This is an optimization exercise on Yosys and OpenROAD, whose aim is small area and a short achievable clock period, not a production implementation. Where RTL was checked, it was by simulation tests only, not by an equivalence proof against the original. Not every run is shown, and edits may drop behaviour that the tests do not exercise. The RTL of runs 10 and 11 was laid out without a check of its function.

==> flow/run.sh <==
#!/bin/bash
# synth_recipe.tcl (not shown) runs the flow's synth.tcl, then flattens the netlist and writes it again
# the make line also repeats each setting of config.mk as NAME=value (left out here)
make -C /OpenROAD-flow-scripts/flow DESIGN_CONFIG=/design/flow/config.mk WORK_HOME=/design/flow/orfs CLKGATE_MAP_FILE= SYNTH_SCRIPT=/design/flow/synth_recipe.tcl finish
==> flow/config.mk <==
export PLATFORM = sky130hd
export DESIGN_NAME = resize_controller
export DESIGN_NICKNAME = resize_controller
export VERILOG_FILES = /design/flow/design.v
export SDC_FILE = /design/flow/constraint.sdc
export NUM_CORES = 4
export LEC_CHECK = 0
export CAP_MARGIN = 20
export CORE_MARGIN = 2
export CORE_UTILIZATION = 40
export PLACE_DENSITY = 0.6
export SLEW_MARGIN = 20
==> flow/constraint.sdc <==
create_clock -name core_clock -period 32.0 [get_ports {clk}]
set_input_delay 6.4000 -clock core_clock [delete_from_list [all_inputs] [get_ports {clk}]]
set_output_delay 6.4000 -clock core_clock [all_outputs]
set_load 0.01 [all_outputs]
==> flow/design.v <==
module resize_controller(
    clk,
    reset_n,
    enable,
    src_addr1,
    src_addr2,
    des_addr,
    stage_flag,
    fraction_part,
    done
);
  input wire clk;
  input wire reset_n;
  input wire enable;
  output reg  done, stage_flag;
  output reg  [23-1:0] src_addr1, src_addr2;
  output reg  [23-1:0] des_addr;
  output wire [15:0] fraction_part;
  reg [8:0] col, row;
  reg [1:0] ch;
  wire [7:0] g = col[7:0] * 8'd171;
  wire [7:0] gmask = (col >= 9'd307) ? 8'h80 :
                     (col >= 9'd154) ? 8'hC0 :
                     (col >= 9'd77)  ? 8'hE0 :
                     (col >= 9'd39)  ? 8'hF0 :
                     (col >= 9'd20)  ? 8'hF8 :
                     (col >= 9'd10)  ? 8'hFC :
                     (col >= 9'd5)   ? 8'hFE : 8'hFF;
  wire [7:0] gm = stage_flag ? {row[1:0], 6'b0} : (g & gmask);
  reg  [2:0] q;
  always @* begin
    casez (gm)
      8'b1???????: q = 3'd7;
      8'b01??????: q = 3'd6;
      8'b001?????: q = 3'd5;
      8'b0001????: q = 3'd4;
      8'b00001???: q = 3'd3;
      8'b000001??: q = 3'd2;
      8'b0000001?: q = 3'd1;
      default:     q = 3'd0;
    endcase
  end
  wire [7:0] gn = gm << (3'd7 - q);
  assign fraction_part = (gm == 8'd0) ? 16'd0 : {1'b0, 5'd7 + {2'b0, q}, gn[6:0], 3'b000};
  wire step = enable & ~done;
  wire col0  = (col == 9'd0);
  wire row0  = (row == 9'd0);
  wire ch0   = (ch == 2'd0);
  wire chl   = (ch == 2'd2);
  wire cwrap = stage_flag ? (col == 9'd384) : (col == 9'd383);
  wire rwrap = stage_flag ? (row == 9'd383) : (row == 9'd479);
  wire last  = cwrap & rwrap & chl;
  wire carry = (g < 8'd171);
  reg [22:0] k;
  always @* begin
    if (~stage_flag) begin
      if (col0)       k = (row0 & ch0) ? 23'd0 : -23'd638;
      else if (cwrap) k = last ? -23'd920959 : 23'd641;
      else            k = carry ? 23'd2 : 23'd1;
    end else begin
      if (col0)       k = row0 ? (ch0 ? -23'd637 : -23'd183551) :
                                 ((row[1:0] == 2'd0) ? 23'd769 : 23'd385);
      else if (cwrap) k = rwrap ? (chl ? -23'd369024 : 23'd183936) : -23'd384;
      else            k = 23'd1;
    end
  end
  wire [22:0] src1_n = src_addr1 + k;
  always @(posedge clk or negedge reset_n) begin
    if (~reset_n) begin
      row        <= 0;
      col        <= 0;
      ch         <= 0;
      src_addr1  <= 0;
      src_addr2  <= 0;
      des_addr   <= 0;
      done       <= 0;
      stage_flag <= 0;
    end else if (step) begin
      col <= cwrap ? 9'd0 : col + 9'd1;
      if (cwrap) begin
        row <= rwrap ? 9'd0 : row + 9'd1;
        if (rwrap) ch <= chl ? 2'd0 : ch + 2'd1;
      end
      if (last) begin
        if (stage_flag) done <= 1'b1;
        else            stage_flag <= 1'b1;
      end
      src_addr1 <= src1_n;
      src_addr2 <= src1_n + (stage_flag ? 23'd384 : 23'd1);
      des_addr  <= last ? 23'd0 : (stage_flag & cwrap) ? des_addr : des_addr + 23'd1;
    end
  end
endmodule
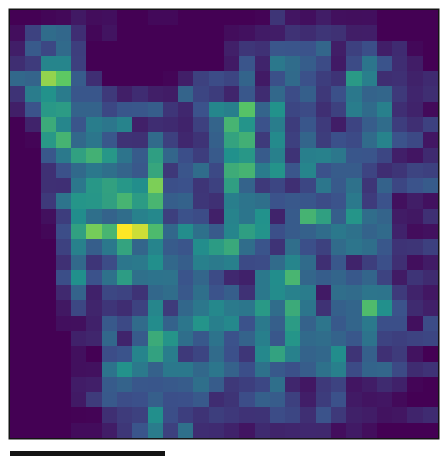
(run_1/wire_density.png)
Scale bar: 50 µm. 28 x 28 tiles, from dark purple (low) to yellow (high), scaled to the fullest tile. Values are wire area over tile area, all layers added.
tiles over half the peak	8.0%
emptiest ninth of the die	lower left
nearly empty tiles	16%
total number of vias: 6,002
WL final: 17.4 mm

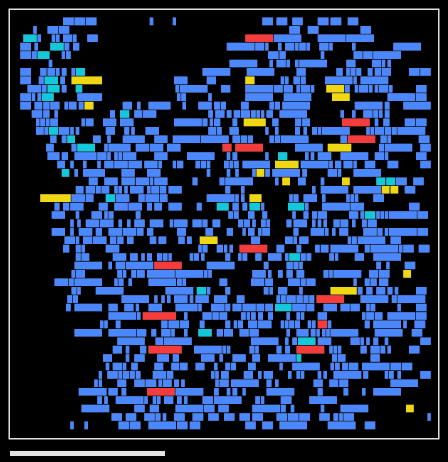
(run_1/drive_strength.png)
Scale bar: 50 µm.
size	color	cells
drive 3 to 4	yellow	19
drive 2	cyan	27
drive 1 or less	blue	854
drive 6 and up	red	13

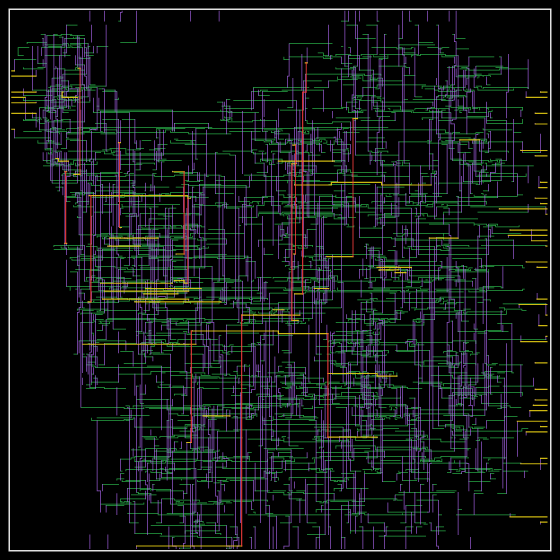
(run_1/metal_stack.png)
layer	color	wire length
met3	yellow	595 µm
met2	purple	7,970 µm
met1	green	8,440 µm
met4	red	415 µm

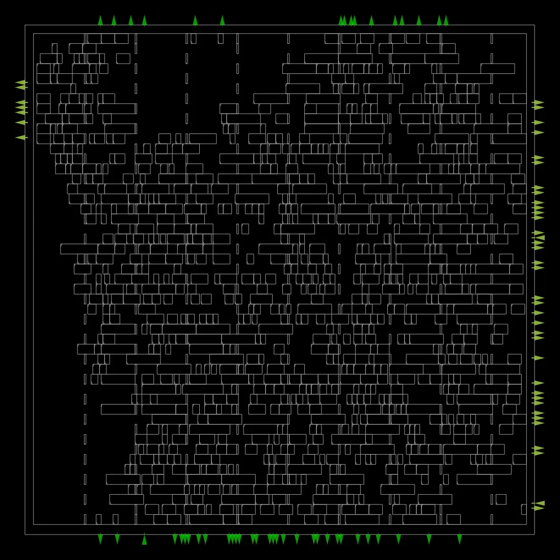
(run_1/final_placement.png)
fin util: 47.9%
sequential portion of the cell area: 26.7%
# rows: 49
Fillers: 1,743
seq_cells: 91

run 1: per-layer routing:
| layer | share of wire [%] | routed length (µm) | vias up | track usage [%] |
|---|---|---|---|---|
| li1 | - | - | 3059 | - |
| met2 | 46 | 7970 | 114 | 28.7 |
| met4 | 2.4 | 415 | 0 | 7.47 |
| met1 | 48 | 8440 | 2801 | 25.8 |
| met5 | 0 | 0 | - | 0 |
| met3 | 3.4 | 595 | 28 | 2.67 |
run 1: layout by cell type (no fill, tap or decap), drive strengths merged, types with 9 or more instances in the layout:
cell type and count:
inv 44, nand2 140, clkbuf 9, xnor2 35
nand4 16, ha 66, nand3 30, a21o 10
dfrtp 91, a21oi 35, nor3 13, xor2 33
nand2b 10, and3 10, and2 11, clkdlybuf4s50 83
o21ai 80, nor2 62
run 1: metrics by stage:
step | worst slack [ns] | cell area (µm²) | util [%] | cells | hold slack, ns
floorplan | 21.30 | 7230 | - | 842 | 0.475
global placement | 20.45 | 8210 | 46.0 | 1126 | 0.463
detailed placement | 20.33 | 8210 | 46.0 | 1126 | 0.469
CTS | 19.95 | 8540 | 47.9 | 1142 | 0.486
global route | 19.70 | 8540 | 47.9 | 1142 | 0.501
finish | 19.95 | 8540 | 47.9 | 1142 | 0.480
==> summary.txt, run 1 <==
status -> no timing/DRC/antenna violations
Max Cap Violations -> 0
worst reg2reg endpoint -> src_addr2[22]
largest registers -> des_addr x23, src_addr1 x23, src_addr2 x23
area added between synthesis and finish -> 18.3%
fin crit share -> 37.6%
Synth area leaders -> dfrtp_1, ha_1, nand2_1
worst-case clock buffer depth -> 2
post-CTS setup buffers -> 0
antenna-violating nets left -> 0
Root Buffer Master -> clkbuf_16
Crit path required time -> 25.60 ns
WP buf/inv -> 2
DRC Markers -> 0
Area-dominant class -> multi-input combinational cells
Iteration-0 DRC Markers -> 375
1st-pass router iterations -> 4
Worst path max stage delay -> 0.62 ns
Top delay family on crit path -> adder cells
hold path startpoint -> src_addr2[6]
cell taking the most area after synthesis -> dfrtp_1
clock skew -> 0.0108 ns
Multi-input gate area -> 4620 µm²
register area -> 2280 µm²
Initial Util -> 40.5%
Crit path depth -> 15
Port-buffer cells -> 84
nonclk inv count -> 42
average vias per placed instance -> 5.26
Hold Path Cell Cnt -> 2
Slowest-stage cell, CP -> dfrtp_1
setup TNS -> 0 ns
post-CTS resize count -> 0
Routed wire per std cell -> 15.3 µm
critical path class -> register to output pin
ClkCell Share -> 3.80%
post-synthesis mux area share -> 0.884%
count of multi-input gates -> 675
hold crit path type -> register to register
diode count -> 0
largest family of logic cells by synthesized area -> simple AND/OR/NAND/NOR gates
Most used DFF post-synth -> dfrtp_1
crit path capture -> fraction_part[9]
post-synthesis sequential area ratio -> 31.5%
Hold Path End -> src_addr2[6]
CLK BUF -> 9
Fin. Hold Viols -> 0
Post-synth ARST share -> 100%
Synth Area in Compound Gates -> 18.1%
Yosys cell types -> 86
==> run 1 -> run 2 <==
==> flow/design.v (replaced) <==
module resize_controller(
    clk,
    reset_n,
    enable,
    src_addr1,
    src_addr2,
    des_addr,
    stage_flag,
    fraction_part,
    done
);
  input wire clk;
  input wire reset_n;
  input wire enable;
  output reg  done, stage_flag;
  output wire [23-1:0] src_addr1, src_addr2;
  output wire [23-1:0] des_addr;
  output wire [15:0] fraction_part;
  reg [19:0] des;       
  reg [1:0]  colh;      
  reg [19:0] s1, s2;    
  reg [7:0]  g;         
  reg [10:0] fr;        
  assign des_addr      = {3'b000, des};
  assign src_addr1     = {3'b000, s1};
  assign src_addr2     = {3'b000, s2};
  assign fraction_part = {2'b00, fr, 3'b000};
  wire [8:0] col  = {colh, des[6:0]};
  wire step = enable & ~done;
  wire lo127  = &des[6:0];
  wire col0   = (colh == 2'd0) & ~|des[6:0];
  wire c383   = (colh == 2'd2) & lo127;              
  wire c384   = (colh == 2'd3);                      
  wire dz     = ~|des;
  wire end0   = (des == 20'd552959);                 
  wire d147   = (des == 20'd147456);
  wire d294   = (des == 20'd294912);
  wire d442   = (des == 20'd442368);
  wire cwrap = stage_flag ? c384 : c383;
  wire last  = stage_flag ? (c384 & d442) : end0;
  wire [19:0] des_inc = des + 20'd1;
  wire [19:0] des_n = last ? 20'd0 : (stage_flag & c384) ? des : des_inc;
  wire [1:0]  colh_n = cwrap ? 2'd0 : colh + {1'b0, lo127};
  wire [7:0] g_add = g + (stage_flag ? 8'd64 : 8'd171);
  wire [7:0] g_n = stage_flag ? (c384 ? g_add : g) : (c383 ? 8'd0 : g_add);
  wire [7:0] gmask = stage_flag       ? 8'hFF :
                     (col >= 9'd306)  ? 8'h80 :
                     (col >= 9'd153)  ? 8'hC0 :
                     (col >= 9'd76)   ? 8'hE0 :
                     (col >= 9'd38)   ? 8'hF0 :
                     (col >= 9'd19)   ? 8'hF8 :
                     (col >= 9'd9)    ? 8'hFC :
                     (col >= 9'd4)    ? 8'hFE : 8'hFF;
  wire [7:0] gm = g_n & gmask;
  reg  [2:0] q;
  always @* begin
    casez (gm)
      8'b1???????: q = 3'd7;
      8'b01??????: q = 3'd6;
      8'b001?????: q = 3'd5;
      8'b0001????: q = 3'd4;
      8'b00001???: q = 3'd3;
      8'b000001??: q = 3'd2;
      8'b0000001?: q = 3'd1;
      default:     q = 3'd0;
    endcase
  end
  wire [7:0]  gn = gm << (3'd7 - q);
  wire [10:0] fr_n = (gm == 8'd0) ? 11'd0 : {4'd7 + {1'b0, q}, gn[6:0]};
  wire carry = (g < 8'd171);      
  reg  [1:0]  kl;                 
  reg  signed [3:0] kh;           
  reg         ld;                 
  reg  [12:0] hv;
  always @* begin
    kl = 2'd1; kh = 4'sd0; ld = 1'b0; hv = 13'd0;
    if (~stage_flag) begin
      if (col0) begin
        if (dz) kl = 2'd0;
        else begin kl = 2'd2; kh = -4'sd5; end
      end else if (c383) begin
        if (end0) begin ld = 1'b1; hv = 13'd4; end
        else kh = 4'sd5;
      end else kl = carry ? 2'd2 : 2'd1;
    end else begin
      if (col0) begin
        if (dz) begin kl = 2'd3; kh = -4'sd5; end
        else if (d147) begin ld = 1'b1; hv = 13'd1440; end
        else if (d294) begin ld = 1'b1; hv = 13'd2880; end
        else kh = (des[8:7] == 2'd0) ? 4'sd6 : 4'sd3;
      end else if (c384) begin
        kl = 2'd0;
        if (d147)      begin ld = 1'b1; hv = 13'd2874; end
        else if (d294) begin ld = 1'b1; hv = 13'd4314; end
        else if (d442) begin ld = 1'b1; hv = 13'd1434; end
        else kh = -4'sd3;
      end
    end
  end
  wire [7:0]  l_sum = {1'b0, s1[6:0]} + {6'd0, kl};
  wire [12:0] h_sum = s1[19:7] + {{9{kh[3]}}, kh} + {12'd0, l_sum[7]};
  wire [19:0] s1_n = {ld ? hv : h_sum, l_sum[6:0]};
  wire [19:0] s2_n = s1_n + (stage_flag ? 20'd384 : 20'd1);
  always @(posedge clk or negedge reset_n) begin
    if (~reset_n) begin
      des        <= 0;
      colh       <= 0;
      s1         <= 0;
      s2         <= 0;
      g          <= 0;
      fr         <= 0;
      done       <= 0;
      stage_flag <= 0;
    end else if (step) begin
      des  <= des_n;
      colh <= colh_n;
      s1   <= s1_n;
      s2   <= s2_n;
      g    <= g_n;
      fr   <= fr_n;
      if (last) begin
        if (stage_flag) done <= 1'b1;
        else            stage_flag <= 1'b1;
      end
    end
  end
endmodule
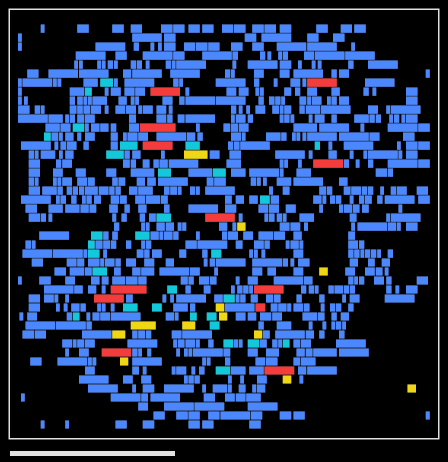
(run_2/drive_strength.png)
Scale bar: 50 µm.
size	color	cells	most used
drive 1 or less	blue	741	nand2_1
drive 6 and up	red	12	clkbuf_16
drive 3 to 4	yellow	12	buf_4
drive 2	cyan	30	or2_2
Plain + repair buffers: 80
Design Area, Final: 7380 µm²
area added between synthesis and finish: 17.4%
final worst slack: 23.34 ns

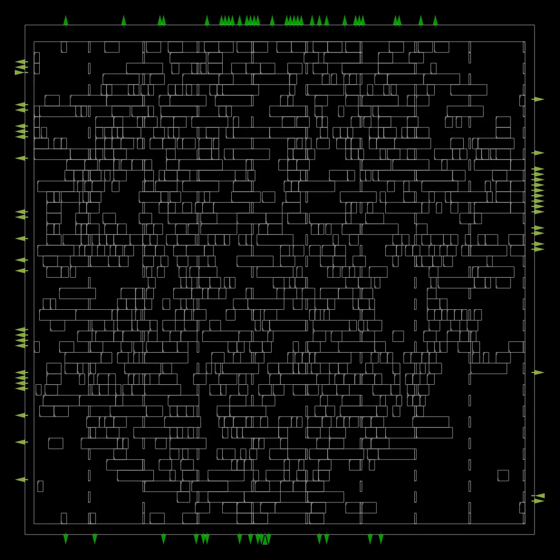
(run_2/final_placement.png)
fin util: 48.4%
seq_cells: 83
Well Taps: 211

==> run 2 against run 1 <==
Compared with the run above:
- area after synthesis is 13% lower
- first-iteration DRC count fell by 2.9%
- clock skew decreased by 0.0020 ns
- critical path type is now input port to register
- largest cell class unchanged
- highest routed layer unchanged
==> summary.txt, run 2 <==
number of flops mapped to enable cells by yosys -> 0
DRC Markers -> 0
vias in the first global route -> 5,738
clock skew -> 0.00883 ns
diode count -> 0
Remaining Overflow, GRT -> 0
Port-buffer cells -> 75
M3 GR Usage -> 3.72%
I/O Pins -> 90
Tmin final -> 8.66 ns
Hold Path Cell Cnt -> 2
Max Cap Violations -> 0
CTS clk-pin slew, worst paths -> 0.06 ns
Fin. Hold Viols -> 0
Hold Path End -> s2[12]
DR top layer -> met4
hold crit path type -> register to register
Hold WS -> 0.476 ns
# rows -> 45
leading cell types by count after synthesis -> nand2_1, dfrtp_1, o21ai_0
crit path capture -> des[19]
hold path startpoint -> s2[12]
met2 wire len -> 8.42 mm
Post-Syn Area -> 6290 µm²
core area -> 15,300 µm²
CP arrival -> 8.93 ns
Initial Util -> 41.2%
final setup violating endpoints -> 0
Pins Over Slew Limit -> 0
fin crit share -> 27.1%
Iteration-0 DRC Markers -> 364
Place WS -> 23.05 ns
average vias per placed instance -> 5.72
Root Buffer Master -> clkbuf_16
post-synthesis register bit count -> 83
clk sinks -> 83
final RePlAce weighted congestion -> 0.881
setup TNS -> 0 ns
worst reg2reg endpoint -> s2[19]
R2R Setup Slk -> 25.33 ns
Most used DFF post-synth -> dfrtp_1
post-route insts no fill -> 1,006
most frequent cells in the layout -> nand2_1, dfrtp_1, clkdlybuf4s50_1
antenna-violating nets left -> 0
post-CTS setup buffers -> 0
post-synthesis sequential area ratio -> 33.0%
Fillers -> 1,466
worst slew pin tran -> 0.882 ns
Layout Nets -> 826
worst-case clock buffer depth -> 2
die area -> 16,700 µm²
largest registers -> des x20, s1 x20, s2 x20
post-CTS resize count -> 0
Yosys top cell area share -> 33.0%
crit path from -> enable
top-count cell post-synth -> nand2_1
status -> no timing/DRC/antenna violations
Critical Path Start Type -> input port
Synth area leaders -> dfrtp_1, nand2_1, ha_1
TritonCTS clock tree -> built
yosys warns -> 1
Hold Buf Count CTS -> 0
leading cell type in the layout, fill and taps excluded -> nand2_1
met1 GRT Util -> 28.4%
max_slew headroom -> 40.7%
routing usage on met2 -> 36.4%
Crit Path Max Fanout -> 22
Post-synth ARST share -> 100%
Syn Inst Count -> 749
Crit path required time -> 32.26 ns
DR WL met3 -> 769 µm
die width -> 129 µm
first-pass GRT wire length -> 29.1 mm
busiest layer in global routing -> met2
dpl hpwl -> 12.7 mm
1st-pass router iterations -> 5
worst skew pair latency -> 0.35 ns
initial antenna violation count -> 0
reg2reg path depth -> 22
WL met1 -> 7.77 mm
Yosys cell types -> 84
H-tree depth -> 3
critical path class -> input port to register
Cell Area, Placed -> 7060 µm²
unrepaired setup endpoints after global routing -> false
die extent in y -> 129 µm
share of layout cells above drive strength 1 -> 6.79%
placed cells -> 991
CTS buffer count -> 9
cell taking the most area after synthesis -> dfrtp_1
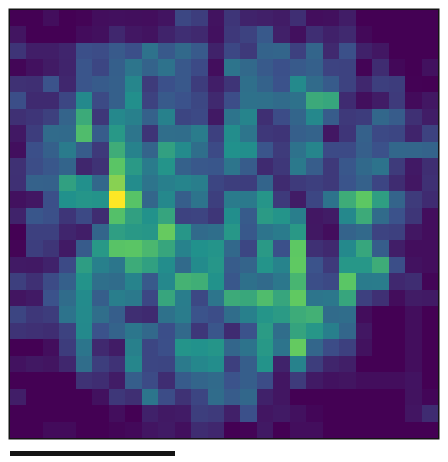
(run_2/wire_density.png)
Scale bar: 50 µm. 26 x 26 tiles, from dark purple (low) to yellow (high), scaled to the fullest tile. Values are wire area over tile area, all layers added.
tiles over half the peak	12%
nearly empty tiles	13%
emptiest ninth of the die	lower right
mean over tiles	0.16
WL final: 17.3 mm
GRT Util Overall: 21.8%
Routed wire per std cell: 17.2 µm
total number of vias: 5,750

## run 2: kinds of logic (layout without fill, tap and decap cells)
group,after synthesis,count (layout),synth area share [%]
compound gates,203,203,21.1
mux,5,5,0.856
simple gates,292,292,24.4
flops,83,83,33.0
xor+xnor,53,53,7.38
fa+ha+maj,32,32,6.85
buf+inv,80,113,6.37
other cells,1,14,0.0596
## run 2: final cells by class
cell class	count	area (µm²)	area share, %
Clock inverter	6	88.8	1.20
Clock buffer	9	225	3.05
Sequential cell	83	2080	28.1
Multi-Input combinational cell	599	3870	52.5
Inverter	18	67.6	0.915
Timing Repair Buffer	80	786	10.6
Tap cell	211	264	3.58
## run 2: critical path: stages
cell	delay (ns)
clkdlybuf4s50_1	0.51
nor2b_2	0.15
buf_4	0.29
o21ai_2	0.20
or4_4	0.50
nor2_4	0.17
nand2_2	0.10
or4_1	0.40
a21oi_1	0.19
## Run 3: files that changed since run 2, shown whole
removed: flow/run.sh
==> flow/design.v <==
module rc_next(
    input  wire        done,
    input  wire        stage_flag,
    input  wire [19:0] des,
    input  wire [1:0]  colh,
    input  wire [19:0] s1,
    input  wire [7:0]  g,
    output wire [19:0] des_n,
    output wire [1:0]  colh_n,
    output wire [19:0] s1_n,
    output reg  [19:0] s2_n,
    output wire [7:0]  g_n,
    output wire [10:0] fr_n,
    output wire        stage_n,
    output wire        done_n
);
  wire live = ~done;
  wire [8:0] col = {colh, des[6:0]};
  wire lo127  = &des[6:0];
  wire col0   = (colh == 2'd0) & ~|des[6:0];
  wire c383   = (colh == 2'd2) & lo127;              
  wire c384   = (colh == 2'd3);                      
  wire dz     = ~|des;
  wire end0   = (des == 20'd552959);                 
  wire d147   = (des == 20'd147456);
  wire d294   = (des == 20'd294912);
  wire d442   = (des == 20'd442368);
  wire cwrap = stage_flag ? c384 : c383;
  wire last  = live & (stage_flag ? (c384 & d442) : end0);
  assign stage_n = stage_flag | last;
  assign done_n  = done | (last & stage_flag);
  reg  [19:0] des_inc;
  reg         dc;
  integer     i;
  always @* begin
    dc = live & ~(stage_flag & c384);
    for (i = 0; i < 20; i = i + 1) begin
      des_inc[i] = des[i] ^ dc;
      dc = dc & des[i];
    end
  end
  assign des_n  = last ? 20'd0 : des_inc;
  assign colh_n = (live & cwrap) ? 2'd0 : colh + {1'b0, live & lo127};
  reg  [7:0] g_add;
  reg        gc;
  reg  [7:0] gk;
  integer    j;
  always @* begin
    gk = stage_flag ? ((live & c384) ? 8'd64 : 8'd0) : 8'd171;
    gc = 1'b0;
    for (j = 0; j < 8; j = j + 1) begin
      g_add[j] = g[j] ^ gk[j] ^ gc;
      gc = (g[j] & gk[j]) | (gc & (g[j] ^ gk[j]));
    end
  end
  assign g_n = (~stage_flag & c383) ? 8'd0 : g_add;
  wire [7:0] gmask = stage_flag       ? 8'hFF :
                     (col >= 9'd306)  ? 8'h80 :
                     (col >= 9'd153)  ? 8'hC0 :
                     (col >= 9'd76)   ? 8'hE0 :
                     (col >= 9'd38)   ? 8'hF0 :
                     (col >= 9'd19)   ? 8'hF8 :
                     (col >= 9'd9)    ? 8'hFC :
                     (col >= 9'd4)    ? 8'hFE : 8'hFF;
  wire [7:0] gm = g_n & gmask;
  reg  [2:0] q;
  always @* begin
    casez (gm)
      8'b1???????: q = 3'd7;
      8'b01??????: q = 3'd6;
      8'b001?????: q = 3'd5;
      8'b0001????: q = 3'd4;
      8'b00001???: q = 3'd3;
      8'b000001??: q = 3'd2;
      8'b0000001?: q = 3'd1;
      default:     q = 3'd0;
    endcase
  end
  wire [7:0]  gn = gm << (3'd7 - q);
  assign fr_n = (gm == 8'd0) ? 11'd0 : {4'd7 + {1'b0, q}, gn[6:0]};
  wire carry = (g < 8'd171);      
  reg  [1:0]  kl;                 
  reg  [3:0]  kh;                 
  reg         ld;                 
  reg  [12:0] hv;
  always @* begin
    kl = 2'd1; kh = 4'd0; ld = 1'b0; hv = 13'd0;
    if (done) kl = 2'd0;
    else if (~stage_flag) begin
      if (col0) begin
        if (dz) kl = 2'd0;
        else begin kl = 2'd2; kh = -4'd5; end
      end else if (c383) begin
        if (end0) begin ld = 1'b1; hv = 13'd4; end
        else kh = 4'd5;
      end else kl = carry ? 2'd2 : 2'd1;
    end else begin
      if (col0) begin
        if (dz) begin kl = 2'd3; kh = -4'd5; end
        else if (d147) begin ld = 1'b1; hv = 13'd1440; end
        else if (d294) begin ld = 1'b1; hv = 13'd2880; end
        else kh = (des[8:7] == 2'd0) ? 4'd6 : 4'd3;
      end else if (c384) begin
        kl = 2'd0;
        if (d147)      begin ld = 1'b1; hv = 13'd2874; end
        else if (d294) begin ld = 1'b1; hv = 13'd4314; end
        else if (d442) begin ld = 1'b1; hv = 13'd1434; end
        else kh = -4'd3;
      end
    end
  end
  reg  [6:0]  l_sum;
  reg  [12:0] h_sum;
  reg         lc, hc, pinc, pdec;
  integer     k;
  always @* begin
    lc = 1'b0;
    for (k = 0; k < 7; k = k + 1) begin
      l_sum[k] = s1[k] ^ (k < 2 ? kl[k] : 1'b0) ^ lc;
      lc = (k < 2 ? (s1[k] & kl[k]) : 1'b0) | (lc & (s1[k] ^ (k < 2 ? kl[k] : 1'b0)));
    end
    hc = lc;
    for (k = 0; k < 3; k = k + 1) begin
      h_sum[k] = s1[7+k] ^ kh[k] ^ hc;
      hc = (s1[7+k] & kh[k]) | (hc & (s1[7+k] ^ kh[k]));
    end
    pinc = hc & ~kh[3];
    pdec = ~hc & kh[3];
    for (k = 3; k < 13; k = k + 1) begin
      h_sum[k] = s1[7+k] ^ (pinc | pdec);
      pinc = pinc & s1[7+k];
      pdec = pdec & ~s1[7+k];
    end
  end
  assign s1_n = {ld ? hv : h_sum, l_sum};
  reg  [1:0] a2;
  reg        c2;
  integer    m;
  always @* begin
    a2 = stage_flag ? 2'd3 : 2'd0;
    for (m = 0; m < 7; m = m + 1)
      s2_n[m] = s1_n[m] ^ (~stage_flag & (&(s1_n[6:0] | ~((7'd1 << m) - 7'd1))));
    c2 = ~stage_flag & (&s1_n[6:0]);
    for (m = 7; m < 9; m = m + 1) begin
      s2_n[m] = s1_n[m] ^ a2[m-7] ^ c2;
      c2 = (s1_n[m] & a2[m-7]) | (c2 & (s1_n[m] ^ a2[m-7]));
    end
    for (m = 9; m < 20; m = m + 1)
      s2_n[m] = s1_n[m] ^ (c2 & (&(s1_n[19:9] | ~((11'd1 << (m - 9)) - 11'd1))));
  end
endmodule
module rc_hold #(parameter W = 1) (
    input  wire         en,
    input  wire [W-1:0] nx,
    input  wire [W-1:0] q,
    output wire [W-1:0] d
);
  assign d = en ? nx : q;
endmodule
module resize_controller(
    clk,
    reset_n,
    enable,
    src_addr1,
    src_addr2,
    des_addr,
    stage_flag,
    fraction_part,
    done
);
  input wire clk;
  input wire reset_n;
  input wire enable;
  output reg  done, stage_flag;
  output wire [23-1:0] src_addr1, src_addr2;
  output wire [23-1:0] des_addr;
  output wire [15:0] fraction_part;
  reg [19:0] des;       
  reg [1:0]  colh;      
  reg [19:0] s1, s2;    
  reg [7:0]  g;         
  reg [10:0] fr;        
  assign des_addr      = {3'b000, des};
  assign src_addr1     = {3'b000, s1};
  assign src_addr2     = {3'b000, s2};
  assign fraction_part = {2'b00, fr, 3'b000};
  wire [19:0] des_n, s1_n, s2_n;
  wire [1:0]  colh_n;
  wire [7:0]  g_n;
  wire [10:0] fr_n;
  wire        stage_n, done_n;
  rc_next u_next (
    .done(done), .stage_flag(stage_flag), .des(des), .colh(colh), .s1(s1), .g(g),
    .des_n(des_n), .colh_n(colh_n), .s1_n(s1_n), .s2_n(s2_n), .g_n(g_n), .fr_n(fr_n),
    .stage_n(stage_n), .done_n(done_n)
  );
  localparam N = 20 + 2 + 20 + 20 + 8 + 11 + 2;
  wire [N-1:0] d;
  rc_hold #(.W(N)) u_hold (
    .en(enable),
    .nx({des_n, colh_n, s1_n, s2_n, g_n, fr_n, stage_n, done_n}),
    .q ({des,   colh,   s1,   s2,   g,   fr,   stage_flag, done}),
    .d (d)
  );
  always @(posedge clk or negedge reset_n) begin
    if (~reset_n) begin
      des        <= 0;
      colh       <= 0;
      s1         <= 0;
      s2         <= 0;
      g          <= 0;
      fr         <= 0;
      stage_flag <= 0;
      done       <= 0;
    end else begin
      {des, colh, s1, s2, g, fr, stage_flag, done} <= d;
    end
  end
endmodule
==> flow/flow/run.sh <==
#!/bin/bash
# Standard ORFS layout, with the port buffers made of buf_2 cells instead of
# the default delay buffers. Each tool's output goes to the ORFS logs; make's
# own output goes to flow_make.log here.
set -euo pipefail
bash standard.sh "BUFFER_PORTS_ARGS=-buffer_cell sky130_fd_sc_hd__buf_2" finish > flow_make.log 2>&1
==> flow/standard.sh <==
#!/bin/bash
# synth_recipe.tcl (not shown) runs the flow's synth.tcl, then flattens the netlist and writes it again
# the make line also repeats each setting of config.mk as NAME=value (left out here)
make -C /OpenROAD-flow-scripts/flow DESIGN_CONFIG=/design/flow/config.mk WORK_HOME=/design/flow/orfs CLKGATE_MAP_FILE= SYNTH_SCRIPT=/design/flow/synth_recipe.tcl "${@:-finish}"
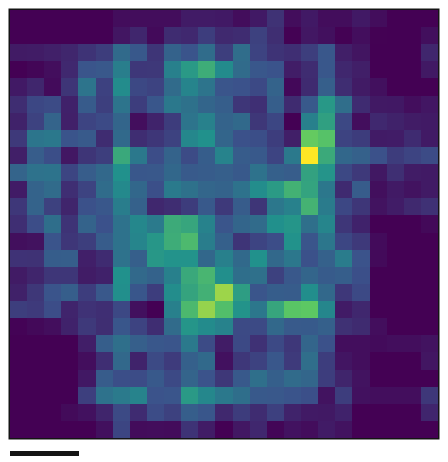
(run_3/wire_density.png)
Scale bar: 20 µm. 25 x 25 tiles, from dark purple (low) to yellow (high), scaled to the fullest tile. Values are wire area over tile area, all layers added.
GRT Util Overall: 19.5%
WL final: 14.6 mm
Routed wire per std cell: 16.9 µm

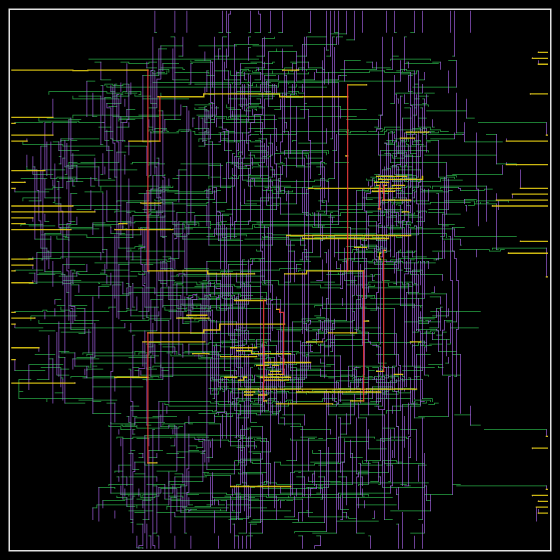
(run_3/metal_stack.png)
layer	color	wire length
met1	green	6,480 µm
met4	red	235 µm
met3	yellow	767 µm
met2	purple	7,140 µm

==> run 3 against run 2 <==
Compared with the run above:
- wire length down 16%
- core utilization is 2.1 points lower
- maximum frequency is 13% higher
- still clean
- sequential cell count is the same
- final area decreased by 12%
- cell count shrank 14%
==> summary.txt, run 3 <==
status -> no timing/DRC/antenna violations
top-count cell post-synth -> dfrtp_1
hold path startpoint -> s2[7]
Critical Path Start Type -> register
vias in the first global route -> 4,805
Simple-Gate Fraction of Synth Area -> 19.1%
fin util -> 46.3%
Most used DFF post-synth -> dfrtp_1
final setup violating endpoints -> 0
initial antenna violation count -> 0
Fillers -> 1,361
WP buf/inv -> 1
most frequent cells in the layout -> dfrtp_1, buf_2, nand2_1
Hold Path End -> s2[7]
1st-pass router iterations -> 6
worst skew pair latency -> 0.36 ns
Area-dominant class -> multi-input combinational cells
reg2reg path depth -> 25
Tmin final -> 7.69 ns
ClkCell Share -> 4.69%
sequential portion of the cell area -> 32.1%
CLK BUF -> 11
Yosys cell types -> 78
post-route insts no fill -> 867
Initial Util -> 41.4%
CTS clk-pin slew, worst paths -> 0.06 ns
Hold Buf Count CTS -> 0
placed cells -> 851
die extent in y -> 124 µm
core area -> 14,000 µm²
R2R Setup Slk -> 24.72 ns
post-CTS resize count -> 0
Well Taps -> 180
DRC Markers -> 0
count of multi-input gates -> 478
clk sinks -> 83
worst-case clock buffer depth -> 2
Synth area leaders -> dfrtp_1, ha_1, nand2_1
CP cell instances -> buf_2
Yosys top cell area share -> 35.8%
Post-synth ARST share -> 100%
dpl hpwl -> 10.7 mm
Multi-input gate area -> 3340 µm²
setup TNS -> 0 ns
die area -> 15,500 µm²
CP arrival -> 1.29 ns
Port-buffer cells -> 75
Data buffer area share -> 6.34%
leading cell types by count after synthesis -> dfrtp_1, nand2_1, nor2_1
Iteration-0 DRC Markers -> 360
total number of vias -> 4,974
max_slew headroom -> 44.9%
diode count -> 0
Root Buffer Master -> clkbuf_16
Hold WS -> 0.487 ns
Top delay family on crit path -> flip-flops
post-synthesis register bit count -> 83
xor-xnor portion of the synthesized cell area -> 3.17%
leading cell type in the layout, fill and taps excluded -> dfrtp_1
clock skew -> 0.0150 ns
hold crit path type -> register to register
CTS buffer count -> 9
Synth Area in Compound Gates -> 18.9%
multi-input combinational area share -> 51.6%
yosys warns -> 2
average vias per placed instance -> 5.74
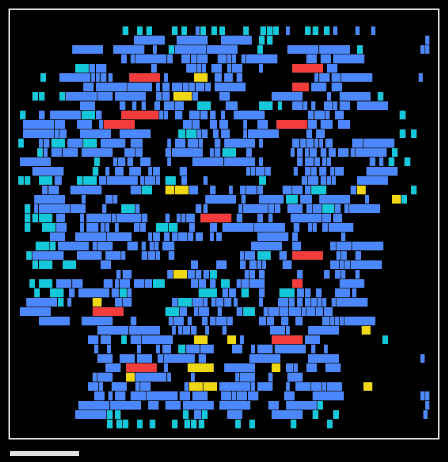
(run_3/drive_strength.png)
Scale bar: 20 µm.
size	color	cells	most used
drive 2	cyan	113	buf_2
drive 6 and up	red	12	clkbuf_16
drive 3 to 4	yellow	17	buf_4
drive 1 or less	blue	545	dfrtp_1
Design Area, Final: 6480 µm²
area added between synthesis and finish: 11.8%
final worst slack: 24.31 ns
Plain + repair buffers: 79

run 3: cell count changes in the layout (fill, tap and decap cells not counted), moves of 10 or more:
cell             change
mux2_2              +15
o2bb2ai_1           +25
o21ai_0             -32
nand2_1             -48
xnor2_1             -19
clkdlybuf4s50_1     -74
buf_2               +73
inv_1               +13
nor2b_1             -10
xor2_1              -13
run 3: worst max-delay path by stage:
stage,startpoint,endpoint,cells past startpoint
2_1_floorplan,enable,s1[11],4
3_3_place_gp,enable,colh[1],5
3_5_place_dp,enable,colh[1],5
4_1_cts,done,done,1
5_1_grt,done,done,1
6_report,done,done,1
run 3: worst reg2reg max path: cells and delay by family, from the launching register on:
kind	cells	cell delay (ns)
muxes	1	0.36
DFF	1	0.45
buffers and inverters	2	0.12
xor gates and xnor gates	1	0.17
adders and majority gates	10	2.25
AOI/OAI and AO/OA	3	0.69
and+or+nand+nor	8	3.16
run 3: per-layer routing:
| layer | routed length [µm] | track usage, % | vias to the layer above |
|---|---|---|---|
| met1 | 6480 | 25.1 | 2422 |
| met5 | 0 | 0 | - |
| met4 | 234 | 6.54 | 0 |
| li1 | - | - | 2364 |
| met3 | 766 | 3.91 | 24 |
| met2 | 7140 | 32.7 | 164 |
==> run 3 -> run 4 <==
==> flow/run.sh (new file) <==
#!/bin/bash
# synth_recipe.tcl (not shown) runs the flow's synth.tcl, then flattens the netlist and writes it again
# the make line also repeats each setting of config.mk as NAME=value (left out here)
make -C /OpenROAD-flow-scripts/flow DESIGN_CONFIG=/design/flow/config.mk WORK_HOME=/design/flow/orfs CLKGATE_MAP_FILE= SYNTH_SCRIPT=/design/flow/synth_recipe.tcl finish
removed: flow/flow/run.sh
removed: flow/standard.sh
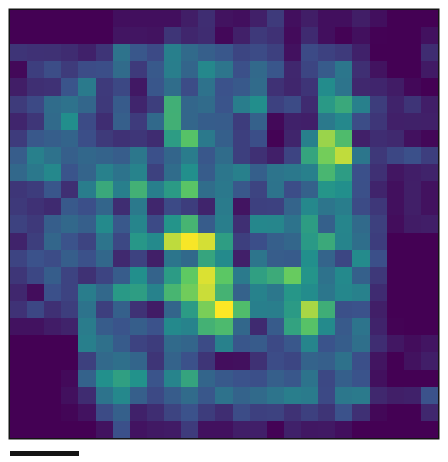
(run_4/wire_density.png)
Scale bar: 20 µm. 25 x 25 tiles, from dark purple (low) to yellow (high), scaled to the fullest tile. Values are wire area over tile area, all layers added.
tiles over half the peak	9.3%
densest ninth of the die	center
nearly empty tiles	13%
fullest tile	0.61
mean over tiles	0.15
WL final: 14.9 mm
Routed wire per std cell: 17.1 µm
GRT Util Overall: 19.5%
total number of vias: 4,945

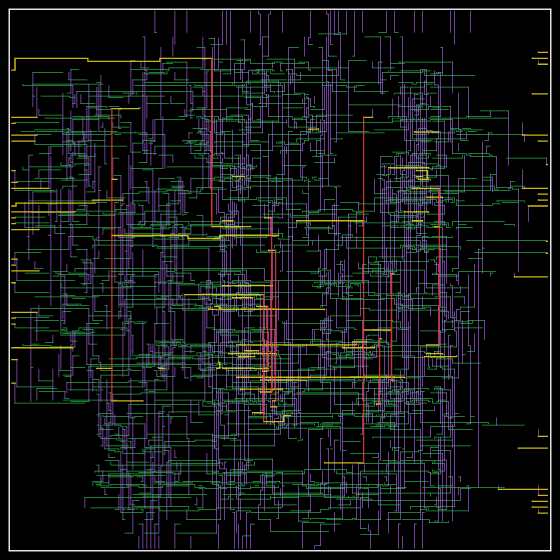
(run_4/metal_stack.png)
layer	color	wire length
met2	purple	6,980 µm
met1	green	6,890 µm
met4	red	380 µm
met3	yellow	608 µm

==> run 4 against run 3 <==
Compared with the run above:
- still clean
- register-to-register slack is essentially flat
- wire length grew 1.6%
- synthesized cell count unchanged
- worst hold slack improved by 0.0045 ns
- die area unchanged
- critical path depth is the same
- largest cell class unchanged
==> summary.txt, run 4 <==
largest family of logic cells by synthesized area -> simple AND/OR/NAND/NOR gates
die area -> 15,500 µm²
max_slew headroom -> 37.2%
most frequent cells in the layout -> dfrtp_1, clkdlybuf4s50_1, nand2_1
Post-synth ARST share -> 100%
Hold Buf Count CTS -> 0
cell taking the most area after synthesis -> dfrtp_1
antenna-violating nets left -> 0
fin crit share -> 25.3%
Initial Util -> 41.4%
Crit Path Max Fanout -> 17
top-count cell post-synth -> dfrtp_1
hold crit path type -> register to register
post-synthesis register bit count -> 83
Synth area leaders -> dfrtp_1, ha_1, nand2_1
TritonCTS clock tree -> built
CP arrival -> 1.69 ns
WP buf/inv -> 1
critical path class -> register to output pin
clk sinks -> 83
worst slew pin tran -> 0.918 ns
Synth Area in Compound Gates -> 18.9%
post-CTS resize count -> 0
dpl hpwl -> 10.7 mm
# rows -> 43
number of flops mapped to enable cells by yosys -> 0
unrepaired setup endpoints after global routing -> false
status -> no timing/DRC/antenna violations
Worst path max stage delay -> 0.70 ns
average vias per placed instance -> 5.70
first-pass GRT wire length -> 24.7 mm
M3 GR Usage -> 3.31%
CTS clk-pin slew, worst paths -> 0.06 ns
Top delay family on crit path -> flip-flops
Design Area, Final -> 6840 µm²
Slowest-stage cell, CP -> dfrtp_1
final RePlAce weighted congestion -> 0.900
yosys warns -> 2
WL met1 -> 6.89 mm
diode count -> 0
largest registers -> des x20, s1 x20, s2 x20
Critical Path Start Type -> register
leading cell type in the layout, fill and taps excluded -> dfrtp_1
share of layout cells above drive strength 1 -> 10.2%
DRC Markers -> 0
Remaining Overflow, GRT -> 0
reg2reg path depth -> 25
met1 GRT Util -> 26.5%
Yosys top cell area share -> 35.8%
H-tree depth -> 3
Crit path required time -> 25.60 ns
setup TNS -> 0 ns
die extent in y -> 124 µm
busiest layer in global routing -> met2
Most used DFF post-synth -> dfrtp_1
Tmin final -> 8.09 ns
met2 wire len -> 6.98 mm
Layout Nets -> 729
1st-pass router iterations -> 5
post-CTS setup buffers -> 0
final setup violating endpoints -> 0
Pins Over Slew Limit -> 0
area added between synthesis and finish -> 18.1%
DR WL met3 -> 607 µm
Syn Inst Count -> 632
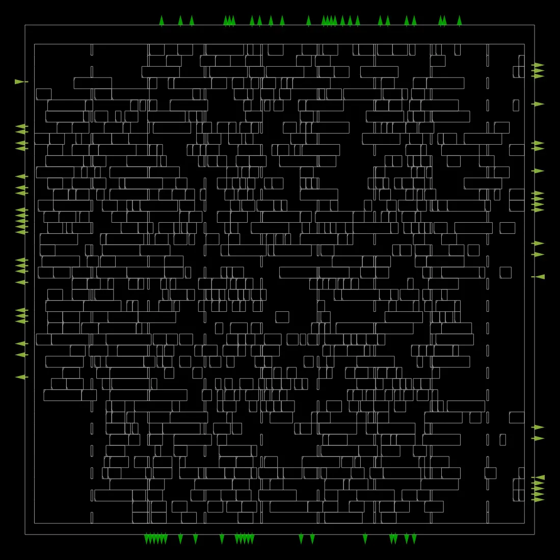
(run_4/final_placement.png)
post-route insts no fill: 867
sequential portion of the cell area: 30.4%
Fillers: 1,352
core area: 14,000 µm²
Well Taps: 180

[run 4: cell types whose count changed in the layout (fill, tap and decap cells not counted), sizes merged]
cell and delta:
clkinv +2, clkbuf -1, clkdlybuf4s50 +73, clkinvlp -1, buf -73
[run 4: worst paths after layout]
path / from / end / slack [ns]
min in group asynchronous: reset_n / des[6] / 6.02
max in group asynchronous: reset_n / g[4] / 25.00
max: done / done / 23.91
max reg2reg: des[7] / s2[19] / 24.71
min: s2[7] / s2[7] / 0.49
min reg2reg: s2[7] / s2[7] / 0.49
[run 4: stage by stage]
stage | hold WS (ns) | utilization, % | setup WS [ns] | instances
global placement | 0.482 | 46.7 | 24.08 | 851
finish | 0.491 | 48.9 | 23.91 | 867
CTS | 0.497 | 48.9 | 23.88 | 867
floorplan | 0.516 | - | 24.45 | 645
detailed placement | 0.480 | 46.7 | 24.05 | 851
global route | 0.520 | 48.9 | 23.81 | 867
[run 4: cell type report]
cell class	count	area [µm²]
tap	180	225
inverter	31	116
timing repair buffer	79	776
clock buffer	10	239
multi-input combinational	478	3340
sequential	83	2080
clock inverter	6	63.8
fill	1352	7150
==> run 4 -> run 5 <==
==> flow/flow/run.sh (new file) <==
#!/bin/bash
# Standard ORFS layout with two changes: the port buffers are buf_1 cells
# instead of the default delay buffers, and timing repair aims for a setup
# slack of 25.0 ns at the design's clock period (a shorter achieved period).
# make's output goes to flow_make.log; each tool's log is under orfs/logs.
set -euo pipefail
bash standard.sh "BUFFER_PORTS_ARGS=-buffer_cell sky130_fd_sc_hd__buf_1" "SETUP_SLACK_MARGIN=25.0" finish > flow_make.log 2>&1
==> flow/standard.sh (new file) <==
#!/bin/bash
# synth_recipe.tcl (not shown) runs the flow's synth.tcl, then flattens the netlist and writes it again
# the make line also repeats each setting of config.mk as NAME=value (left out here)
make -C /OpenROAD-flow-scripts/flow DESIGN_CONFIG=/design/flow/config.mk WORK_HOME=/design/flow/orfs CLKGATE_MAP_FILE= SYNTH_SCRIPT=/design/flow/synth_recipe.tcl "${@:-finish}"
removed: flow/run.sh
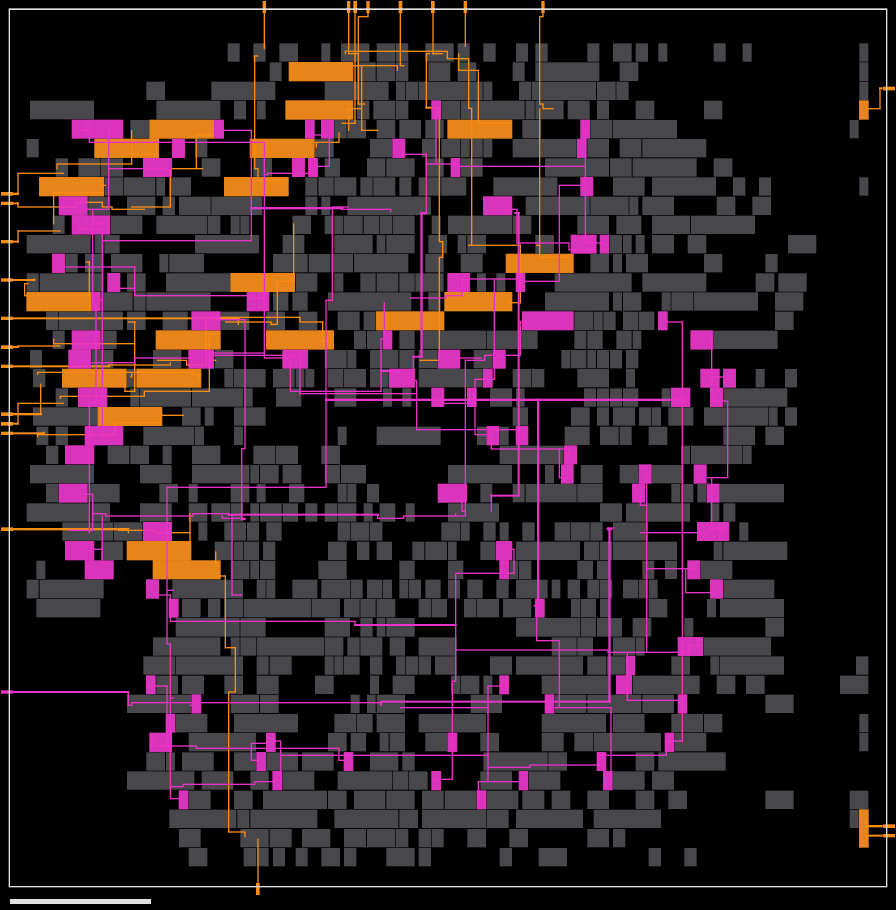
(run_5/port_nets.png)
Scale bar: 20 µm.
port	color	bits	direction	end cells	buffers	wire
src_addr1	orange	23	output	23	20	746 µm
enable	magenta	1	input	102	11	1,640 µm
Port-buffer cells: 75
I/O Pins: 90

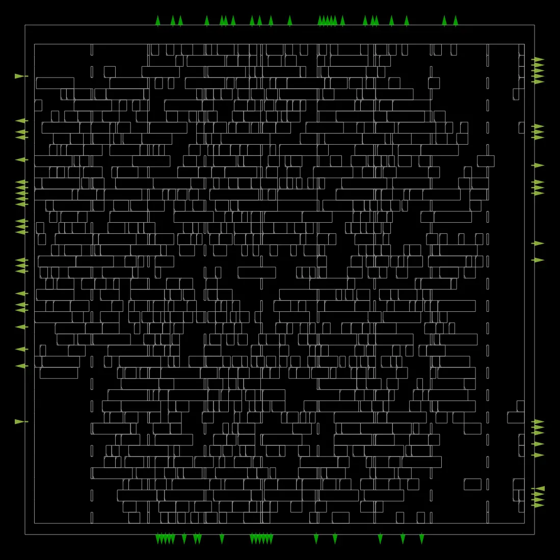
(run_5/final_placement.png)
Fillers: 1,306
fin util: 53.2%
# rows: 43
post-route insts no fill: 949

==> run 5 against run 4 <==
Compared with the run above:
- clock skew about the same
- core utilization increased by 4.3 points
- count of clock-buffer cells in the layout unchanged
- non-clock buffer count increased by 80
- synthesized cell count unchanged
- sequential cell count unchanged
- worst hold slack improved by 0.0045 ns
- worst setup slack improved by 0.78 ns
- first-iteration DRC count increased by 42%
- die area unchanged
- final area increased by 8.8%
- largest cell class unchanged
==> summary.txt, run 5 <==
total number of vias -> 5,369
DR top layer -> met4
M3 GR Usage -> 3.99%
Hold Buf Count CTS -> 0
R2R Setup Slk -> 25.18 ns
status -> no timing/DRC/antenna violations
Worst path max stage delay -> 0.41 ns
placed cells -> 851
die area -> 15,500 µm²
Crit Path Max Fanout -> 2
Yosys top cell area share -> 35.8%
worst-case clock buffer depth -> 2
CP cell instances -> buf_2
final RePlAce weighted congestion -> 0.935
clk sinks -> 83
final setup violating endpoints -> 0
worst slew pin tran -> 0.774 ns
Syn Inst Count -> 632
Cell Area, Placed -> 6090 µm²
fin crit share -> 22.8%
Routed wire per std cell -> 17.9 µm
Max Cap Violations -> 0
Critical Path Start Type -> register
top-count cell post-synth -> dfrtp_1
Pins Over Slew Limit -> 0
diode count -> 0
TritonCTS clock tree -> built
crit path capture -> src_addr2[11]
Remaining Overflow, GRT -> 0
critical path class -> register to output pin
cell taking the most area after synthesis -> dfrtp_1
Iteration-0 DRC Markers -> 450
first-pass GRT wire length -> 27.4 mm
routing usage on met2 -> 35.0%
register area -> 2110 µm²
Root Buffer Master -> clkbuf_16
post-CTS resize count -> 66
Initial Util -> 41.4%
initial antenna violation count -> 0
antenna-violating nets left -> 0
Layout Nets -> 811
crit path from -> s2[11]
Multi-input gate area -> 3420 µm²
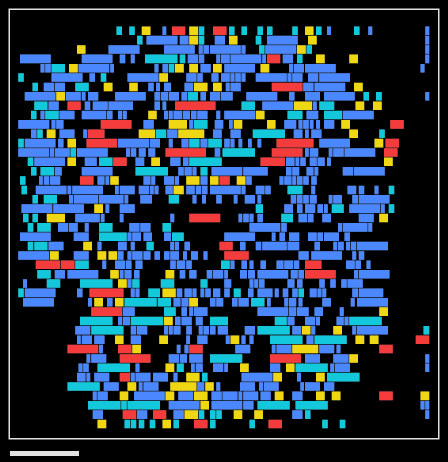
(run_5/drive_strength.png)
Scale bar: 20 µm.
Design Area, Final: 7450 µm²
Plain + repair buffers: 159
area added between synthesis and finish: 28.5%
final worst slack: 24.69 ns

==> run 5: worst min-delay path by stage <==
stage | startpoint | to | slack [ns] | depth (start not counted)
finish | s2[17] | s2[17] | 0.50 | 2
global route | s2[1] | s2[1] | 0.53 | 1
CTS | s2[7] | s2[7] | 0.49 | 2
detailed placement | s2[7] | s2[7] | 0.48 | 2
global placement | s2[17] | s2[17] | 0.47 | 2
floorplan | s2[15] | s2[15] | 0.52 | 2
==> run 5: logic make-up (layout without fill, tap and decap cells) <==
kind of cell	after synthesis	count (layout)	synth area share [%]
buffers and inverters	84	208	7.28
muxes	25	25	4.79
and+or+nand+nor	215	215	19.1
other	1	14	0.0647
AOI/OAI and AO/OA	159	159	18.9
adders and majority gates	44	44	10.8
DFF	83	83	35.8
xor gates and xnor gates	21	21	3.17
==> run 5: final cells by class <==
cell class | instances | area share [%]
inverter | 31 | 1.78
clock buffer | 10 | 3.21
timing repair buffer | 159 | 16.7
clock inverter | 6 | 0.857
timing repair inverter | 2 | 0.269
sequential | 83 | 28.3
tap | 180 | 3.02
multi-input combinational | 478 | 45.9
==> run 5 -> run 6 <==
==> flow/flow/run.sh (replaced) <==
#!/bin/bash
# Standard ORFS layout with two changes: the port buffers are buf_1 cells
# instead of the default delay buffers, and timing repair aims for a setup
# slack of 24.5 ns at the design's clock period (a shorter achieved period).
# make's output goes to flow_make.log; each tool's log is under orfs/logs.
set -euo pipefail
bash standard.sh "BUFFER_PORTS_ARGS=-buffer_cell sky130_fd_sc_hd__buf_1" "SETUP_SLACK_MARGIN=24.5" finish > flow_make.log 2>&1
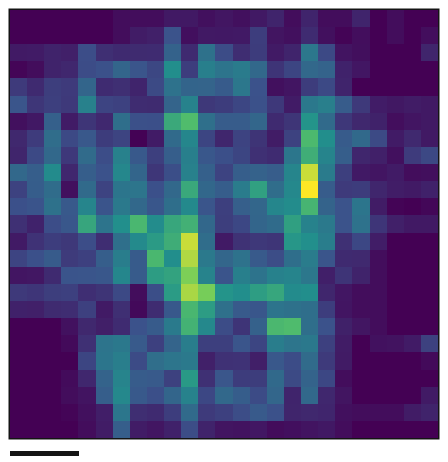
(run_6/wire_density.png)
Scale bar: 20 µm. 25 x 25 tiles, from dark purple (low) to yellow (high), scaled to the fullest tile. Values are wire area over tile area, all layers added.
Routed wire per std cell: 17.0 µm
GRT Util Overall: 19.3%
total number of vias: 4,959
WL final: 14.8 mm

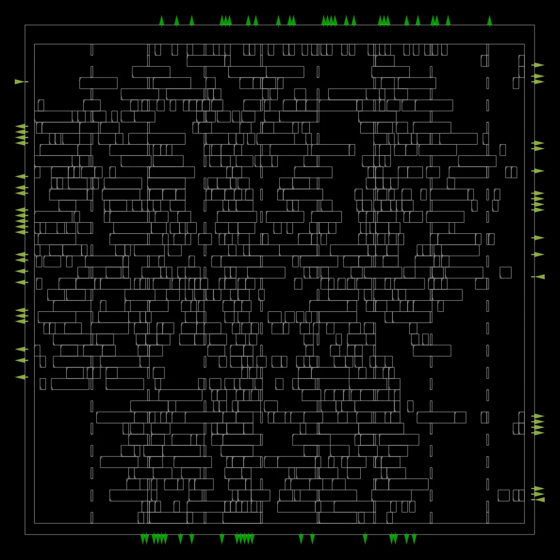
(run_6/final_placement.png)
sequential portion of the cell area: 32.3%
post-route insts no fill: 873

==> run 6 against run 5 <==
Compared with the run above:
- critical path type unchanged
- sequential cell count is the same
- non-clock buffer count shrank 74
- via count shrank 7.6%
- core utilization shrank 6.8 points
- critical endpoint is now des_addr[14]
- still clean
- maximum frequency shrank 2.0%
- largest cell class unchanged
==> summary.txt, run 6 <==
CLK BUF -> 11
Layout Nets -> 735
nonclk inv count -> 31
Hold Path Cell Cnt -> 1
worst reg2reg startpoint -> des[7]
Plain + repair buffers -> 85
Iteration-0 DRC Markers -> 337
Hold WS -> 0.494 ns
Critical Path Start Type -> register
Hold Path End -> fr[9]
cell taking the most area after synthesis -> dfrtp_1
share of layout cells above drive strength 1 -> 12.4%
average vias per placed instance -> 5.68
leading cell types by count after synthesis -> dfrtp_1, nand2_1, nor2_1
Port-buffer cells -> 75
post-synthesis sequential area ratio -> 35.8%
CP cell instances -> buf_1
Crit path required time -> 25.60 ns
Remaining Overflow, GRT -> 0
hold path startpoint -> fr[9]
dpl hpwl -> 10.6 mm
status -> no timing/DRC/antenna violations
yosys warns -> 2
# rows -> 43
clock skew -> 0.00823 ns
largest family of logic cells by synthesized area -> simple AND/OR/NAND/NOR gates
first-pass GRT wire length -> 24.3 mm
die extent in y -> 124 µm
register area -> 2090 µm²
post-synthesis mux area share -> 4.79%
initial antenna violation count -> 0
post-synthesis register bit count -> 83
top-count cell post-synth -> dfrtp_1
Crit path depth -> 1
Area-dominant class -> multi-input combinational cells
Fin. Hold Viols -> 0
vias in the first global route -> 4,646
DRC Markers -> 0
xor-xnor portion of the synthesized cell area -> 3.17%
Multi-input gate area -> 3340 µm²
count of multi-input gates -> 478
crit path from -> des[14]
Synth Area in Adders -> 10.8%
1st-pass router iterations -> 6
Root Buffer Master -> clkbuf_16
H-tree depth -> 3
Most used DFF post-synth -> dfrtp_1
final RePlAce weighted congestion -> 0.947
leading cell type in the layout, fill and taps excluded -> buf_1
Yosys top cell area share -> 35.8%
Tmin final -> 7.46 ns
worst slew pin tran -> 1.03 ns
Data buffer area share -> 5.80%
reg2reg path depth -> 26
die area -> 15,500 µm²
Fillers -> 1,359
TritonCTS clock tree -> built
Worst path max stage delay -> 0.51 ns
core area -> 14,000 µm²
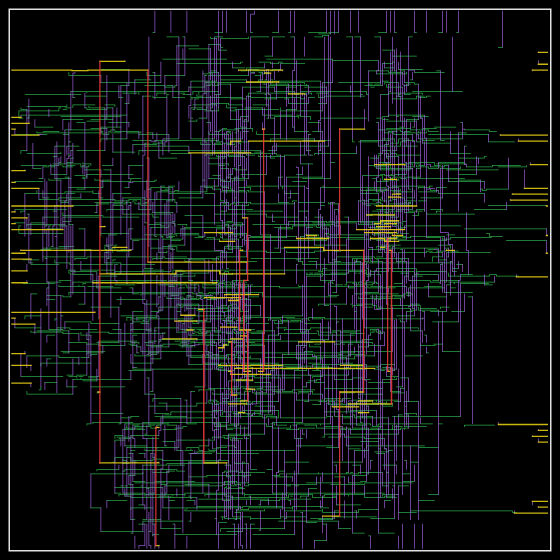
(run_6/metal_stack.png)
layer	color	wire length
met1	green	6,760 µm
met4	red	493 µm
met3	yellow	724 µm
met2	purple	6,840 µm

run 6: cell counts after synthesis:
Identical to the previous run, type by type.
run 6: what timing repair did:
action	CTS	global route
setup endpoints to repair	28	17
gates resized for setup	10	8
buffers inserted	0	6
pin swaps	0	1
run 6: metal layers:
metal / GRT usage [%] / wire, µm / up-vias
met5: 0 / 0 / -
met4: 10.4 / 493 / 0
met3: 2.96 / 724 / 32
met2: 29.9 / 6840 / 185
met1: 26.1 / 6760 / 2355
li1: - / - / 2387
run 6: through the flow:
stage,instances,cell area [µm²],setup WS [ns],utilization (%)
after detailed placement,851,6080,23.92,43.5
final,873,6490,24.54,46.4
after global placement,851,6080,23.97,43.5
after global routing,873,6490,24.51,46.4
after CTS,867,6430,24.45,45.9
after floorplan,645,5840,24.51,-
run 6: worst max path at each step:
stage	end	slack [ns]
final	des_addr[14]	24.54
after global routing	des_addr[17]	24.51
after CTS	done	24.45
after detailed placement	fr[5]	23.92
after global placement	fr[5]	23.97
after floorplan	s1[0]	24.51
==> run 6 -> run 7 <==
==> flow/flow/run.sh (replaced) <==
#!/bin/bash
# Standard ORFS layout with two changes: the port buffers are buf_1 cells
# instead of the default delay buffers, and clock tree synthesis uses small
# clock buffers and no dummy loads (the design has few flip-flops).
# make's output goes to flow_make.log; each tool's log is under orfs/logs.
set -euo pipefail
bash standard.sh "BUFFER_PORTS_ARGS=-buffer_cell sky130_fd_sc_hd__buf_1" \
  "CTS_ARGS=-sink_clustering_enable -repair_clock_nets -dont_use_dummy_load -buf_list sky130_fd_sc_hd__clkbuf_4 -root_buf sky130_fd_sc_hd__clkbuf_8" \
  finish > flow_make.log 2>&1
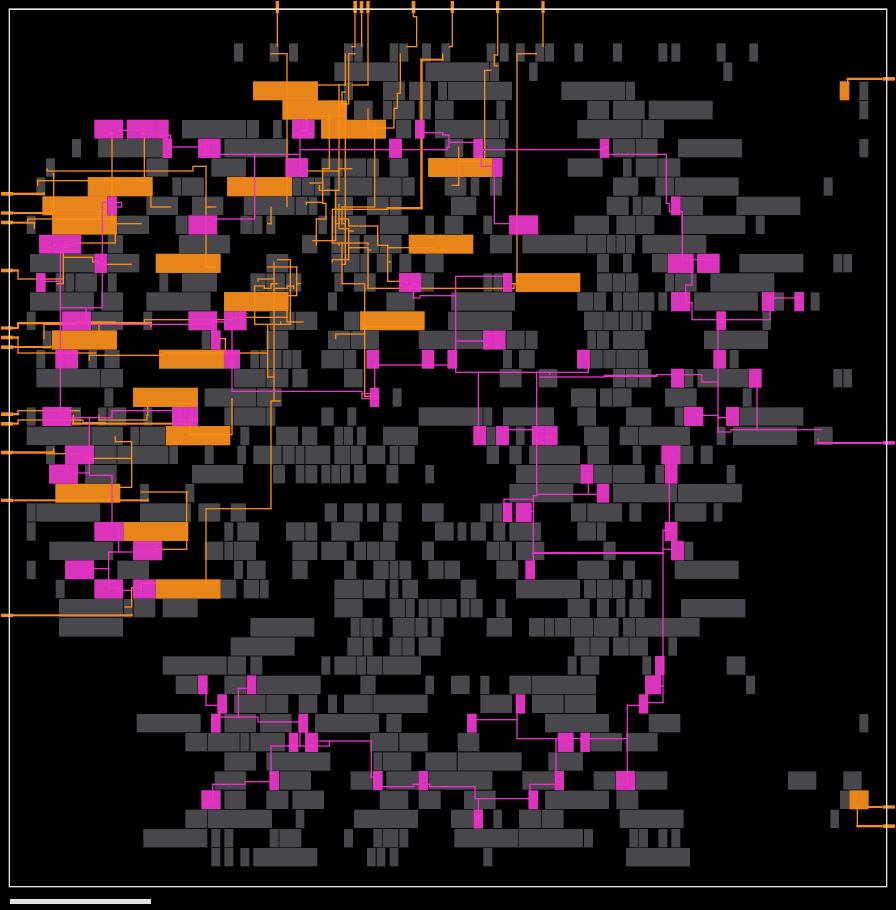
(run_7/port_nets.png)
Scale bar: 20 µm.

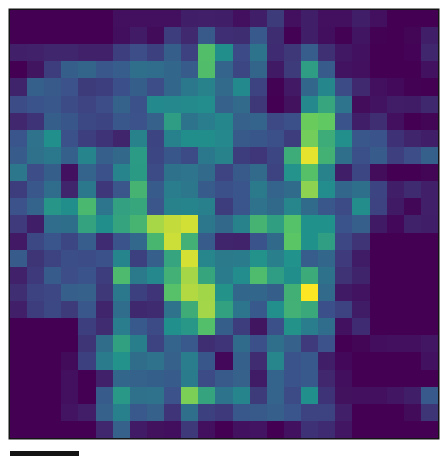
(run_7/wire_density.png)
Scale bar: 20 µm. 25 x 25 tiles, from dark purple (low) to yellow (high), scaled to the fullest tile. Values are wire area over tile area, all layers added.
total number of vias: 4,950
WL final: 14.3 mm
Routed wire per std cell: 16.7 µm
GRT Util Overall: 19.1%

==> run 7 against run 6 <==
Compared with the run above:
- first-iteration DRC count down 5.6%
- final area down 4.3%
- register-to-register slack worse by 0.30 ns
- non-clock buffer count down 6
- sequential share of layout area up 1.2 points
- maximum frequency down 2.9%
- count of clock-buffer cells in the layout down 2
- synthesized cell count unchanged
- worst hold slack better by 0.0012 ns
- critical endpoint is now done
- largest cell class unchanged
==> summary.txt, run 7 <==
Hold WS -> 0.495 ns
Cell Area, Placed -> 6080 µm²
clock skew -> 0.0186 ns
post-synthesis register bit count -> 83
TritonCTS clock tree -> built
final worst slack -> 24.32 ns
ClkCell Share -> 1.99%
Multi-input gate area -> 3340 µm²
Area-dominant class -> multi-input combinational cells
Pins Over Slew Limit -> 0
critical path class -> register to output pin
worst-case clock buffer depth -> 2
final RePlAce weighted congestion -> 0.944
die width -> 124 µm
clk sinks -> 83
Iteration-0 DRC Markers -> 318
Data buffer area share -> 5.20%
routing usage on met2 -> 30.2%
cell taking the most area after synthesis -> dfrtp_1
Initial Util -> 41.4%
core area -> 14,000 µm²
vias in the first global route -> 4,709
dpl hpwl -> 10.4 mm
Port-buffer cells -> 75
Place WS -> 23.98 ns
Yosys top cell area share -> 35.8%
number of flops mapped to enable cells by yosys -> 0
Tmin final -> 7.68 ns
yosys warns -> 2
nonclk inv count -> 31
largest registers -> des x20, s1 x20, s2 x20
first-pass GRT wire length -> 24.2 mm
Remaining Overflow, GRT -> 0
Well Taps -> 180
DRC Markers -> 0
setup TNS -> 0 ns
Yosys cell types -> 78
die extent in y -> 124 µm
CTS buffer count -> 9
placed cells -> 851
unrepaired setup endpoints after global routing -> false
worst slew pin tran -> 0.837 ns
Post-synth ARST share -> 100%
sequential portion of the cell area -> 33.4%
# rows -> 43
seq_cells -> 83
Crit Path Max Fanout -> 17
Synth area leaders -> dfrtp_1, ha_1, nand2_1
diode count -> 0
CTS clk-pin slew, worst paths -> 0.07 ns
Top delay family on crit path -> flip-flops
met1 GRT Util -> 25.9%
WP buf/inv -> 1
count of multi-input gates -> 478
antenna-violating nets left -> 0
Hold Buf Count CTS -> 0
max_slew headroom -> 42.8%
Critical Path Start Type -> register
average vias per placed instance -> 5.76
initial antenna violation count -> 0
fin util -> 44.4%
1st-pass router iterations -> 5
Worst path max stage delay -> 0.70 ns
Syn Inst Count -> 632
busiest layer in global routing -> met2
CLK BUF -> 9
multi-input combinational area share -> 53.9%
leading cell types by count after synthesis -> dfrtp_1, nand2_1, nor2_1
share of layout cells above drive strength 1 -> 9.26%
Slowest-stage cell, CP -> dfrtp_1
met2 wire len -> 6.81 mm
Max Cap Violations -> 0
post-CTS resize count -> 0
Fillers -> 1,394
Design Area, Final -> 6210 µm²
H-tree depth -> 3
fin crit share -> 24.0%
DR top layer -> met4
die area -> 15,500 µm²
Layout Nets -> 729
Fin. Hold Viols -> 0
Most used DFF post-synth -> dfrtp_1
I/O Pins -> 90
status -> no timing/DRC/antenna violations
M3 GR Usage -> 2.92%
hold crit path type -> register to register
Root Buffer Master -> clkbuf_8
CP cell instances -> buf_1
top-count cell post-synth -> dfrtp_1
register area -> 2080 µm²
post-CTS setup buffers -> 0
final setup violating endpoints -> 0
WL met1 -> 6.55 mm
leading cell type in the layout, fill and taps excluded -> dfrtp_1
worst skew pair latency -> 0.37 ns
post-synthesis sequential area ratio -> 35.8%
post-route insts no fill -> 860
Post-Syn Area -> 5790 µm²
CP arrival -> 1.28 ns
average cell area after synthesis -> 9.17 µm²
most frequent cells in the layout -> dfrtp_1, buf_1, nand2_1
DR WL met3 -> 654 µm
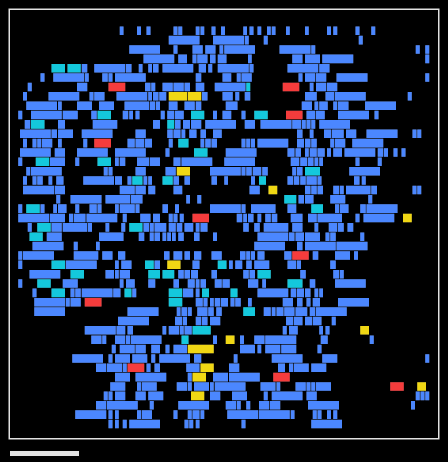
(run_7/drive_strength.png)
Scale bar: 20 µm.
area added between synthesis and finish: 7.17%
Plain + repair buffers: 79

run 7: changes by cell type in the layout (fill, tap and decap cells not counted), sizes merged:
cell and delta:
buf -6, bufinv -2, clkbuf -2, clkinv -1
clkinvlp -1, inv -1
run 7: kinds of logic (layout without fill, tap and decap cells):
logic type | after synthesis | after routing | synth area share [%]
AND/OR/NAND/NOR | 215 | 215 | 19.1
AO/OA/AOI/OAI | 159 | 159 | 18.9
buffers and inverters | 84 | 119 | 7.28
flip-flops | 83 | 83 | 35.8
adder cells (fa/ha/maj) | 44 | 44 | 10.8
multiplexers | 25 | 25 | 4.79
XOR/XNOR | 21 | 21 | 3.17
other | 1 | 14 | 0.0647
run 7: worst paths after layout:
kind / cells after the start / slack (ns) / to / from
min: 1 / 0.50 / s2[18] / s2[18]
max reg2reg: 25 / 24.78 / s2[19] / des[7]
min in group asynchronous: 2 / 6.17 / des[6] / reset_n
max: 1 / 24.32 / done / done
max in group asynchronous: 2 / 25.23 / colh[1] / reset_n
min reg2reg: 1 / 0.50 / s2[18] / s2[18]
==> run 7 -> run 8 <==
==> flow/flow/run.sh (replaced) <==
#!/bin/bash
# Standard ORFS layout, with the port buffers made of buf_1 cells instead of
# the default delay buffers. Each tool's output goes to the ORFS logs; make's
# own output goes to flow_make.log here.
set -euo pipefail
bash standard.sh "BUFFER_PORTS_ARGS=-buffer_cell sky130_fd_sc_hd__buf_1" finish > flow_make.log 2>&1
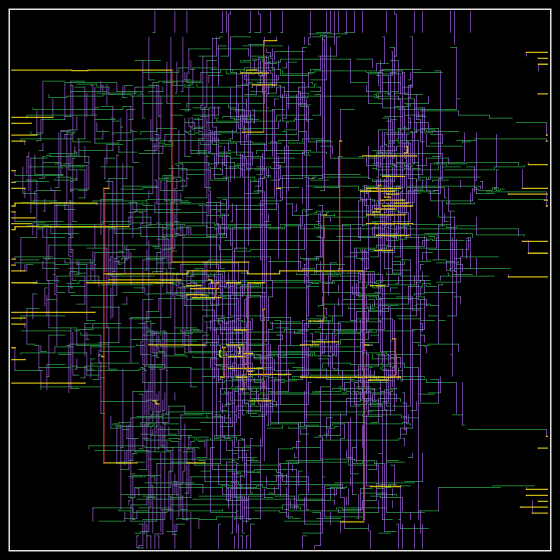
(run_8/metal_stack.png)
layer	color	wire length
met1	green	6,590 µm
met3	yellow	644 µm
met2	purple	6,980 µm
met4	red	318 µm
Routed wire per std cell: 16.8 µm
WL final: 14.5 mm

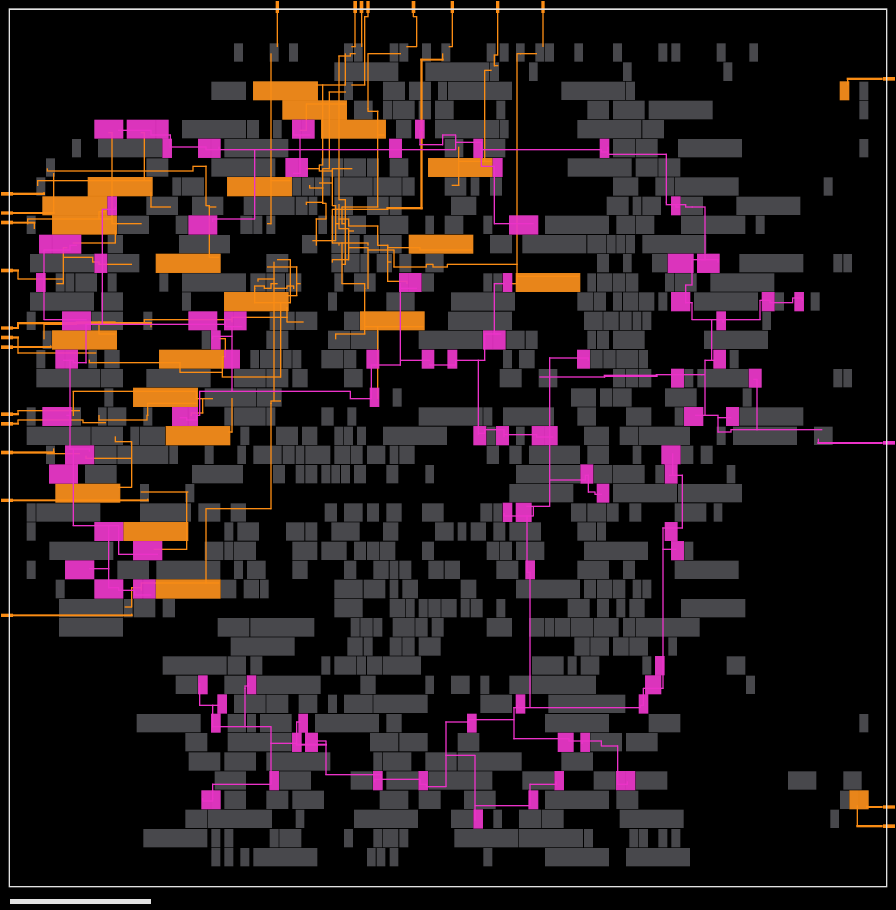
(run_8/port_nets.png)
Scale bar: 20 µm.
port	color	bits	direction	end cells	buffers	wire
src_addr1	orange	23	output	23	20	1,040 µm
enable	magenta	1	input	100	2	820 µm

==> run 8 against run 7 <==
Compared with the run above:
- highest routed layer unchanged
- register-to-register slack got worse by 0.02 ns
- still clean
- count of clock-buffer cells in the layout rose by 3
==> summary.txt, run 8 <==
DR WL met3 -> 643 µm
CP cell instances -> buf_1
Pins Over Slew Limit -> 0
routing usage on met2 -> 30.7%
Max Cap Violations -> 0
diode count -> 0
Yosys cell types -> 78
most frequent cells in the layout -> dfrtp_1, buf_1, nand2_1
post-CTS setup buffers -> 0
cell taking the most area after synthesis -> dfrtp_1
# rows -> 43
first-pass GRT wire length -> 24.4 mm
DR top layer -> met4
busiest layer in global routing -> met2
yosys warns -> 2
M3 GR Usage -> 2.92%
Multi-input gate area -> 3340 µm²
CTS clk-pin slew, worst paths -> 0.06 ns
Initial Util -> 41.4%
post-synthesis register bit count -> 83
Crit path required time -> 25.60 ns
top-count cell post-synth -> dfrtp_1
WP buf/inv -> 1
total number of vias -> 4,995
post-synthesis sequential area ratio -> 35.8%
Root Buffer Master -> clkbuf_16
critical path class -> register to output pin
initial antenna violation count -> 0
antenna-violating nets left -> 0
leading cell types by count after synthesis -> dfrtp_1, nand2_1, nor2_1
status -> no timing/DRC/antenna violations
WL met1 -> 6.59 mm
vias in the first global route -> 4,762
Port-buffer cells -> 75
Design Area, Final -> 6380 µm²
largest registers -> des x20, s1 x20, s2 x20
worst slew pin tran -> 0.835 ns
DRC Markers -> 0
1st-pass router iterations -> 5
Fillers -> 1,381
met1 GRT Util -> 25.9%
Crit Path Max Fanout -> 17
final worst slack -> 24.34 ns
Iteration-0 DRC Markers -> 356
Yosys top cell area share -> 35.8%
area added between synthesis and finish -> 10.1%
fin crit share -> 23.9%
Most used DFF post-synth -> dfrtp_1
GRT Util Overall -> 19.3%
clock skew -> 0.00765 ns
Slowest-stage cell, CP -> dfrtp_1
Fin. Hold Viols -> 0
Syn Inst Count -> 632
CTS buffer count -> 9
worst skew pair latency -> 0.35 ns
Post-Syn Area -> 5790 µm²
average cell area after synthesis -> 9.17 µm²
Synth area leaders -> dfrtp_1, ha_1, nand2_1
Layout Nets -> 729
unrepaired setup endpoints after global routing -> false
H-tree depth -> 3
Place WS -> 23.98 ns
Tmin final -> 7.66 ns
Remaining Overflow, GRT -> 0
max_slew headroom -> 44.2%
die area -> 15,500 µm²
final setup violating endpoints -> 0
average vias per placed instance -> 5.76
Critical Path Start Type -> register
die width -> 124 µm
final RePlAce weighted congestion -> 0.944
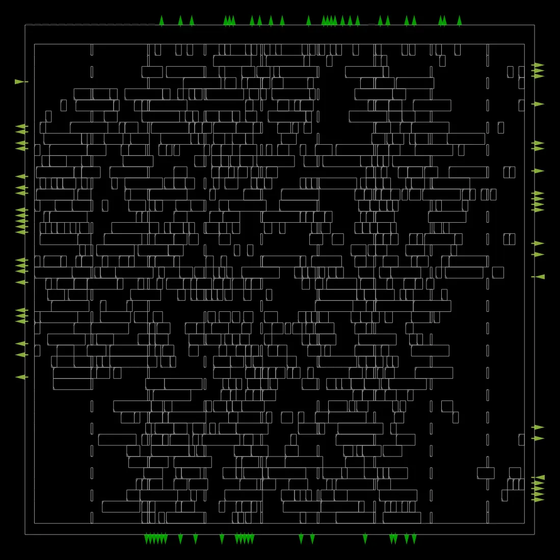
(run_8/final_placement.png)
fin util: 45.6%
post-route insts no fill: 867

[run 8: cell count changes in the layout (fill, tap and decap cells not counted), sizes merged]
cell	before	now
clkinv	0	1
bufinv	0	1
clkinvlp	0	2
clkbuf	11	14
[run 8: cell families (layout without fill, tap and decap cells)]
family / after synthesis / after routing / share of synthesized area (%)
AOI/OAI and AO/OA: 159 / 159 / 18.9
xor gates and xnor gates: 21 / 21 / 3.17
adders and majority gates: 44 / 44 / 10.8
buffers and inverters: 84 / 126 / 7.28
DFF: 83 / 83 / 35.8
muxes: 25 / 25 / 4.79
other: 1 / 14 / 0.0647
and+or+nand+nor: 215 / 215 / 19.1
[run 8: path summary, 6_finish.rpt]
check                                to     from  cells after the start  slack (ns)
worst max-delay path               done     done                      1       24.34
min in group asynchronous        des[4]  reset_n                      2        6.18
worst min register to register    fr[2]    fr[2]                      1        0.49
worst min-delay path              fr[2]    fr[2]                      1        0.49
worst max register to register   s2[19]   des[7]                     25       24.76
max in group asynchronous       colh[1]  reset_n                      2       25.21
[run 8: area by class of cell]
class,count,share of cell area (%)
timing repair buffer,79,5.06
clock buffer,12,3.86
tap,180,3.53
multi-input combinational,478,52.4
sequential,83,32.5
clock inverter,4,0.784
inverter,31,1.82
==> run 8 -> run 9 <==
--- a/flow/design.v
+++ b/flow/design.v
@@ -196,12 +196,14 @@
   );
   localparam N = 20 + 2 + 20 + 20 + 8 + 11 + 2;
   wire [N-1:0] d;
-  rc_hold #(.W(N)) u_hold (
-    .en(enable),
-    .nx({des_n, colh_n, s1_n, s2_n, g_n, fr_n, stage_n, done_n}),
-    .q ({des,   colh,   s1,   s2,   g,   fr,   stage_flag, done}),
-    .d (d)
-  );
+  wire [N-1:0] nx = {des_n, colh_n, s1_n, s2_n, g_n, fr_n, stage_n, done_n};
+  wire [N-1:0] qq = {des,   colh,   s1,   s2,   g,   fr,   stage_flag, done};
+  genvar b;
+  generate
+    for (b = 0; b < N; b = b + 1) begin : hold
+      rc_hold #(.W(1)) u_hold (.en(enable), .nx(nx[b]), .q(qq[b]), .d(d[b]));
+    end
+  endgenerate
   always @(posedge clk or negedge reset_n) begin
     if (~reset_n) begin
       des        <= 0;
==> flow/run.sh (new file) <==
#!/bin/bash
# synth_recipe.tcl (not shown) runs the flow's synth.tcl, then flattens the netlist and writes it again
# the make line also repeats each setting of config.mk as NAME=value (left out here)
make -C /OpenROAD-flow-scripts/flow DESIGN_CONFIG=/design/flow/config.mk WORK_HOME=/design/flow/orfs CLKGATE_MAP_FILE= SYNTH_SCRIPT=/design/flow/synth_recipe.tcl finish
--- a/flow/config.mk
+++ b/flow/config.mk
@@ -10,3 +10,4 @@
 export CORE_UTILIZATION = 40
 export PLACE_DENSITY = 0.6
 export SLEW_MARGIN = 20
+export SYNTH_HIERARCHICAL = 1
removed: flow/flow/run.sh
removed: flow/standard.sh
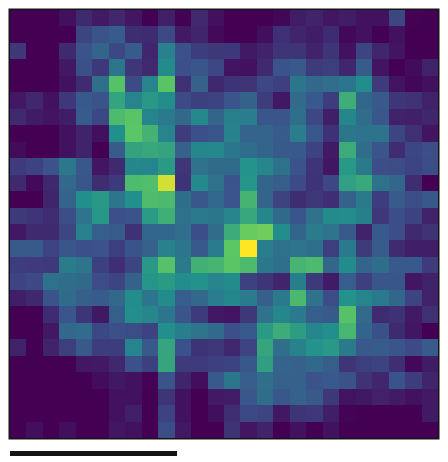
(run_9/wire_density.png)
Scale bar: 50 µm. 26 x 26 tiles, from dark purple (low) to yellow (high), scaled to the fullest tile. Values are wire area over tile area, all layers added.
fullest tile	0.53
nearly empty tiles	14%
mean over tiles	0.13

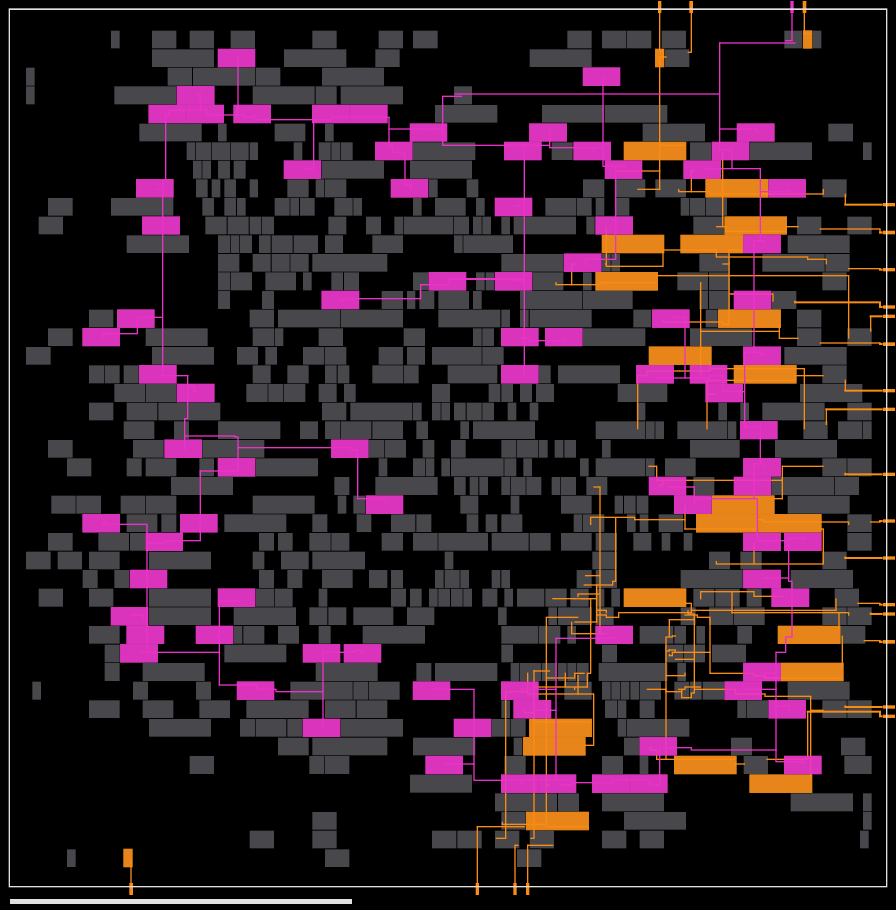
(run_9/port_nets.png)
Scale bar: 50 µm.
port	color	bits	direction	end cells	buffers	wire
src_addr1	orange	23	output	23	20	1,040 µm
enable	magenta	1	input	83	2	824 µm

==> run 9 against run 8 <==
Compared with the run above:
- synthesized cell count is 12% lower
- global-route usage shrank 1.8 points
- register-to-register slack improved by 0.17 ns
==> summary.txt, run 9 <==
Design Area, Final -> 7340 µm²
area added between synthesis and finish -> 19.2%
max_slew headroom -> 42.0%
M3 GR Usage -> 2.80%
WL met1 -> 6.80 mm
worst reg2reg endpoint -> s2[19]
routing usage on met2 -> 25.9%
reg2reg path depth -> 27
TritonCTS clock tree -> built
hold crit path type -> register to register
busiest layer in global routing -> met2
Port-buffer cells -> 75
final setup violating endpoints -> 0
1st-pass router iterations -> 4
crit path capture -> done
met2 wire len -> 6.06 mm
largest registers -> des x20, s1 x20, s2 x20
leading cell type in the layout, fill and taps excluded -> mux2_4
core area -> 15,100 µm²
setup TNS -> 0 ns
Hold Path Cell Cnt -> 1
worst-case clock buffer depth -> 2
Cell Area, Placed -> 7040 µm²
CP cell instances -> clkdlybuf4s50_1
Crit Path Max Fanout -> 18
die width -> 128 µm
met1 GRT Util -> 25.6%
Routed wire per std cell -> 16.4 µm
yosys warns -> 8
DR top layer -> met4
Slowest-stage cell, CP -> dfrtp_1
fin crit share -> 25.4%
number of flops mapped to enable cells by yosys -> 0
I/O Pins -> 90
die extent in y -> 128 µm
unrepaired setup endpoints after global routing -> false
R2R Setup Slk -> 24.93 ns
Hold WS -> 0.508 ns
crit path from -> done
Place WS -> 23.71 ns
post-synthesis register bit count -> 83
Worst path max stage delay -> 0.71 ns
# rows -> 45
Yosys cell types -> 78
post-synthesis sequential area ratio -> 33.7%
diode count -> 0
Hold Path End -> s2[1]
leading cell types by count after synthesis -> mux2_4, dfrtp_1, nand2_1
Tmin final -> 8.14 ns
Post-synth ARST share -> 100%
Initial Util -> 40.7%
Multi-input gate area -> 3870 µm²
die area -> 16,400 µm²
CTS buffer count -> 9
post-route insts no fill -> 821
Crit path depth -> 1
Fin. Hold Viols -> 0
initial antenna violation count -> 0
WP buf/inv -> 1
Max Cap Violations -> 0
antenna-violating nets left -> 0
WL final -> 13.5 mm
Remaining Overflow, GRT -> 0
Pins Over Slew Limit -> 0
CP arrival -> 1.74 ns
Layout Nets -> 677
hold path startpoint -> s2[1]
vias in the first global route -> 4,403
GRT Util Overall -> 17.5%
H-tree depth -> 3
DRC Markers -> 0
post-CTS setup buffers -> 0
Post-Syn Area -> 6160 µm²
Hold Buf Count CTS -> 0
share of layout cells above drive strength 1 -> 20.5%
final RePlAce weighted congestion -> 0.849
worst reg2reg startpoint -> des[1]
critical path class -> register to output pin
CTS clk-pin slew, worst paths -> 0.06 ns
register area -> 2080 µm²
Iteration-0 DRC Markers -> 303
Syn Inst Count -> 556
cell taking the most area after synthesis -> dfrtp_1
Synth area leaders -> dfrtp_1, mux2_4, ha_1
total number of vias -> 4,392
average vias per placed instance -> 5.35
Critical Path Start Type -> register
fin util -> 48.5%
status -> no timing/DRC/antenna violations
clk sinks -> 83
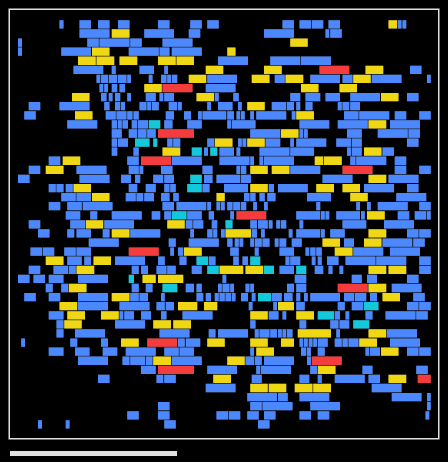
(run_9/drive_strength.png)
Scale bar: 50 µm.
size	color	cells	most used
drive 1 or less	blue	503	dfrtp_1
drive 3 to 4	yellow	98	mux2_4
drive 2	cyan	20	o21ai_2
drive 6 and up	red	12	clkbuf_16

run 9: cell types whose count changed in the layout (fill, tap and decap cells not counted), moves of 9 or more:
cell / previous run / this run
nor2_1: 56 / 37
buf_1: 73 / 0
mux2_2: 18 / 1
nand4_1: 11 / 2
nand2_1: 61 / 39
mux2_4: 1 / 84
o2bb2ai_1: 25 / 0
nand3_1: 19 / 10
clkdlybuf4s50_1: 0 / 73
nor2b_1: 0 / 23
a21oi_1: 33 / 12
run 9: kinds of logic after synthesis:
family	after synthesis	synth area share [%]
other cells	1	0.0609
compound gates	83	10.1
mux	90	21.6
xor+xnor	28	3.98
buf+inv	52	4.27
fa+ha+maj	44	10.2
simple gates	175	16.1
flops	83	33.7
run 9: Yosys stat by module, one instance, submodules excluded, excerpt:
module             copies in the design  cells inside  flops+latches  area [µm²]
rc_next                               1           375              0        2730
resize_controller                     1            98             83        2190
run 9: layout make-up:
class,count,share of cell area (%)
Inverter,24,1.23
Tap cell,188,3.21
Multi-Input combinational cell,434,52.7
Clock buffer,11,3.17
Timing Repair Buffer,78,10.5
Sequential cell,83,28.3
Clock inverter,3,0.887
==> run 9 -> run 10 <==
--- a/flow/design.v
+++ b/flow/design.v
@@ -8,7 +8,6 @@
     output wire [19:0] des_n,
     output wire [1:0]  colh_n,
     output wire [19:0] s1_n,
-    output reg  [19:0] s2_n,
     output wire [7:0]  g_n,
     output wire [10:0] fr_n,
     output wire        stage_n,
@@ -133,21 +132,6 @@
     end
   end
   assign s1_n = {ld ? hv : h_sum, l_sum};
-  reg  [1:0] a2;
-  reg        c2;
-  integer    m;
-  always @* begin
-    a2 = stage_flag ? 2'd3 : 2'd0;
-    for (m = 0; m < 7; m = m + 1)
-      s2_n[m] = s1_n[m] ^ (~stage_flag & (&(s1_n[6:0] | ~((7'd1 << m) - 7'd1))));
-    c2 = ~stage_flag & (&s1_n[6:0]);
-    for (m = 7; m < 9; m = m + 1) begin
-      s2_n[m] = s1_n[m] ^ a2[m-7] ^ c2;
-      c2 = (s1_n[m] & a2[m-7]) | (c2 & (s1_n[m] ^ a2[m-7]));
-    end
-    for (m = 9; m < 20; m = m + 1)
-      s2_n[m] = s1_n[m] ^ (c2 & (&(s1_n[19:9] | ~((11'd1 << (m - 9)) - 11'd1))));
-  end
 endmodule
 module rc_hold #(parameter W = 1) (
     input  wire         en,
@@ -177,45 +161,59 @@
   output wire [15:0] fraction_part;
   reg [19:0] des;       
   reg [1:0]  colh;      
-  reg [19:0] s1, s2;    
+  reg [19:0] s1;        
   reg [7:0]  g;         
   reg [10:0] fr;        
   assign des_addr      = {3'b000, des};
   assign src_addr1     = {3'b000, s1};
-  assign src_addr2     = {3'b000, s2};
+  wire        dz    = ~|des;
+  wire        plus1 = stage_flag ? (dz & ~done) : ~dz;
+  wire        p384  = stage_flag & ~(dz & ~done);
+  reg  [19:0] s2;
+  reg         c2;
+  integer     m;
+  always @* begin
+    for (m = 0; m < 7; m = m + 1)
+      s2[m] = s1[m] ^ (plus1 & (&(s1[6:0] | ~((7'd1 << m) - 7'd1))));
+    c2 = plus1 & (&s1[6:0]);
+    s2[7] = s1[7] ^ p384 ^ c2;
+    c2 = (s1[7] & (p384 | c2)) | (p384 & c2);
+    s2[8] = s1[8] ^ p384 ^ c2;
+    c2 = (s1[8] & (p384 | c2)) | (p384 & c2);
+    for (m = 9; m < 20; m = m + 1)
+      s2[m] = s1[m] ^ (c2 & (&(s1[19:9] | ~((11'd1 << (m - 9)) - 11'd1))));
+  end
+  assign src_addr2 = {3'b000, s2};
   assign fraction_part = {2'b00, fr, 3'b000};
-  wire [19:0] des_n, s1_n, s2_n;
+  wire [19:0] des_n, s1_n;
   wire [1:0]  colh_n;
   wire [7:0]  g_n;
   wire [10:0] fr_n;
   wire        stage_n, done_n;
   rc_next u_next (
     .done(done), .stage_flag(stage_flag), .des(des), .colh(colh), .s1(s1), .g(g),
-    .des_n(des_n), .colh_n(colh_n), .s1_n(s1_n), .s2_n(s2_n), .g_n(g_n), .fr_n(fr_n),
+    .des_n(des_n), .colh_n(colh_n), .s1_n(s1_n), .g_n(g_n), .fr_n(fr_n),
     .stage_n(stage_n), .done_n(done_n)
   );
-  localparam N = 20 + 2 + 20 + 20 + 8 + 11 + 2;
+  localparam N = 20 + 2 + 20 + 8 + 11 + 2;
   wire [N-1:0] d;
-  wire [N-1:0] nx = {des_n, colh_n, s1_n, s2_n, g_n, fr_n, stage_n, done_n};
-  wire [N-1:0] qq = {des,   colh,   s1,   s2,   g,   fr,   stage_flag, done};
-  genvar b;
-  generate
-    for (b = 0; b < N; b = b + 1) begin : hold
-      rc_hold #(.W(1)) u_hold (.en(enable), .nx(nx[b]), .q(qq[b]), .d(d[b]));
-    end
-  endgenerate
+  rc_hold #(.W(N)) u_hold (
+    .en(enable),
+    .nx({des_n, colh_n, s1_n, g_n, fr_n, stage_n, done_n}),
+    .q ({des,   colh,   s1,   g,   fr,   stage_flag, done}),
+    .d (d)
+  );
   always @(posedge clk or negedge reset_n) begin
     if (~reset_n) begin
       des        <= 0;
       colh       <= 0;
       s1         <= 0;
-      s2         <= 0;
       g          <= 0;
       fr         <= 0;
       stage_flag <= 0;
       done       <= 0;
     end else begin
-      {des, colh, s1, s2, g, fr, stage_flag, done} <= d;
+      {des, colh, s1, g, fr, stage_flag, done} <= d;
     end
   end
 endmodule
==> flow/flow/run.sh (new file) <==
#!/bin/bash
set -euo pipefail
bash standard.sh "BUFFER_PORTS_ARGS=-buffer_cell sky130_fd_sc_hd__buf_1" "SETUP_SLACK_MARGIN=24.4" finish > flow_make.log 2>&1
==> flow/standard.sh (new file) <==
#!/bin/bash
# synth_recipe.tcl (not shown) runs the flow's synth.tcl, then flattens the netlist and writes it again
# the make line also repeats each setting of config.mk as NAME=value (left out here)
make -C /OpenROAD-flow-scripts/flow DESIGN_CONFIG=/design/flow/config.mk WORK_HOME=/design/flow/orfs CLKGATE_MAP_FILE= SYNTH_SCRIPT=/design/flow/synth_recipe.tcl "${@:-finish}"
--- a/flow/config.mk
+++ b/flow/config.mk
@@ -10,4 +10,3 @@
 export CORE_UTILIZATION = 40
 export PLACE_DENSITY = 0.6
 export SLEW_MARGIN = 20
-export SYNTH_HIERARCHICAL = 1
removed: flow/run.sh
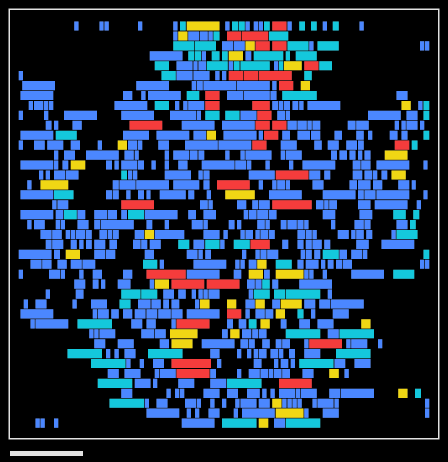
(run_10/drive_strength.png)
Scale bar: 20 µm.
area added between synthesis and finish: 24.7%
Design Area, Final: 6400 µm²

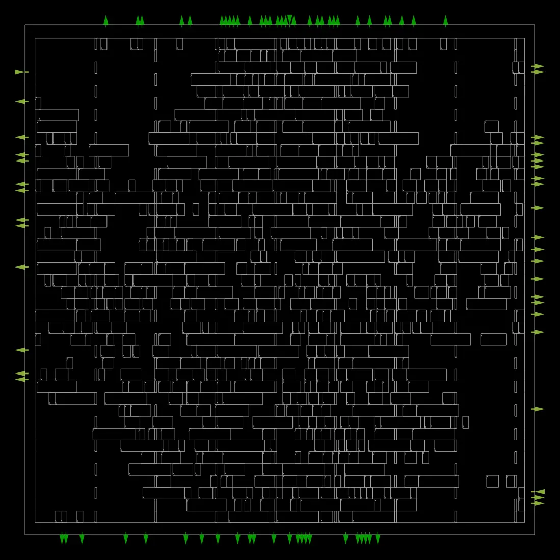
(run_10/final_placement.png)
fin util: 50.9%
seq_cells: 63
Well Taps: 172
core area: 12,600 µm²
post-route insts no fill: 833

==> run 10 against run 9 <==
Compared with the run above:
- still clean
- maximum frequency is 20% lower
- via count increased by 8.9%
- register-to-register slack improved by 0.71 ns
- die area is 16% lower
- first-iteration DRC count decreased by 5.9%
- sequential cell count decreased by 20
- wire length up 7.5%
- core utilization grew 2.5 points
- count of clock-buffer cells in the layout fell by 1
- clock skew decreased by 0.0038 ns
- critical path type unchanged
- largest cell class unchanged
==> summary.txt, run 10 <==
Fin. Hold Viols -> 0
Hold Buf Count CTS -> 0
met1 GRT Util -> 27.4%
CP arrival -> 3.82 ns
Initial Util -> 40.8%
Hold Path End -> fr[0]
clock skew -> 0.00427 ns
Yosys top cell area share -> 30.7%
Hold WS -> 0.477 ns
final worst slack -> 21.78 ns
register area -> 1600 µm²
Worst path max stage delay -> 0.47 ns
Slowest-stage cell, CP -> dfrtp_2
unrepaired setup endpoints after global routing -> true
critical path class -> register to output pin
Plain + repair buffers -> 112
I/O Pins -> 90
ClkCell Share -> 5.41%
CTS clk-pin slew, worst paths -> 0.05 ns
die area -> 13,800 µm²
Synth area leaders -> dfrtp_1, ha_1, o2bb2ai_1
Post-Syn Area -> 5130 µm²
# rows -> 41
average vias per placed instance -> 5.74
largest registers -> des x20, s1 x20, fr x11
placed cells -> 787
Port-buffer cells -> 75
WL final -> 14.5 mm
final setup violating endpoints -> 0
count of multi-input gates -> 443
CTS buffer count -> 9
routing usage on met2 -> 36.5%
Cell Area, Placed -> 5560 µm²
Root Buffer Master -> clkbuf_16
DRC Markers -> 0
post-synthesis register bit count -> 63
Top delay family on crit path -> simple AND/OR/NAND/NOR gates
worst slew pin tran -> 0.901 ns
Iteration-0 DRC Markers -> 285
Routed wire per std cell -> 17.4 µm
DR top layer -> met4
top-count cell post-synth -> dfrtp_1
leading cell type in the layout, fill and taps excluded -> nand2_1
first-pass GRT wire length -> 23.0 mm
worst reg2reg startpoint -> colh[0]
initial antenna violation count -> 0
Yosys cell types -> 83
CP cell instances -> nor4_4, nand4_1, nor2_4, mux2i_4, nand4_1, nor2_2, nand3_1, fa_2, fa_2, nor2b_4, nand3_4, buf_4, buf_6, xnor2_1, buf_2
CLK BUF -> 10
Fillers -> 1,159
Data buffer area share -> 11.1%
Area-dominant class -> multi-input combinational cells
DR WL met3 -> 677 µm
cell taking the most area after synthesis -> dfrtp_1
fin crit share -> 31.9%
most frequent cells in the layout -> nand2_1, buf_1, dfrtp_1
Remaining Overflow, GRT -> 0
status -> no timing/DRC/antenna violations
Pins Over Slew Limit -> 0
worst-case clock buffer depth -> 2
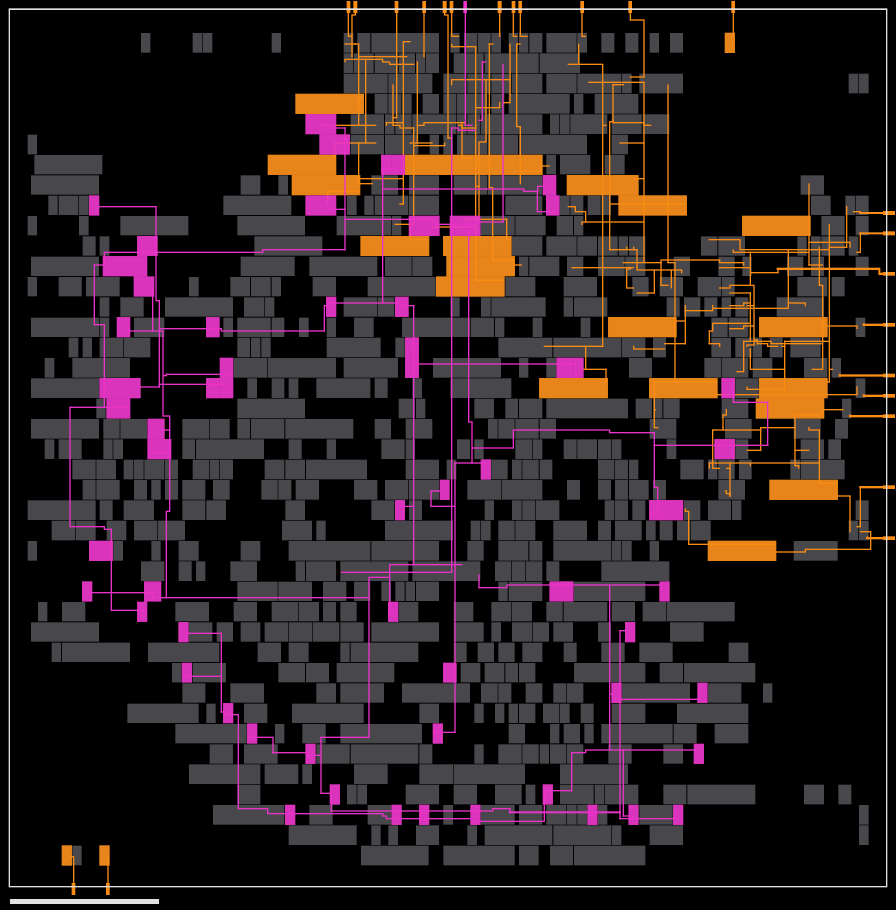
(run_10/port_nets.png)
Scale bar: 20 µm.
port	color	bits	direction	end cells	buffers	wire
src_addr1	orange	23	output	23	20	1,090 µm
enable	magenta	1	input	61	4	1,040 µm

## run 10: changes by cell type after synthesis, sizes merged, moves of 9 or more
cell / before / now
mux2: 85 / 6
dfrtp: 83 / 63
nand2: 39 / 59
o2bb2ai: 0 / 26
clkbuf: 6 / 26
or3: 4 / 13
nand3: 12 / 23
nor2b: 23 / 1
## run 10: cells by family after synthesis
kind of cell / count (synthesis) / share of synthesized area, %
AO/OA/AOI/OAI: 152 / 23.2
XOR/XNOR: 17 / 3.17
adder cells (fa/ha/maj): 44 / 12.2
buffers and inverters: 82 / 7.53
flip-flops: 63 / 30.7
multiplexers: 12 / 2.49
other: 1 / 0.0731
AND/OR/NAND/NOR: 204 / 20.6
## run 10: how the worst max path moves through the flow
stage                     startpoint       endpoint  slack [ns]  cells after the start
final                        des[13]  src_addr2[14]       21.78                     15
after global routing         des[13]  src_addr2[14]       21.55                     15
after CTS                    des[17]  src_addr2[19]       21.80                     15
after detailed placement     des[14]  src_addr2[19]       21.45                     15
after global placement       des[14]  src_addr2[19]       21.64                     15
after floorplan               des[3]  src_addr2[19]       22.08                     15
==> run 10 -> run 11 <==
==> flow/flow/run.sh (replaced) <==
#!/bin/bash
# Standard ORFS layout, with the port buffers made of buf_1 cells instead of
# the default delay buffers. Each tool's output goes to the ORFS logs; make's
# own output goes to flow_make.log here.
set -euo pipefail
bash standard.sh "BUFFER_PORTS_ARGS=-buffer_cell sky130_fd_sc_hd__buf_1" finish > flow_make.log 2>&1
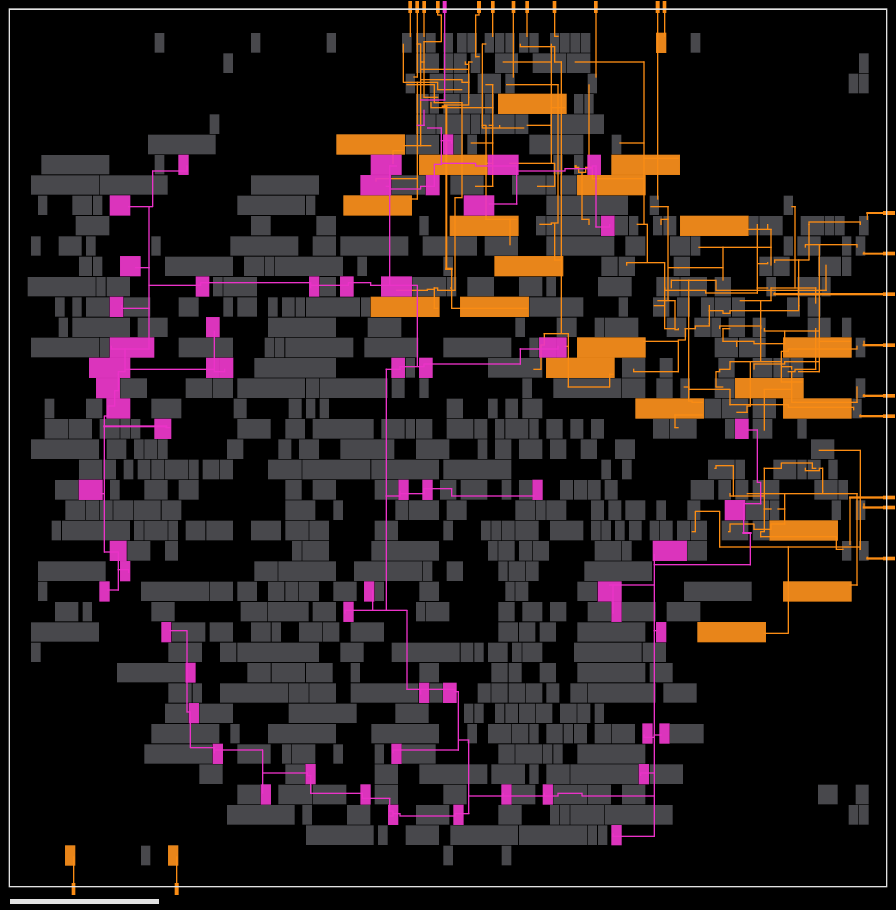
(run_11/port_nets.png)
Scale bar: 20 µm.
port	color	bits	direction	end cells	buffers	wire
src_addr1	orange	23	output	23	20	1,170 µm
enable	magenta	1	input	61	2	584 µm

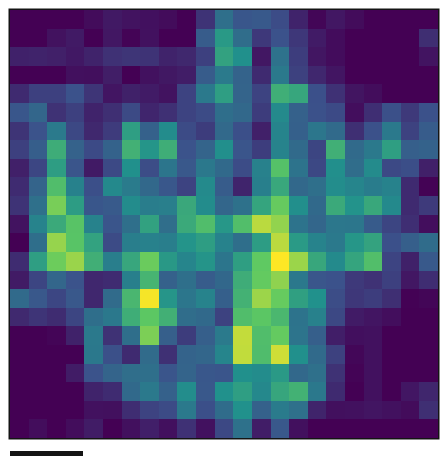
(run_11/wire_density.png)
Scale bar: 20 µm. 23 x 23 tiles, from dark purple (low) to yellow (high), scaled to the fullest tile. Values are wire area over tile area, all layers added.
tiles over half the peak	16%
nearly empty tiles	16%
emptiest ninth of the die	lower right
densest ninth of the die	center
fullest tile	0.55
WL final: 13.4 mm
Routed wire per std cell: 16.6 µm
GRT Util Overall: 20.4%
total number of vias: 4,608

==> run 11 against run 10 <==
Compared with the run above:
- still clean
- wire length is 7.7% lower
- maximum frequency is 9.9% lower
- worst hold slack worse by 0.0027 ns
- first-iteration DRC count is 20% lower
- via count is 3.6% lower
- worst setup slack worse by 1.1 ns
- synthesized cell count stayed put
- critical path type unchanged
==> summary.txt, run 11 <==
final worst slack -> 20.66 ns
CP cell instances -> nor3_2, nand4_1, nor2_1, mux2i_1, nand4_1, nor2_1, nand3_1, fa_1, fa_1, nor2b_1, nand3_1, nor2_1, nand3_1, xnor2_1, buf_1
Hold Buf Count CTS -> 0
Fin. Hold Viols -> 0
clock skew -> 0.00641 ns
Layout Nets -> 673
CTS buffer count -> 9
WP buf/inv -> 1
status -> no timing/DRC/antenna violations
TritonCTS clock tree -> built
die extent in y -> 117 µm
top-count cell post-synth -> dfrtp_1
Max Cap Violations -> 0
Synth area leaders -> dfrtp_1, ha_1, o2bb2ai_1
DRC Markers -> 0
Port-buffer cells -> 75
Most used DFF post-synth -> dfrtp_1
CTS clk-pin slew, worst paths -> 0.06 ns
Root Buffer Master -> clkbuf_16
post-CTS setup buffers -> 0
Worst path max stage delay -> 0.54 ns
area added between synthesis and finish -> 12.9%
hold path startpoint -> fr[0]
post-synthesis sequential area ratio -> 30.7%
Crit path required time -> 25.60 ns
largest registers -> des x20, s1 x20, fr x11
Cell Area, Placed -> 5450 µm²
post-route insts no fill -> 803
worst skew pair latency -> 0.33 ns
crit path from -> des[3]
Multi-input gate area -> 3220 µm²
Place WS -> 20.97 ns
Slowest-stage cell, CP -> dfrtp_1
final setup violating endpoints -> 0
Design Area, Final -> 5790 µm²
average cell area after synthesis -> 8.93 µm²
yosys warns -> 2
Syn Inst Count -> 575
placed cells -> 787
share of layout cells above drive strength 1 -> 7.92%
core area -> 12,600 µm²
Tmin final -> 11.34 ns
die area -> 13,800 µm²
Yosys top cell area share -> 30.7%
antenna-violating nets left -> 0
dpl hpwl -> 9.40 mm
leading cell types by count after synthesis -> dfrtp_1, nand2_1, nor2_1
Yosys cell types -> 83
1st-pass router iterations -> 4
# rows -> 41
Pins Over Slew Limit -> 0
diode count -> 0
hold crit path type -> register to register
post-CTS resize count -> 0
fin util -> 46.1%
worst slew pin tran -> 0.840 ns
register area -> 1580 µm²
worst reg2reg startpoint -> des[3]
Top delay family on crit path -> simple AND/OR/NAND/NOR gates
Post-synth ARST share -> 100%
H-tree depth -> 3
Fillers -> 1,204
I/O Pins -> 90
post-synthesis register bit count -> 63
Post-Syn Area -> 5130 µm²
number of flops mapped to enable cells by yosys -> 0
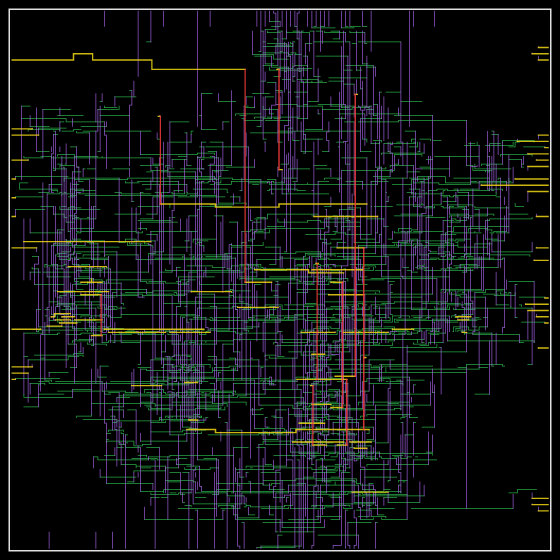
(run_11/metal_stack.png)
layer	color	wire length
met1	green	5,930 µm
met3	yellow	577 µm
met2	purple	6,570 µm
met4	red	276 µm

run 11: cell type report:
type	count	area share, %
clock buffers	9	3.89
clock inverters	7	2.09
inverters	27	1.75
multi-input cells	443	55.5
flip-flops and latches	63	27.2
well taps	172	3.71
repair buffers	82	5.81
run 11: cell families after synthesis:
family | Yosys count | synth area share [%]
multiplexers | 12 | 2.49
adder cells (fa/ha/maj) | 44 | 12.2
AO/OA/AOI/OAI | 152 | 23.2
buffers and inverters | 82 | 7.53
AND/OR/NAND/NOR | 204 | 20.6
flip-flops | 63 | 30.7
other | 1 | 0.0731
XOR/XNOR | 17 | 3.17
run 11: worst paths after layout:
kind | cells past startpoint | end | slack (ns)
hold reg to reg | 1 | fr[0] | 0.47
setup / recovery | 15 | src_addr2[19] | 20.66
setup reg to reg | 26 | s1[18] | 25.55
max in group asynchronous | 2 | s1[2] | 25.20
min in group asynchronous | 2 | des[11] | 6.27
hold / removal | 1 | fr[0] | 0.47
run 11: per-layer routing:
layer | track usage [%] | routed length, µm | up-vias
met2 | 34.2 | 6570 | 131
met3 | 3.71 | 577 | 22
met4 | 6.51 | 276 | 0
met1 | 26.7 | 5930 | 2253
met5 | 0 | 0 | -
li1 | - | - | 2202
==> run 11 -> run 12 <==
--- a/flow/design.v
+++ b/flow/design.v
@@ -11,7 +11,13 @@
     output wire [7:0]  g_n,
     output wire [10:0] fr_n,
     output wire        stage_n,
-    output wire        done_n
+    output wire        done_n,
+    input  wire        a1,
+    input  wire        a384,
+    output wire        a1_n,
+    output wire        a384_n,
+    output wire        c7_n,
+    output wire        c9_n
 );
   wire live = ~done;
   wire [8:0] col = {colh, des[6:0]};
@@ -132,6 +138,10 @@
     end
   end
   assign s1_n = {ld ? hv : h_sum, l_sum};
+  assign a1_n   = live ? ~stage_flag : a1;
+  assign a384_n = live ? stage_flag : a384;
+  assign c7_n   = a1_n & (&s1_n[6:0]);
+  assign c9_n   = a384_n ? (s1_n[8] | s1_n[7]) : (a1_n & (&s1_n[8:0]));
 endmodule
 module rc_hold #(parameter W = 1) (
     input  wire         en,
@@ -166,22 +176,17 @@
   reg [10:0] fr;        
   assign des_addr      = {3'b000, des};
   assign src_addr1     = {3'b000, s1};
-  wire        dz    = ~|des;
-  wire        plus1 = stage_flag ? (dz & ~done) : ~dz;
-  wire        p384  = stage_flag & ~(dz & ~done);
+  reg         a1, a384, c7, c9;
+  wire        a1_n, a384_n, c7_n, c9_n;
   reg  [19:0] s2;
-  reg         c2;
   integer     m;
   always @* begin
     for (m = 0; m < 7; m = m + 1)
-      s2[m] = s1[m] ^ (plus1 & (&(s1[6:0] | ~((7'd1 << m) - 7'd1))));
-    c2 = plus1 & (&s1[6:0]);
-    s2[7] = s1[7] ^ p384 ^ c2;
-    c2 = (s1[7] & (p384 | c2)) | (p384 & c2);
-    s2[8] = s1[8] ^ p384 ^ c2;
-    c2 = (s1[8] & (p384 | c2)) | (p384 & c2);
+      s2[m] = s1[m] ^ (a1 & (&(s1[6:0] | ~((7'd1 << m) - 7'd1))));
+    s2[7] = s1[7] ^ (a384 | c7);
+    s2[8] = s1[8] ^ (a384 ? ~s1[7] : (c7 & s1[7]));
     for (m = 9; m < 20; m = m + 1)
-      s2[m] = s1[m] ^ (c2 & (&(s1[19:9] | ~((11'd1 << (m - 9)) - 11'd1))));
+      s2[m] = s1[m] ^ (c9 & (&(s1[19:9] | ~((11'd1 << (m - 9)) - 11'd1))));
   end
   assign src_addr2 = {3'b000, s2};
   assign fraction_part = {2'b00, fr, 3'b000};
@@ -193,14 +198,15 @@
   rc_next u_next (
     .done(done), .stage_flag(stage_flag), .des(des), .colh(colh), .s1(s1), .g(g),
     .des_n(des_n), .colh_n(colh_n), .s1_n(s1_n), .g_n(g_n), .fr_n(fr_n),
-    .stage_n(stage_n), .done_n(done_n)
+    .stage_n(stage_n), .done_n(done_n),
+    .a1(a1), .a384(a384), .a1_n(a1_n), .a384_n(a384_n), .c7_n(c7_n), .c9_n(c9_n)
   );
-  localparam N = 20 + 2 + 20 + 8 + 11 + 2;
+  localparam N = 20 + 2 + 20 + 8 + 11 + 2 + 4;
   wire [N-1:0] d;
   rc_hold #(.W(N)) u_hold (
     .en(enable),
-    .nx({des_n, colh_n, s1_n, g_n, fr_n, stage_n, done_n}),
-    .q ({des,   colh,   s1,   g,   fr,   stage_flag, done}),
+    .nx({des_n, colh_n, s1_n, g_n, fr_n, stage_n, done_n, a1_n, a384_n, c7_n, c9_n}),
+    .q ({des,   colh,   s1,   g,   fr,   stage_flag, done, a1, a384, c7, c9}),
     .d (d)
   );
   always @(posedge clk or negedge reset_n) begin
@@ -212,8 +218,12 @@
       fr         <= 0;
       stage_flag <= 0;
       done       <= 0;
+      a1         <= 0;
+      a384       <= 0;
+      c7         <= 0;
+      c9         <= 0;
     end else begin
-      {des, colh, s1, g, fr, stage_flag, done} <= d;
+      {des, colh, s1, g, fr, stage_flag, done, a1, a384, c7, c9} <= d;
     end
   end
 endmodule
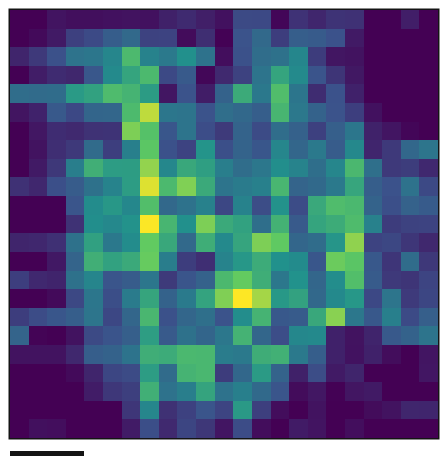
(run_12/wire_density.png)
Scale bar: 20 µm. 23 x 23 tiles, from dark purple (low) to yellow (high), scaled to the fullest tile. Values are wire area over tile area, all layers added.
nearly empty tiles	15%
tiles over half the peak	18%
emptiest ninth of the die	upper right
densest ninth of the die	center
fullest tile	0.50

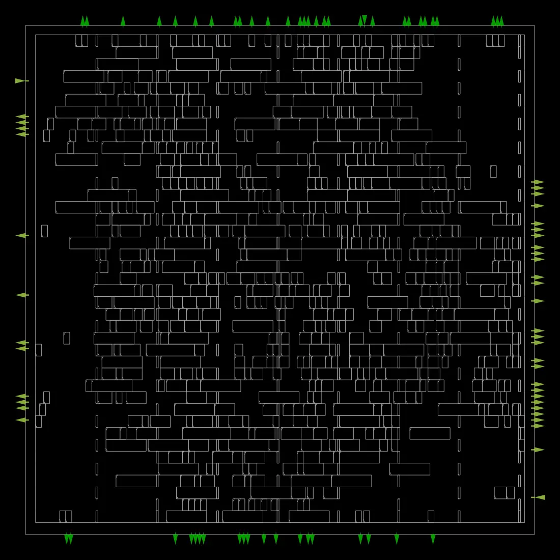
(run_12/final_placement.png)
seq_cells: 67
Fillers: 1,226

==> run 12 against run 11 <==
Compared with the run above:
- largest cell class unchanged
- highest routed layer unchanged
- area after synthesis decreased by 1.6%
- clock skew increased by 0.00085 ns
==> summary.txt, run 12 <==
worst reg2reg startpoint -> des[5]
Worst path max stage delay -> 0.54 ns
worst-case clock buffer depth -> 2
xor-xnor portion of the synthesized cell area -> 3.47%
share of layout cells above drive strength 1 -> 7.41%
fin crit share -> 26.8%
initial antenna violation count -> 0
Synth Area in Adders -> 11.6%
die width -> 116 µm
leading cell type in the layout, fill and taps excluded -> buf_1
WL final -> 12.5 mm
GRT Util Overall -> 19.5%
dpl hpwl -> 8.79 mm
post-CTS setup buffers -> 0
R2R Setup Slk -> 25.58 ns
Slowest-stage cell, CP -> dfrtp_1
unrepaired setup endpoints after global routing -> false
average vias per placed instance -> 5.47
CTS clk-pin slew, worst paths -> 0.06 ns
Pins Over Slew Limit -> 0
Yosys top cell area share -> 33.2%
antenna-violating nets left -> 0
Routed wire per std cell -> 15.5 µm
met2 wire len -> 5.96 mm
Synth Area in Compound Gates -> 20.4%
Top delay family on crit path -> simple AND/OR/NAND/NOR gates
TritonCTS clock tree -> built
most frequent cells in the layout -> buf_1, nand2_1, dfrtp_1
fin util -> 46.2%
Max Cap Violations -> 0
first-pass GRT wire length -> 20.7 mm
yosys warns -> 2
Iteration-0 DRC Markers -> 263
largest registers -> des x20, s1 x20, fr x11
top-count cell post-synth -> nand2_1
post-synthesis mux area share -> 2.95%
leading cell types by count after synthesis -> nand2_1, dfrtp_1, nor2_1
DR WL met3 -> 541 µm
Post-Syn Area -> 5050 µm²
Simple-Gate Fraction of Synth Area -> 21.3%
routing usage on met2 -> 32.2%
met1 GRT Util -> 25.6%
Place WS -> 23.54 ns
diode count -> 0
die area -> 13,500 µm²
hold crit path type -> register to register
post-synthesis register bit count -> 67
busiest layer in global routing -> met2
Yosys cell types -> 71
clk sinks -> 67
setup TNS -> 0 ns
post-CTS resize count -> 0
DR top layer -> met4
Hold Path End -> fr[8]
clock skew -> 0.00725 ns
worst reg2reg endpoint -> s1[19]
DRC Markers -> 0
M3 GR Usage -> 4.00%
core area -> 12,500 µm²
Critical Path Start Type -> register
Crit path required time -> 25.60 ns
WP buf/inv -> 2
cell taking the most area after synthesis -> dfrtp_1
vias in the first global route -> 4,168
Initial Util -> 40.5%
CTS buffer count -> 9
worst slew pin tran -> 0.920 ns
worst skew pair latency -> 0.35 ns
Tmin final -> 8.59 ns
Syn Inst Count -> 574
number of flops mapped to enable cells by yosys -> 0
Synth area leaders -> dfrtp_1, ha_1, nand2_1
WL met1 -> 5.80 mm
reg2reg path depth -> 28
Remaining Overflow, GRT -> 0
final RePlAce weighted congestion -> 0.852
CP cell instances -> nand3_1, nor2_1, nand4_1, inv_1, and3_1, nand2_1, xnor2_1, buf_1
Hold Buf Count CTS -> 0
critical path class -> register to output pin
H-tree depth -> 3
Most used DFF post-synth -> dfrtp_1
average cell area after synthesis -> 8.80 µm²
Root Buffer Master -> clkbuf_16
total number of vias -> 4,408
final setup violating endpoints -> 0
Crit Path Max Fanout -> 11
largest family of logic cells by synthesized area -> simple AND/OR/NAND/NOR gates
status -> no timing/DRC/antenna violations
hold path startpoint -> fr[8]
1st-pass router iterations -> 5
CP arrival -> 2.19 ns
Layout Nets -> 674
Fin. Hold Viols -> 0
# rows -> 41
Hold Path Cell Cnt -> 1
die extent in y -> 116 µm
post-synthesis sequential area ratio -> 33.2%
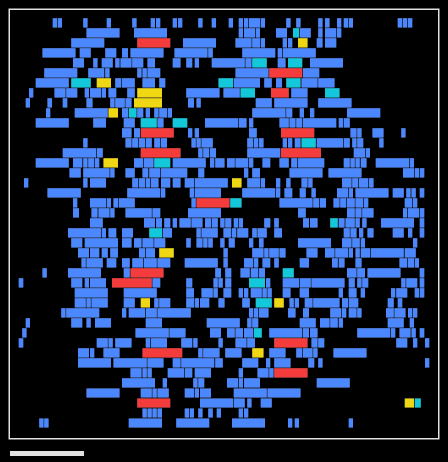
(run_12/drive_strength.png)
Scale bar: 20 µm.
size	color	cells	most used
drive 3 to 4	yellow	12	buf_4
drive 1 or less	blue	587	buf_1
drive 6 and up	red	14	clkbuf_16
drive 2	cyan	21	mux2_2
final worst slack: 23.41 ns
Design Area, Final: 5760 µm²
Plain + repair buffers: 80
area added between synthesis and finish: 14.0%

-- run 12: worst max-delay path by stage --
stage	from	endpoint	slack (ns)	depth (start not counted)
5_1_grt	s1[10]	src_addr2[19]	23.23	8
3_3_place_gp	enable	c9	23.60	8
2_1_floorplan	s1[10]	src_addr2[19]	23.83	8
6_report	s1[10]	src_addr2[19]	23.41	8
4_1_cts	s1[10]	src_addr2[19]	23.38	8
3_5_place_dp	enable	c9	23.54	8
-- run 12: area by class of cell --
type | count | area [µm²]
repair buffers | 80 | 322
clock inverters | 6 | 136
fillers | 1226 | 6710
multi-input cells | 444 | 3070
clock buffers | 10 | 239
flip-flops and latches | 67 | 1680
inverters | 27 | 101
well taps | 172 | 215
-- run 12: stage by stage --
| stage | area (µm²) | hold slack, ns | instances |
|---|---|---|---|
| after floorplan | 5100 | 0.471 | 587 |
| final | 5760 | 0.491 | 806 |
| after global placement | 5380 | 0.478 | 790 |
| after global routing | 5760 | 0.523 | 806 |
| after detailed placement | 5380 | 0.479 | 790 |
| after CTS | 5760 | 0.498 | 806 |

==> layout pictures side by side <==
Wiring by layer.
image #1
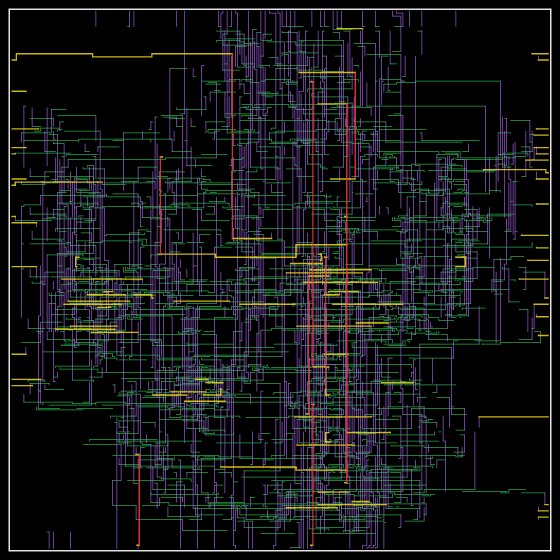
image #2
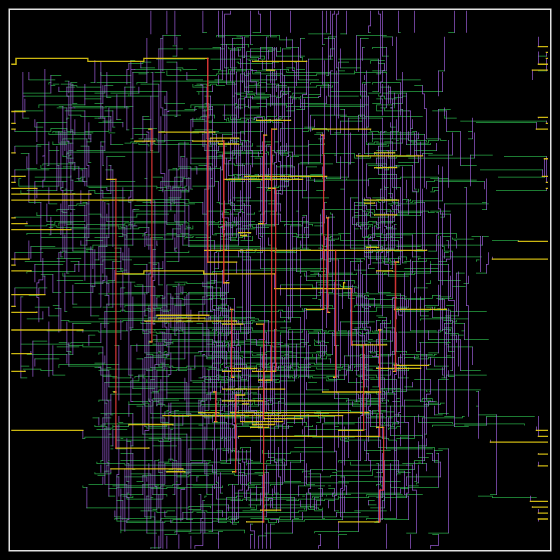
image #3
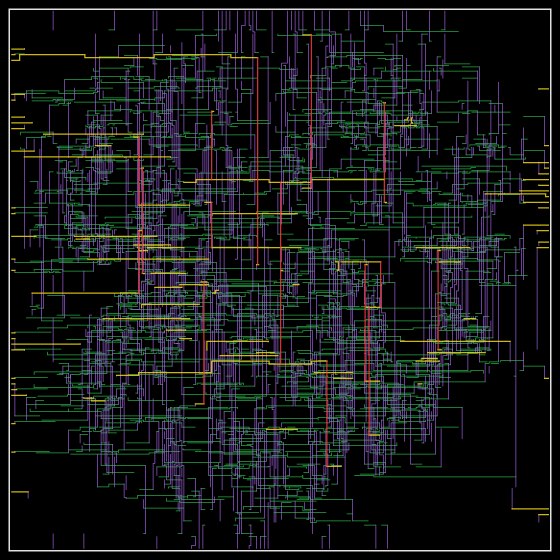
image #4
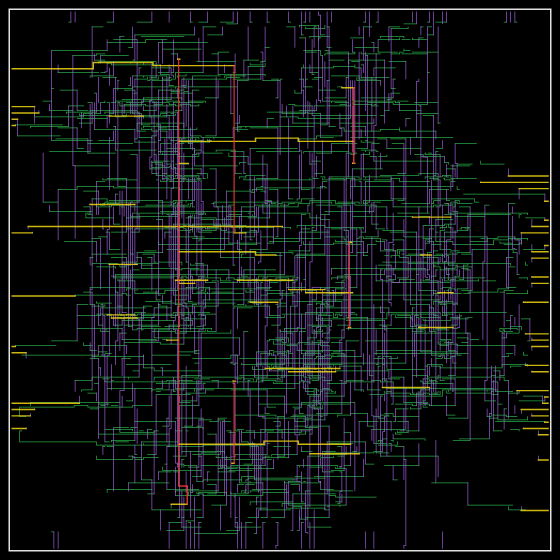
image #5
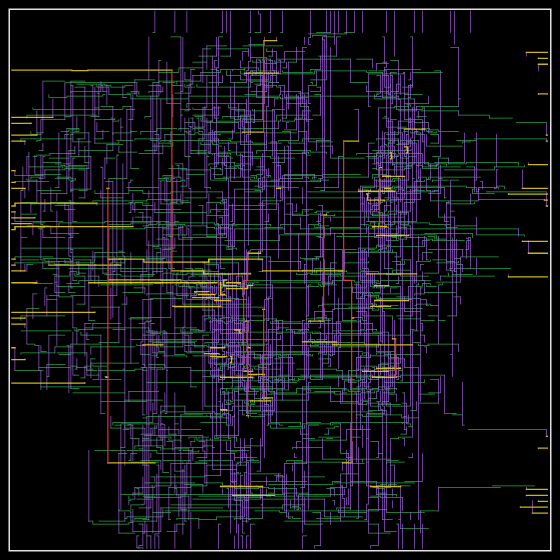
image #6
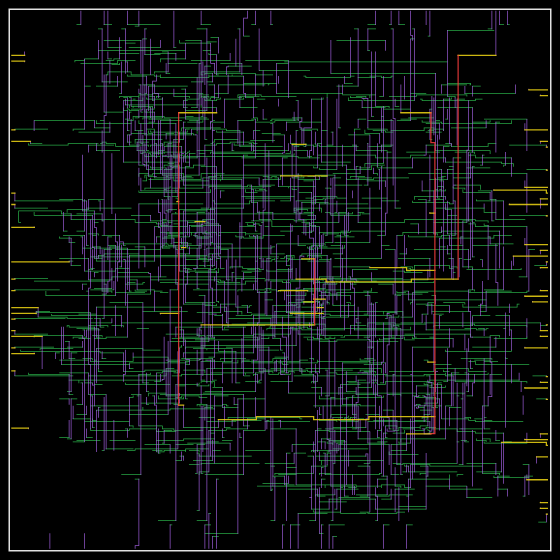
| from | picture |
|---|---|
| run 5 | image #2 |
| run 2 | image #3 |
| run 7 | image #5 |
| run 12 | image #4 |
| run 10 | image #1 |
| run 9 | image #6 |

Key to image #3:
layer	color	wire length
met1	green	7,770 µm
met3	yellow	769 µm
met2	purple	8,420 µm
met4	red	385 µm


==> layout pictures side by side <==
Placed standard cells.
panel A
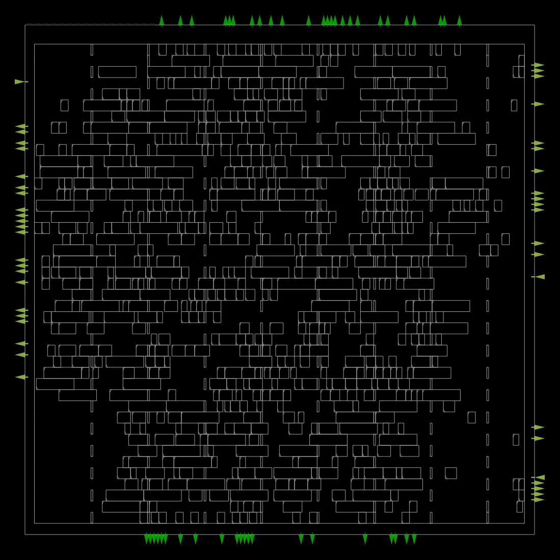
panel B
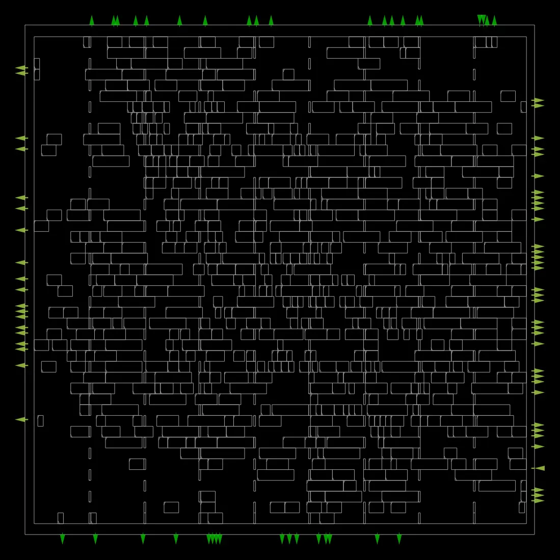
panel C
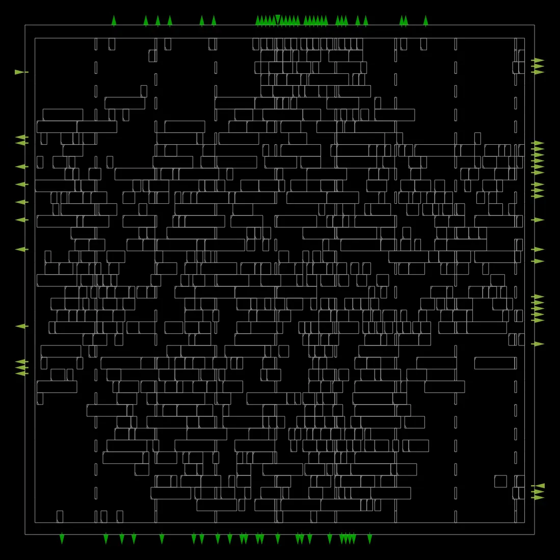
- fewest sequential cells: panel C
panel A -> run 3
panel B -> run 9
panel C -> run 11

## port drivers added, routing unchanged
No port has a modelled driver above. Below, the same layouts with a new extraction and two added sets of constraints.
Step 1 sets driving cells, clkbuf_16 on the clock port and buf_2 on the other inputs (assumed; they add their load-dependent delay and slew).
Step 2, shift: input delay + t, output delay - t, t = (earliest + latest rising clock arrival at the registers) / 2. This alone moves slack from input paths to output paths.
Slacks: ideal ports / drivers / drivers and shift; pairs: ideal ports / drivers.
| run | t (ns) | setup slack, ns | slew at the worst register clock pin (ns) |
|---|---|---|---|
| run 1 | 0.393 | 19.953 / 19.913 / 20.305 | 0.07 / 0.07 |
| run 2 | 0.388 | 23.339 / 23.354 / 22.966 | 0.07 / 0.07 |
| run 3 | 0.392 | 24.309 / 24.267 / 24.031 | 0.07 / 0.07 |
| run 4 | 0.380 | 23.911 / 23.873 / 24.035 | 0.07 / 0.07 |
| run 5 | 0.381 | 24.694 / 24.654 / 24.513 | 0.07 / 0.07 |
| run 6 | 0.392 | 24.542 / 24.502 / 24.266 | 0.07 / 0.07 |
| run 7 | 0.395 | 24.319 / 24.284 / 23.995 | 0.08 / 0.08 |
| run 8 | 0.384 | 24.338 / 24.299 / 23.987 | 0.06 / 0.06 |
| run 9 | 0.390 | 23.857 / 23.815 / 23.754 | 0.06 / 0.06 |
| run 10 | 0.374 | 21.784 / 21.746 / 22.120 | 0.06 / 0.06 |
| run 11 | 0.370 | 20.657 / 20.618 / 20.988 | 0.06 / 0.06 |
| run 12 | 0.380 | 23.408 / 23.371 / 23.554 | 0.06 / 0.06 |
After both steps setup and hold are still met in every run listed. The setup slack of run 2, which loses most, moves by +0.015 ns with the drivers and by -0.373 ns with both steps.
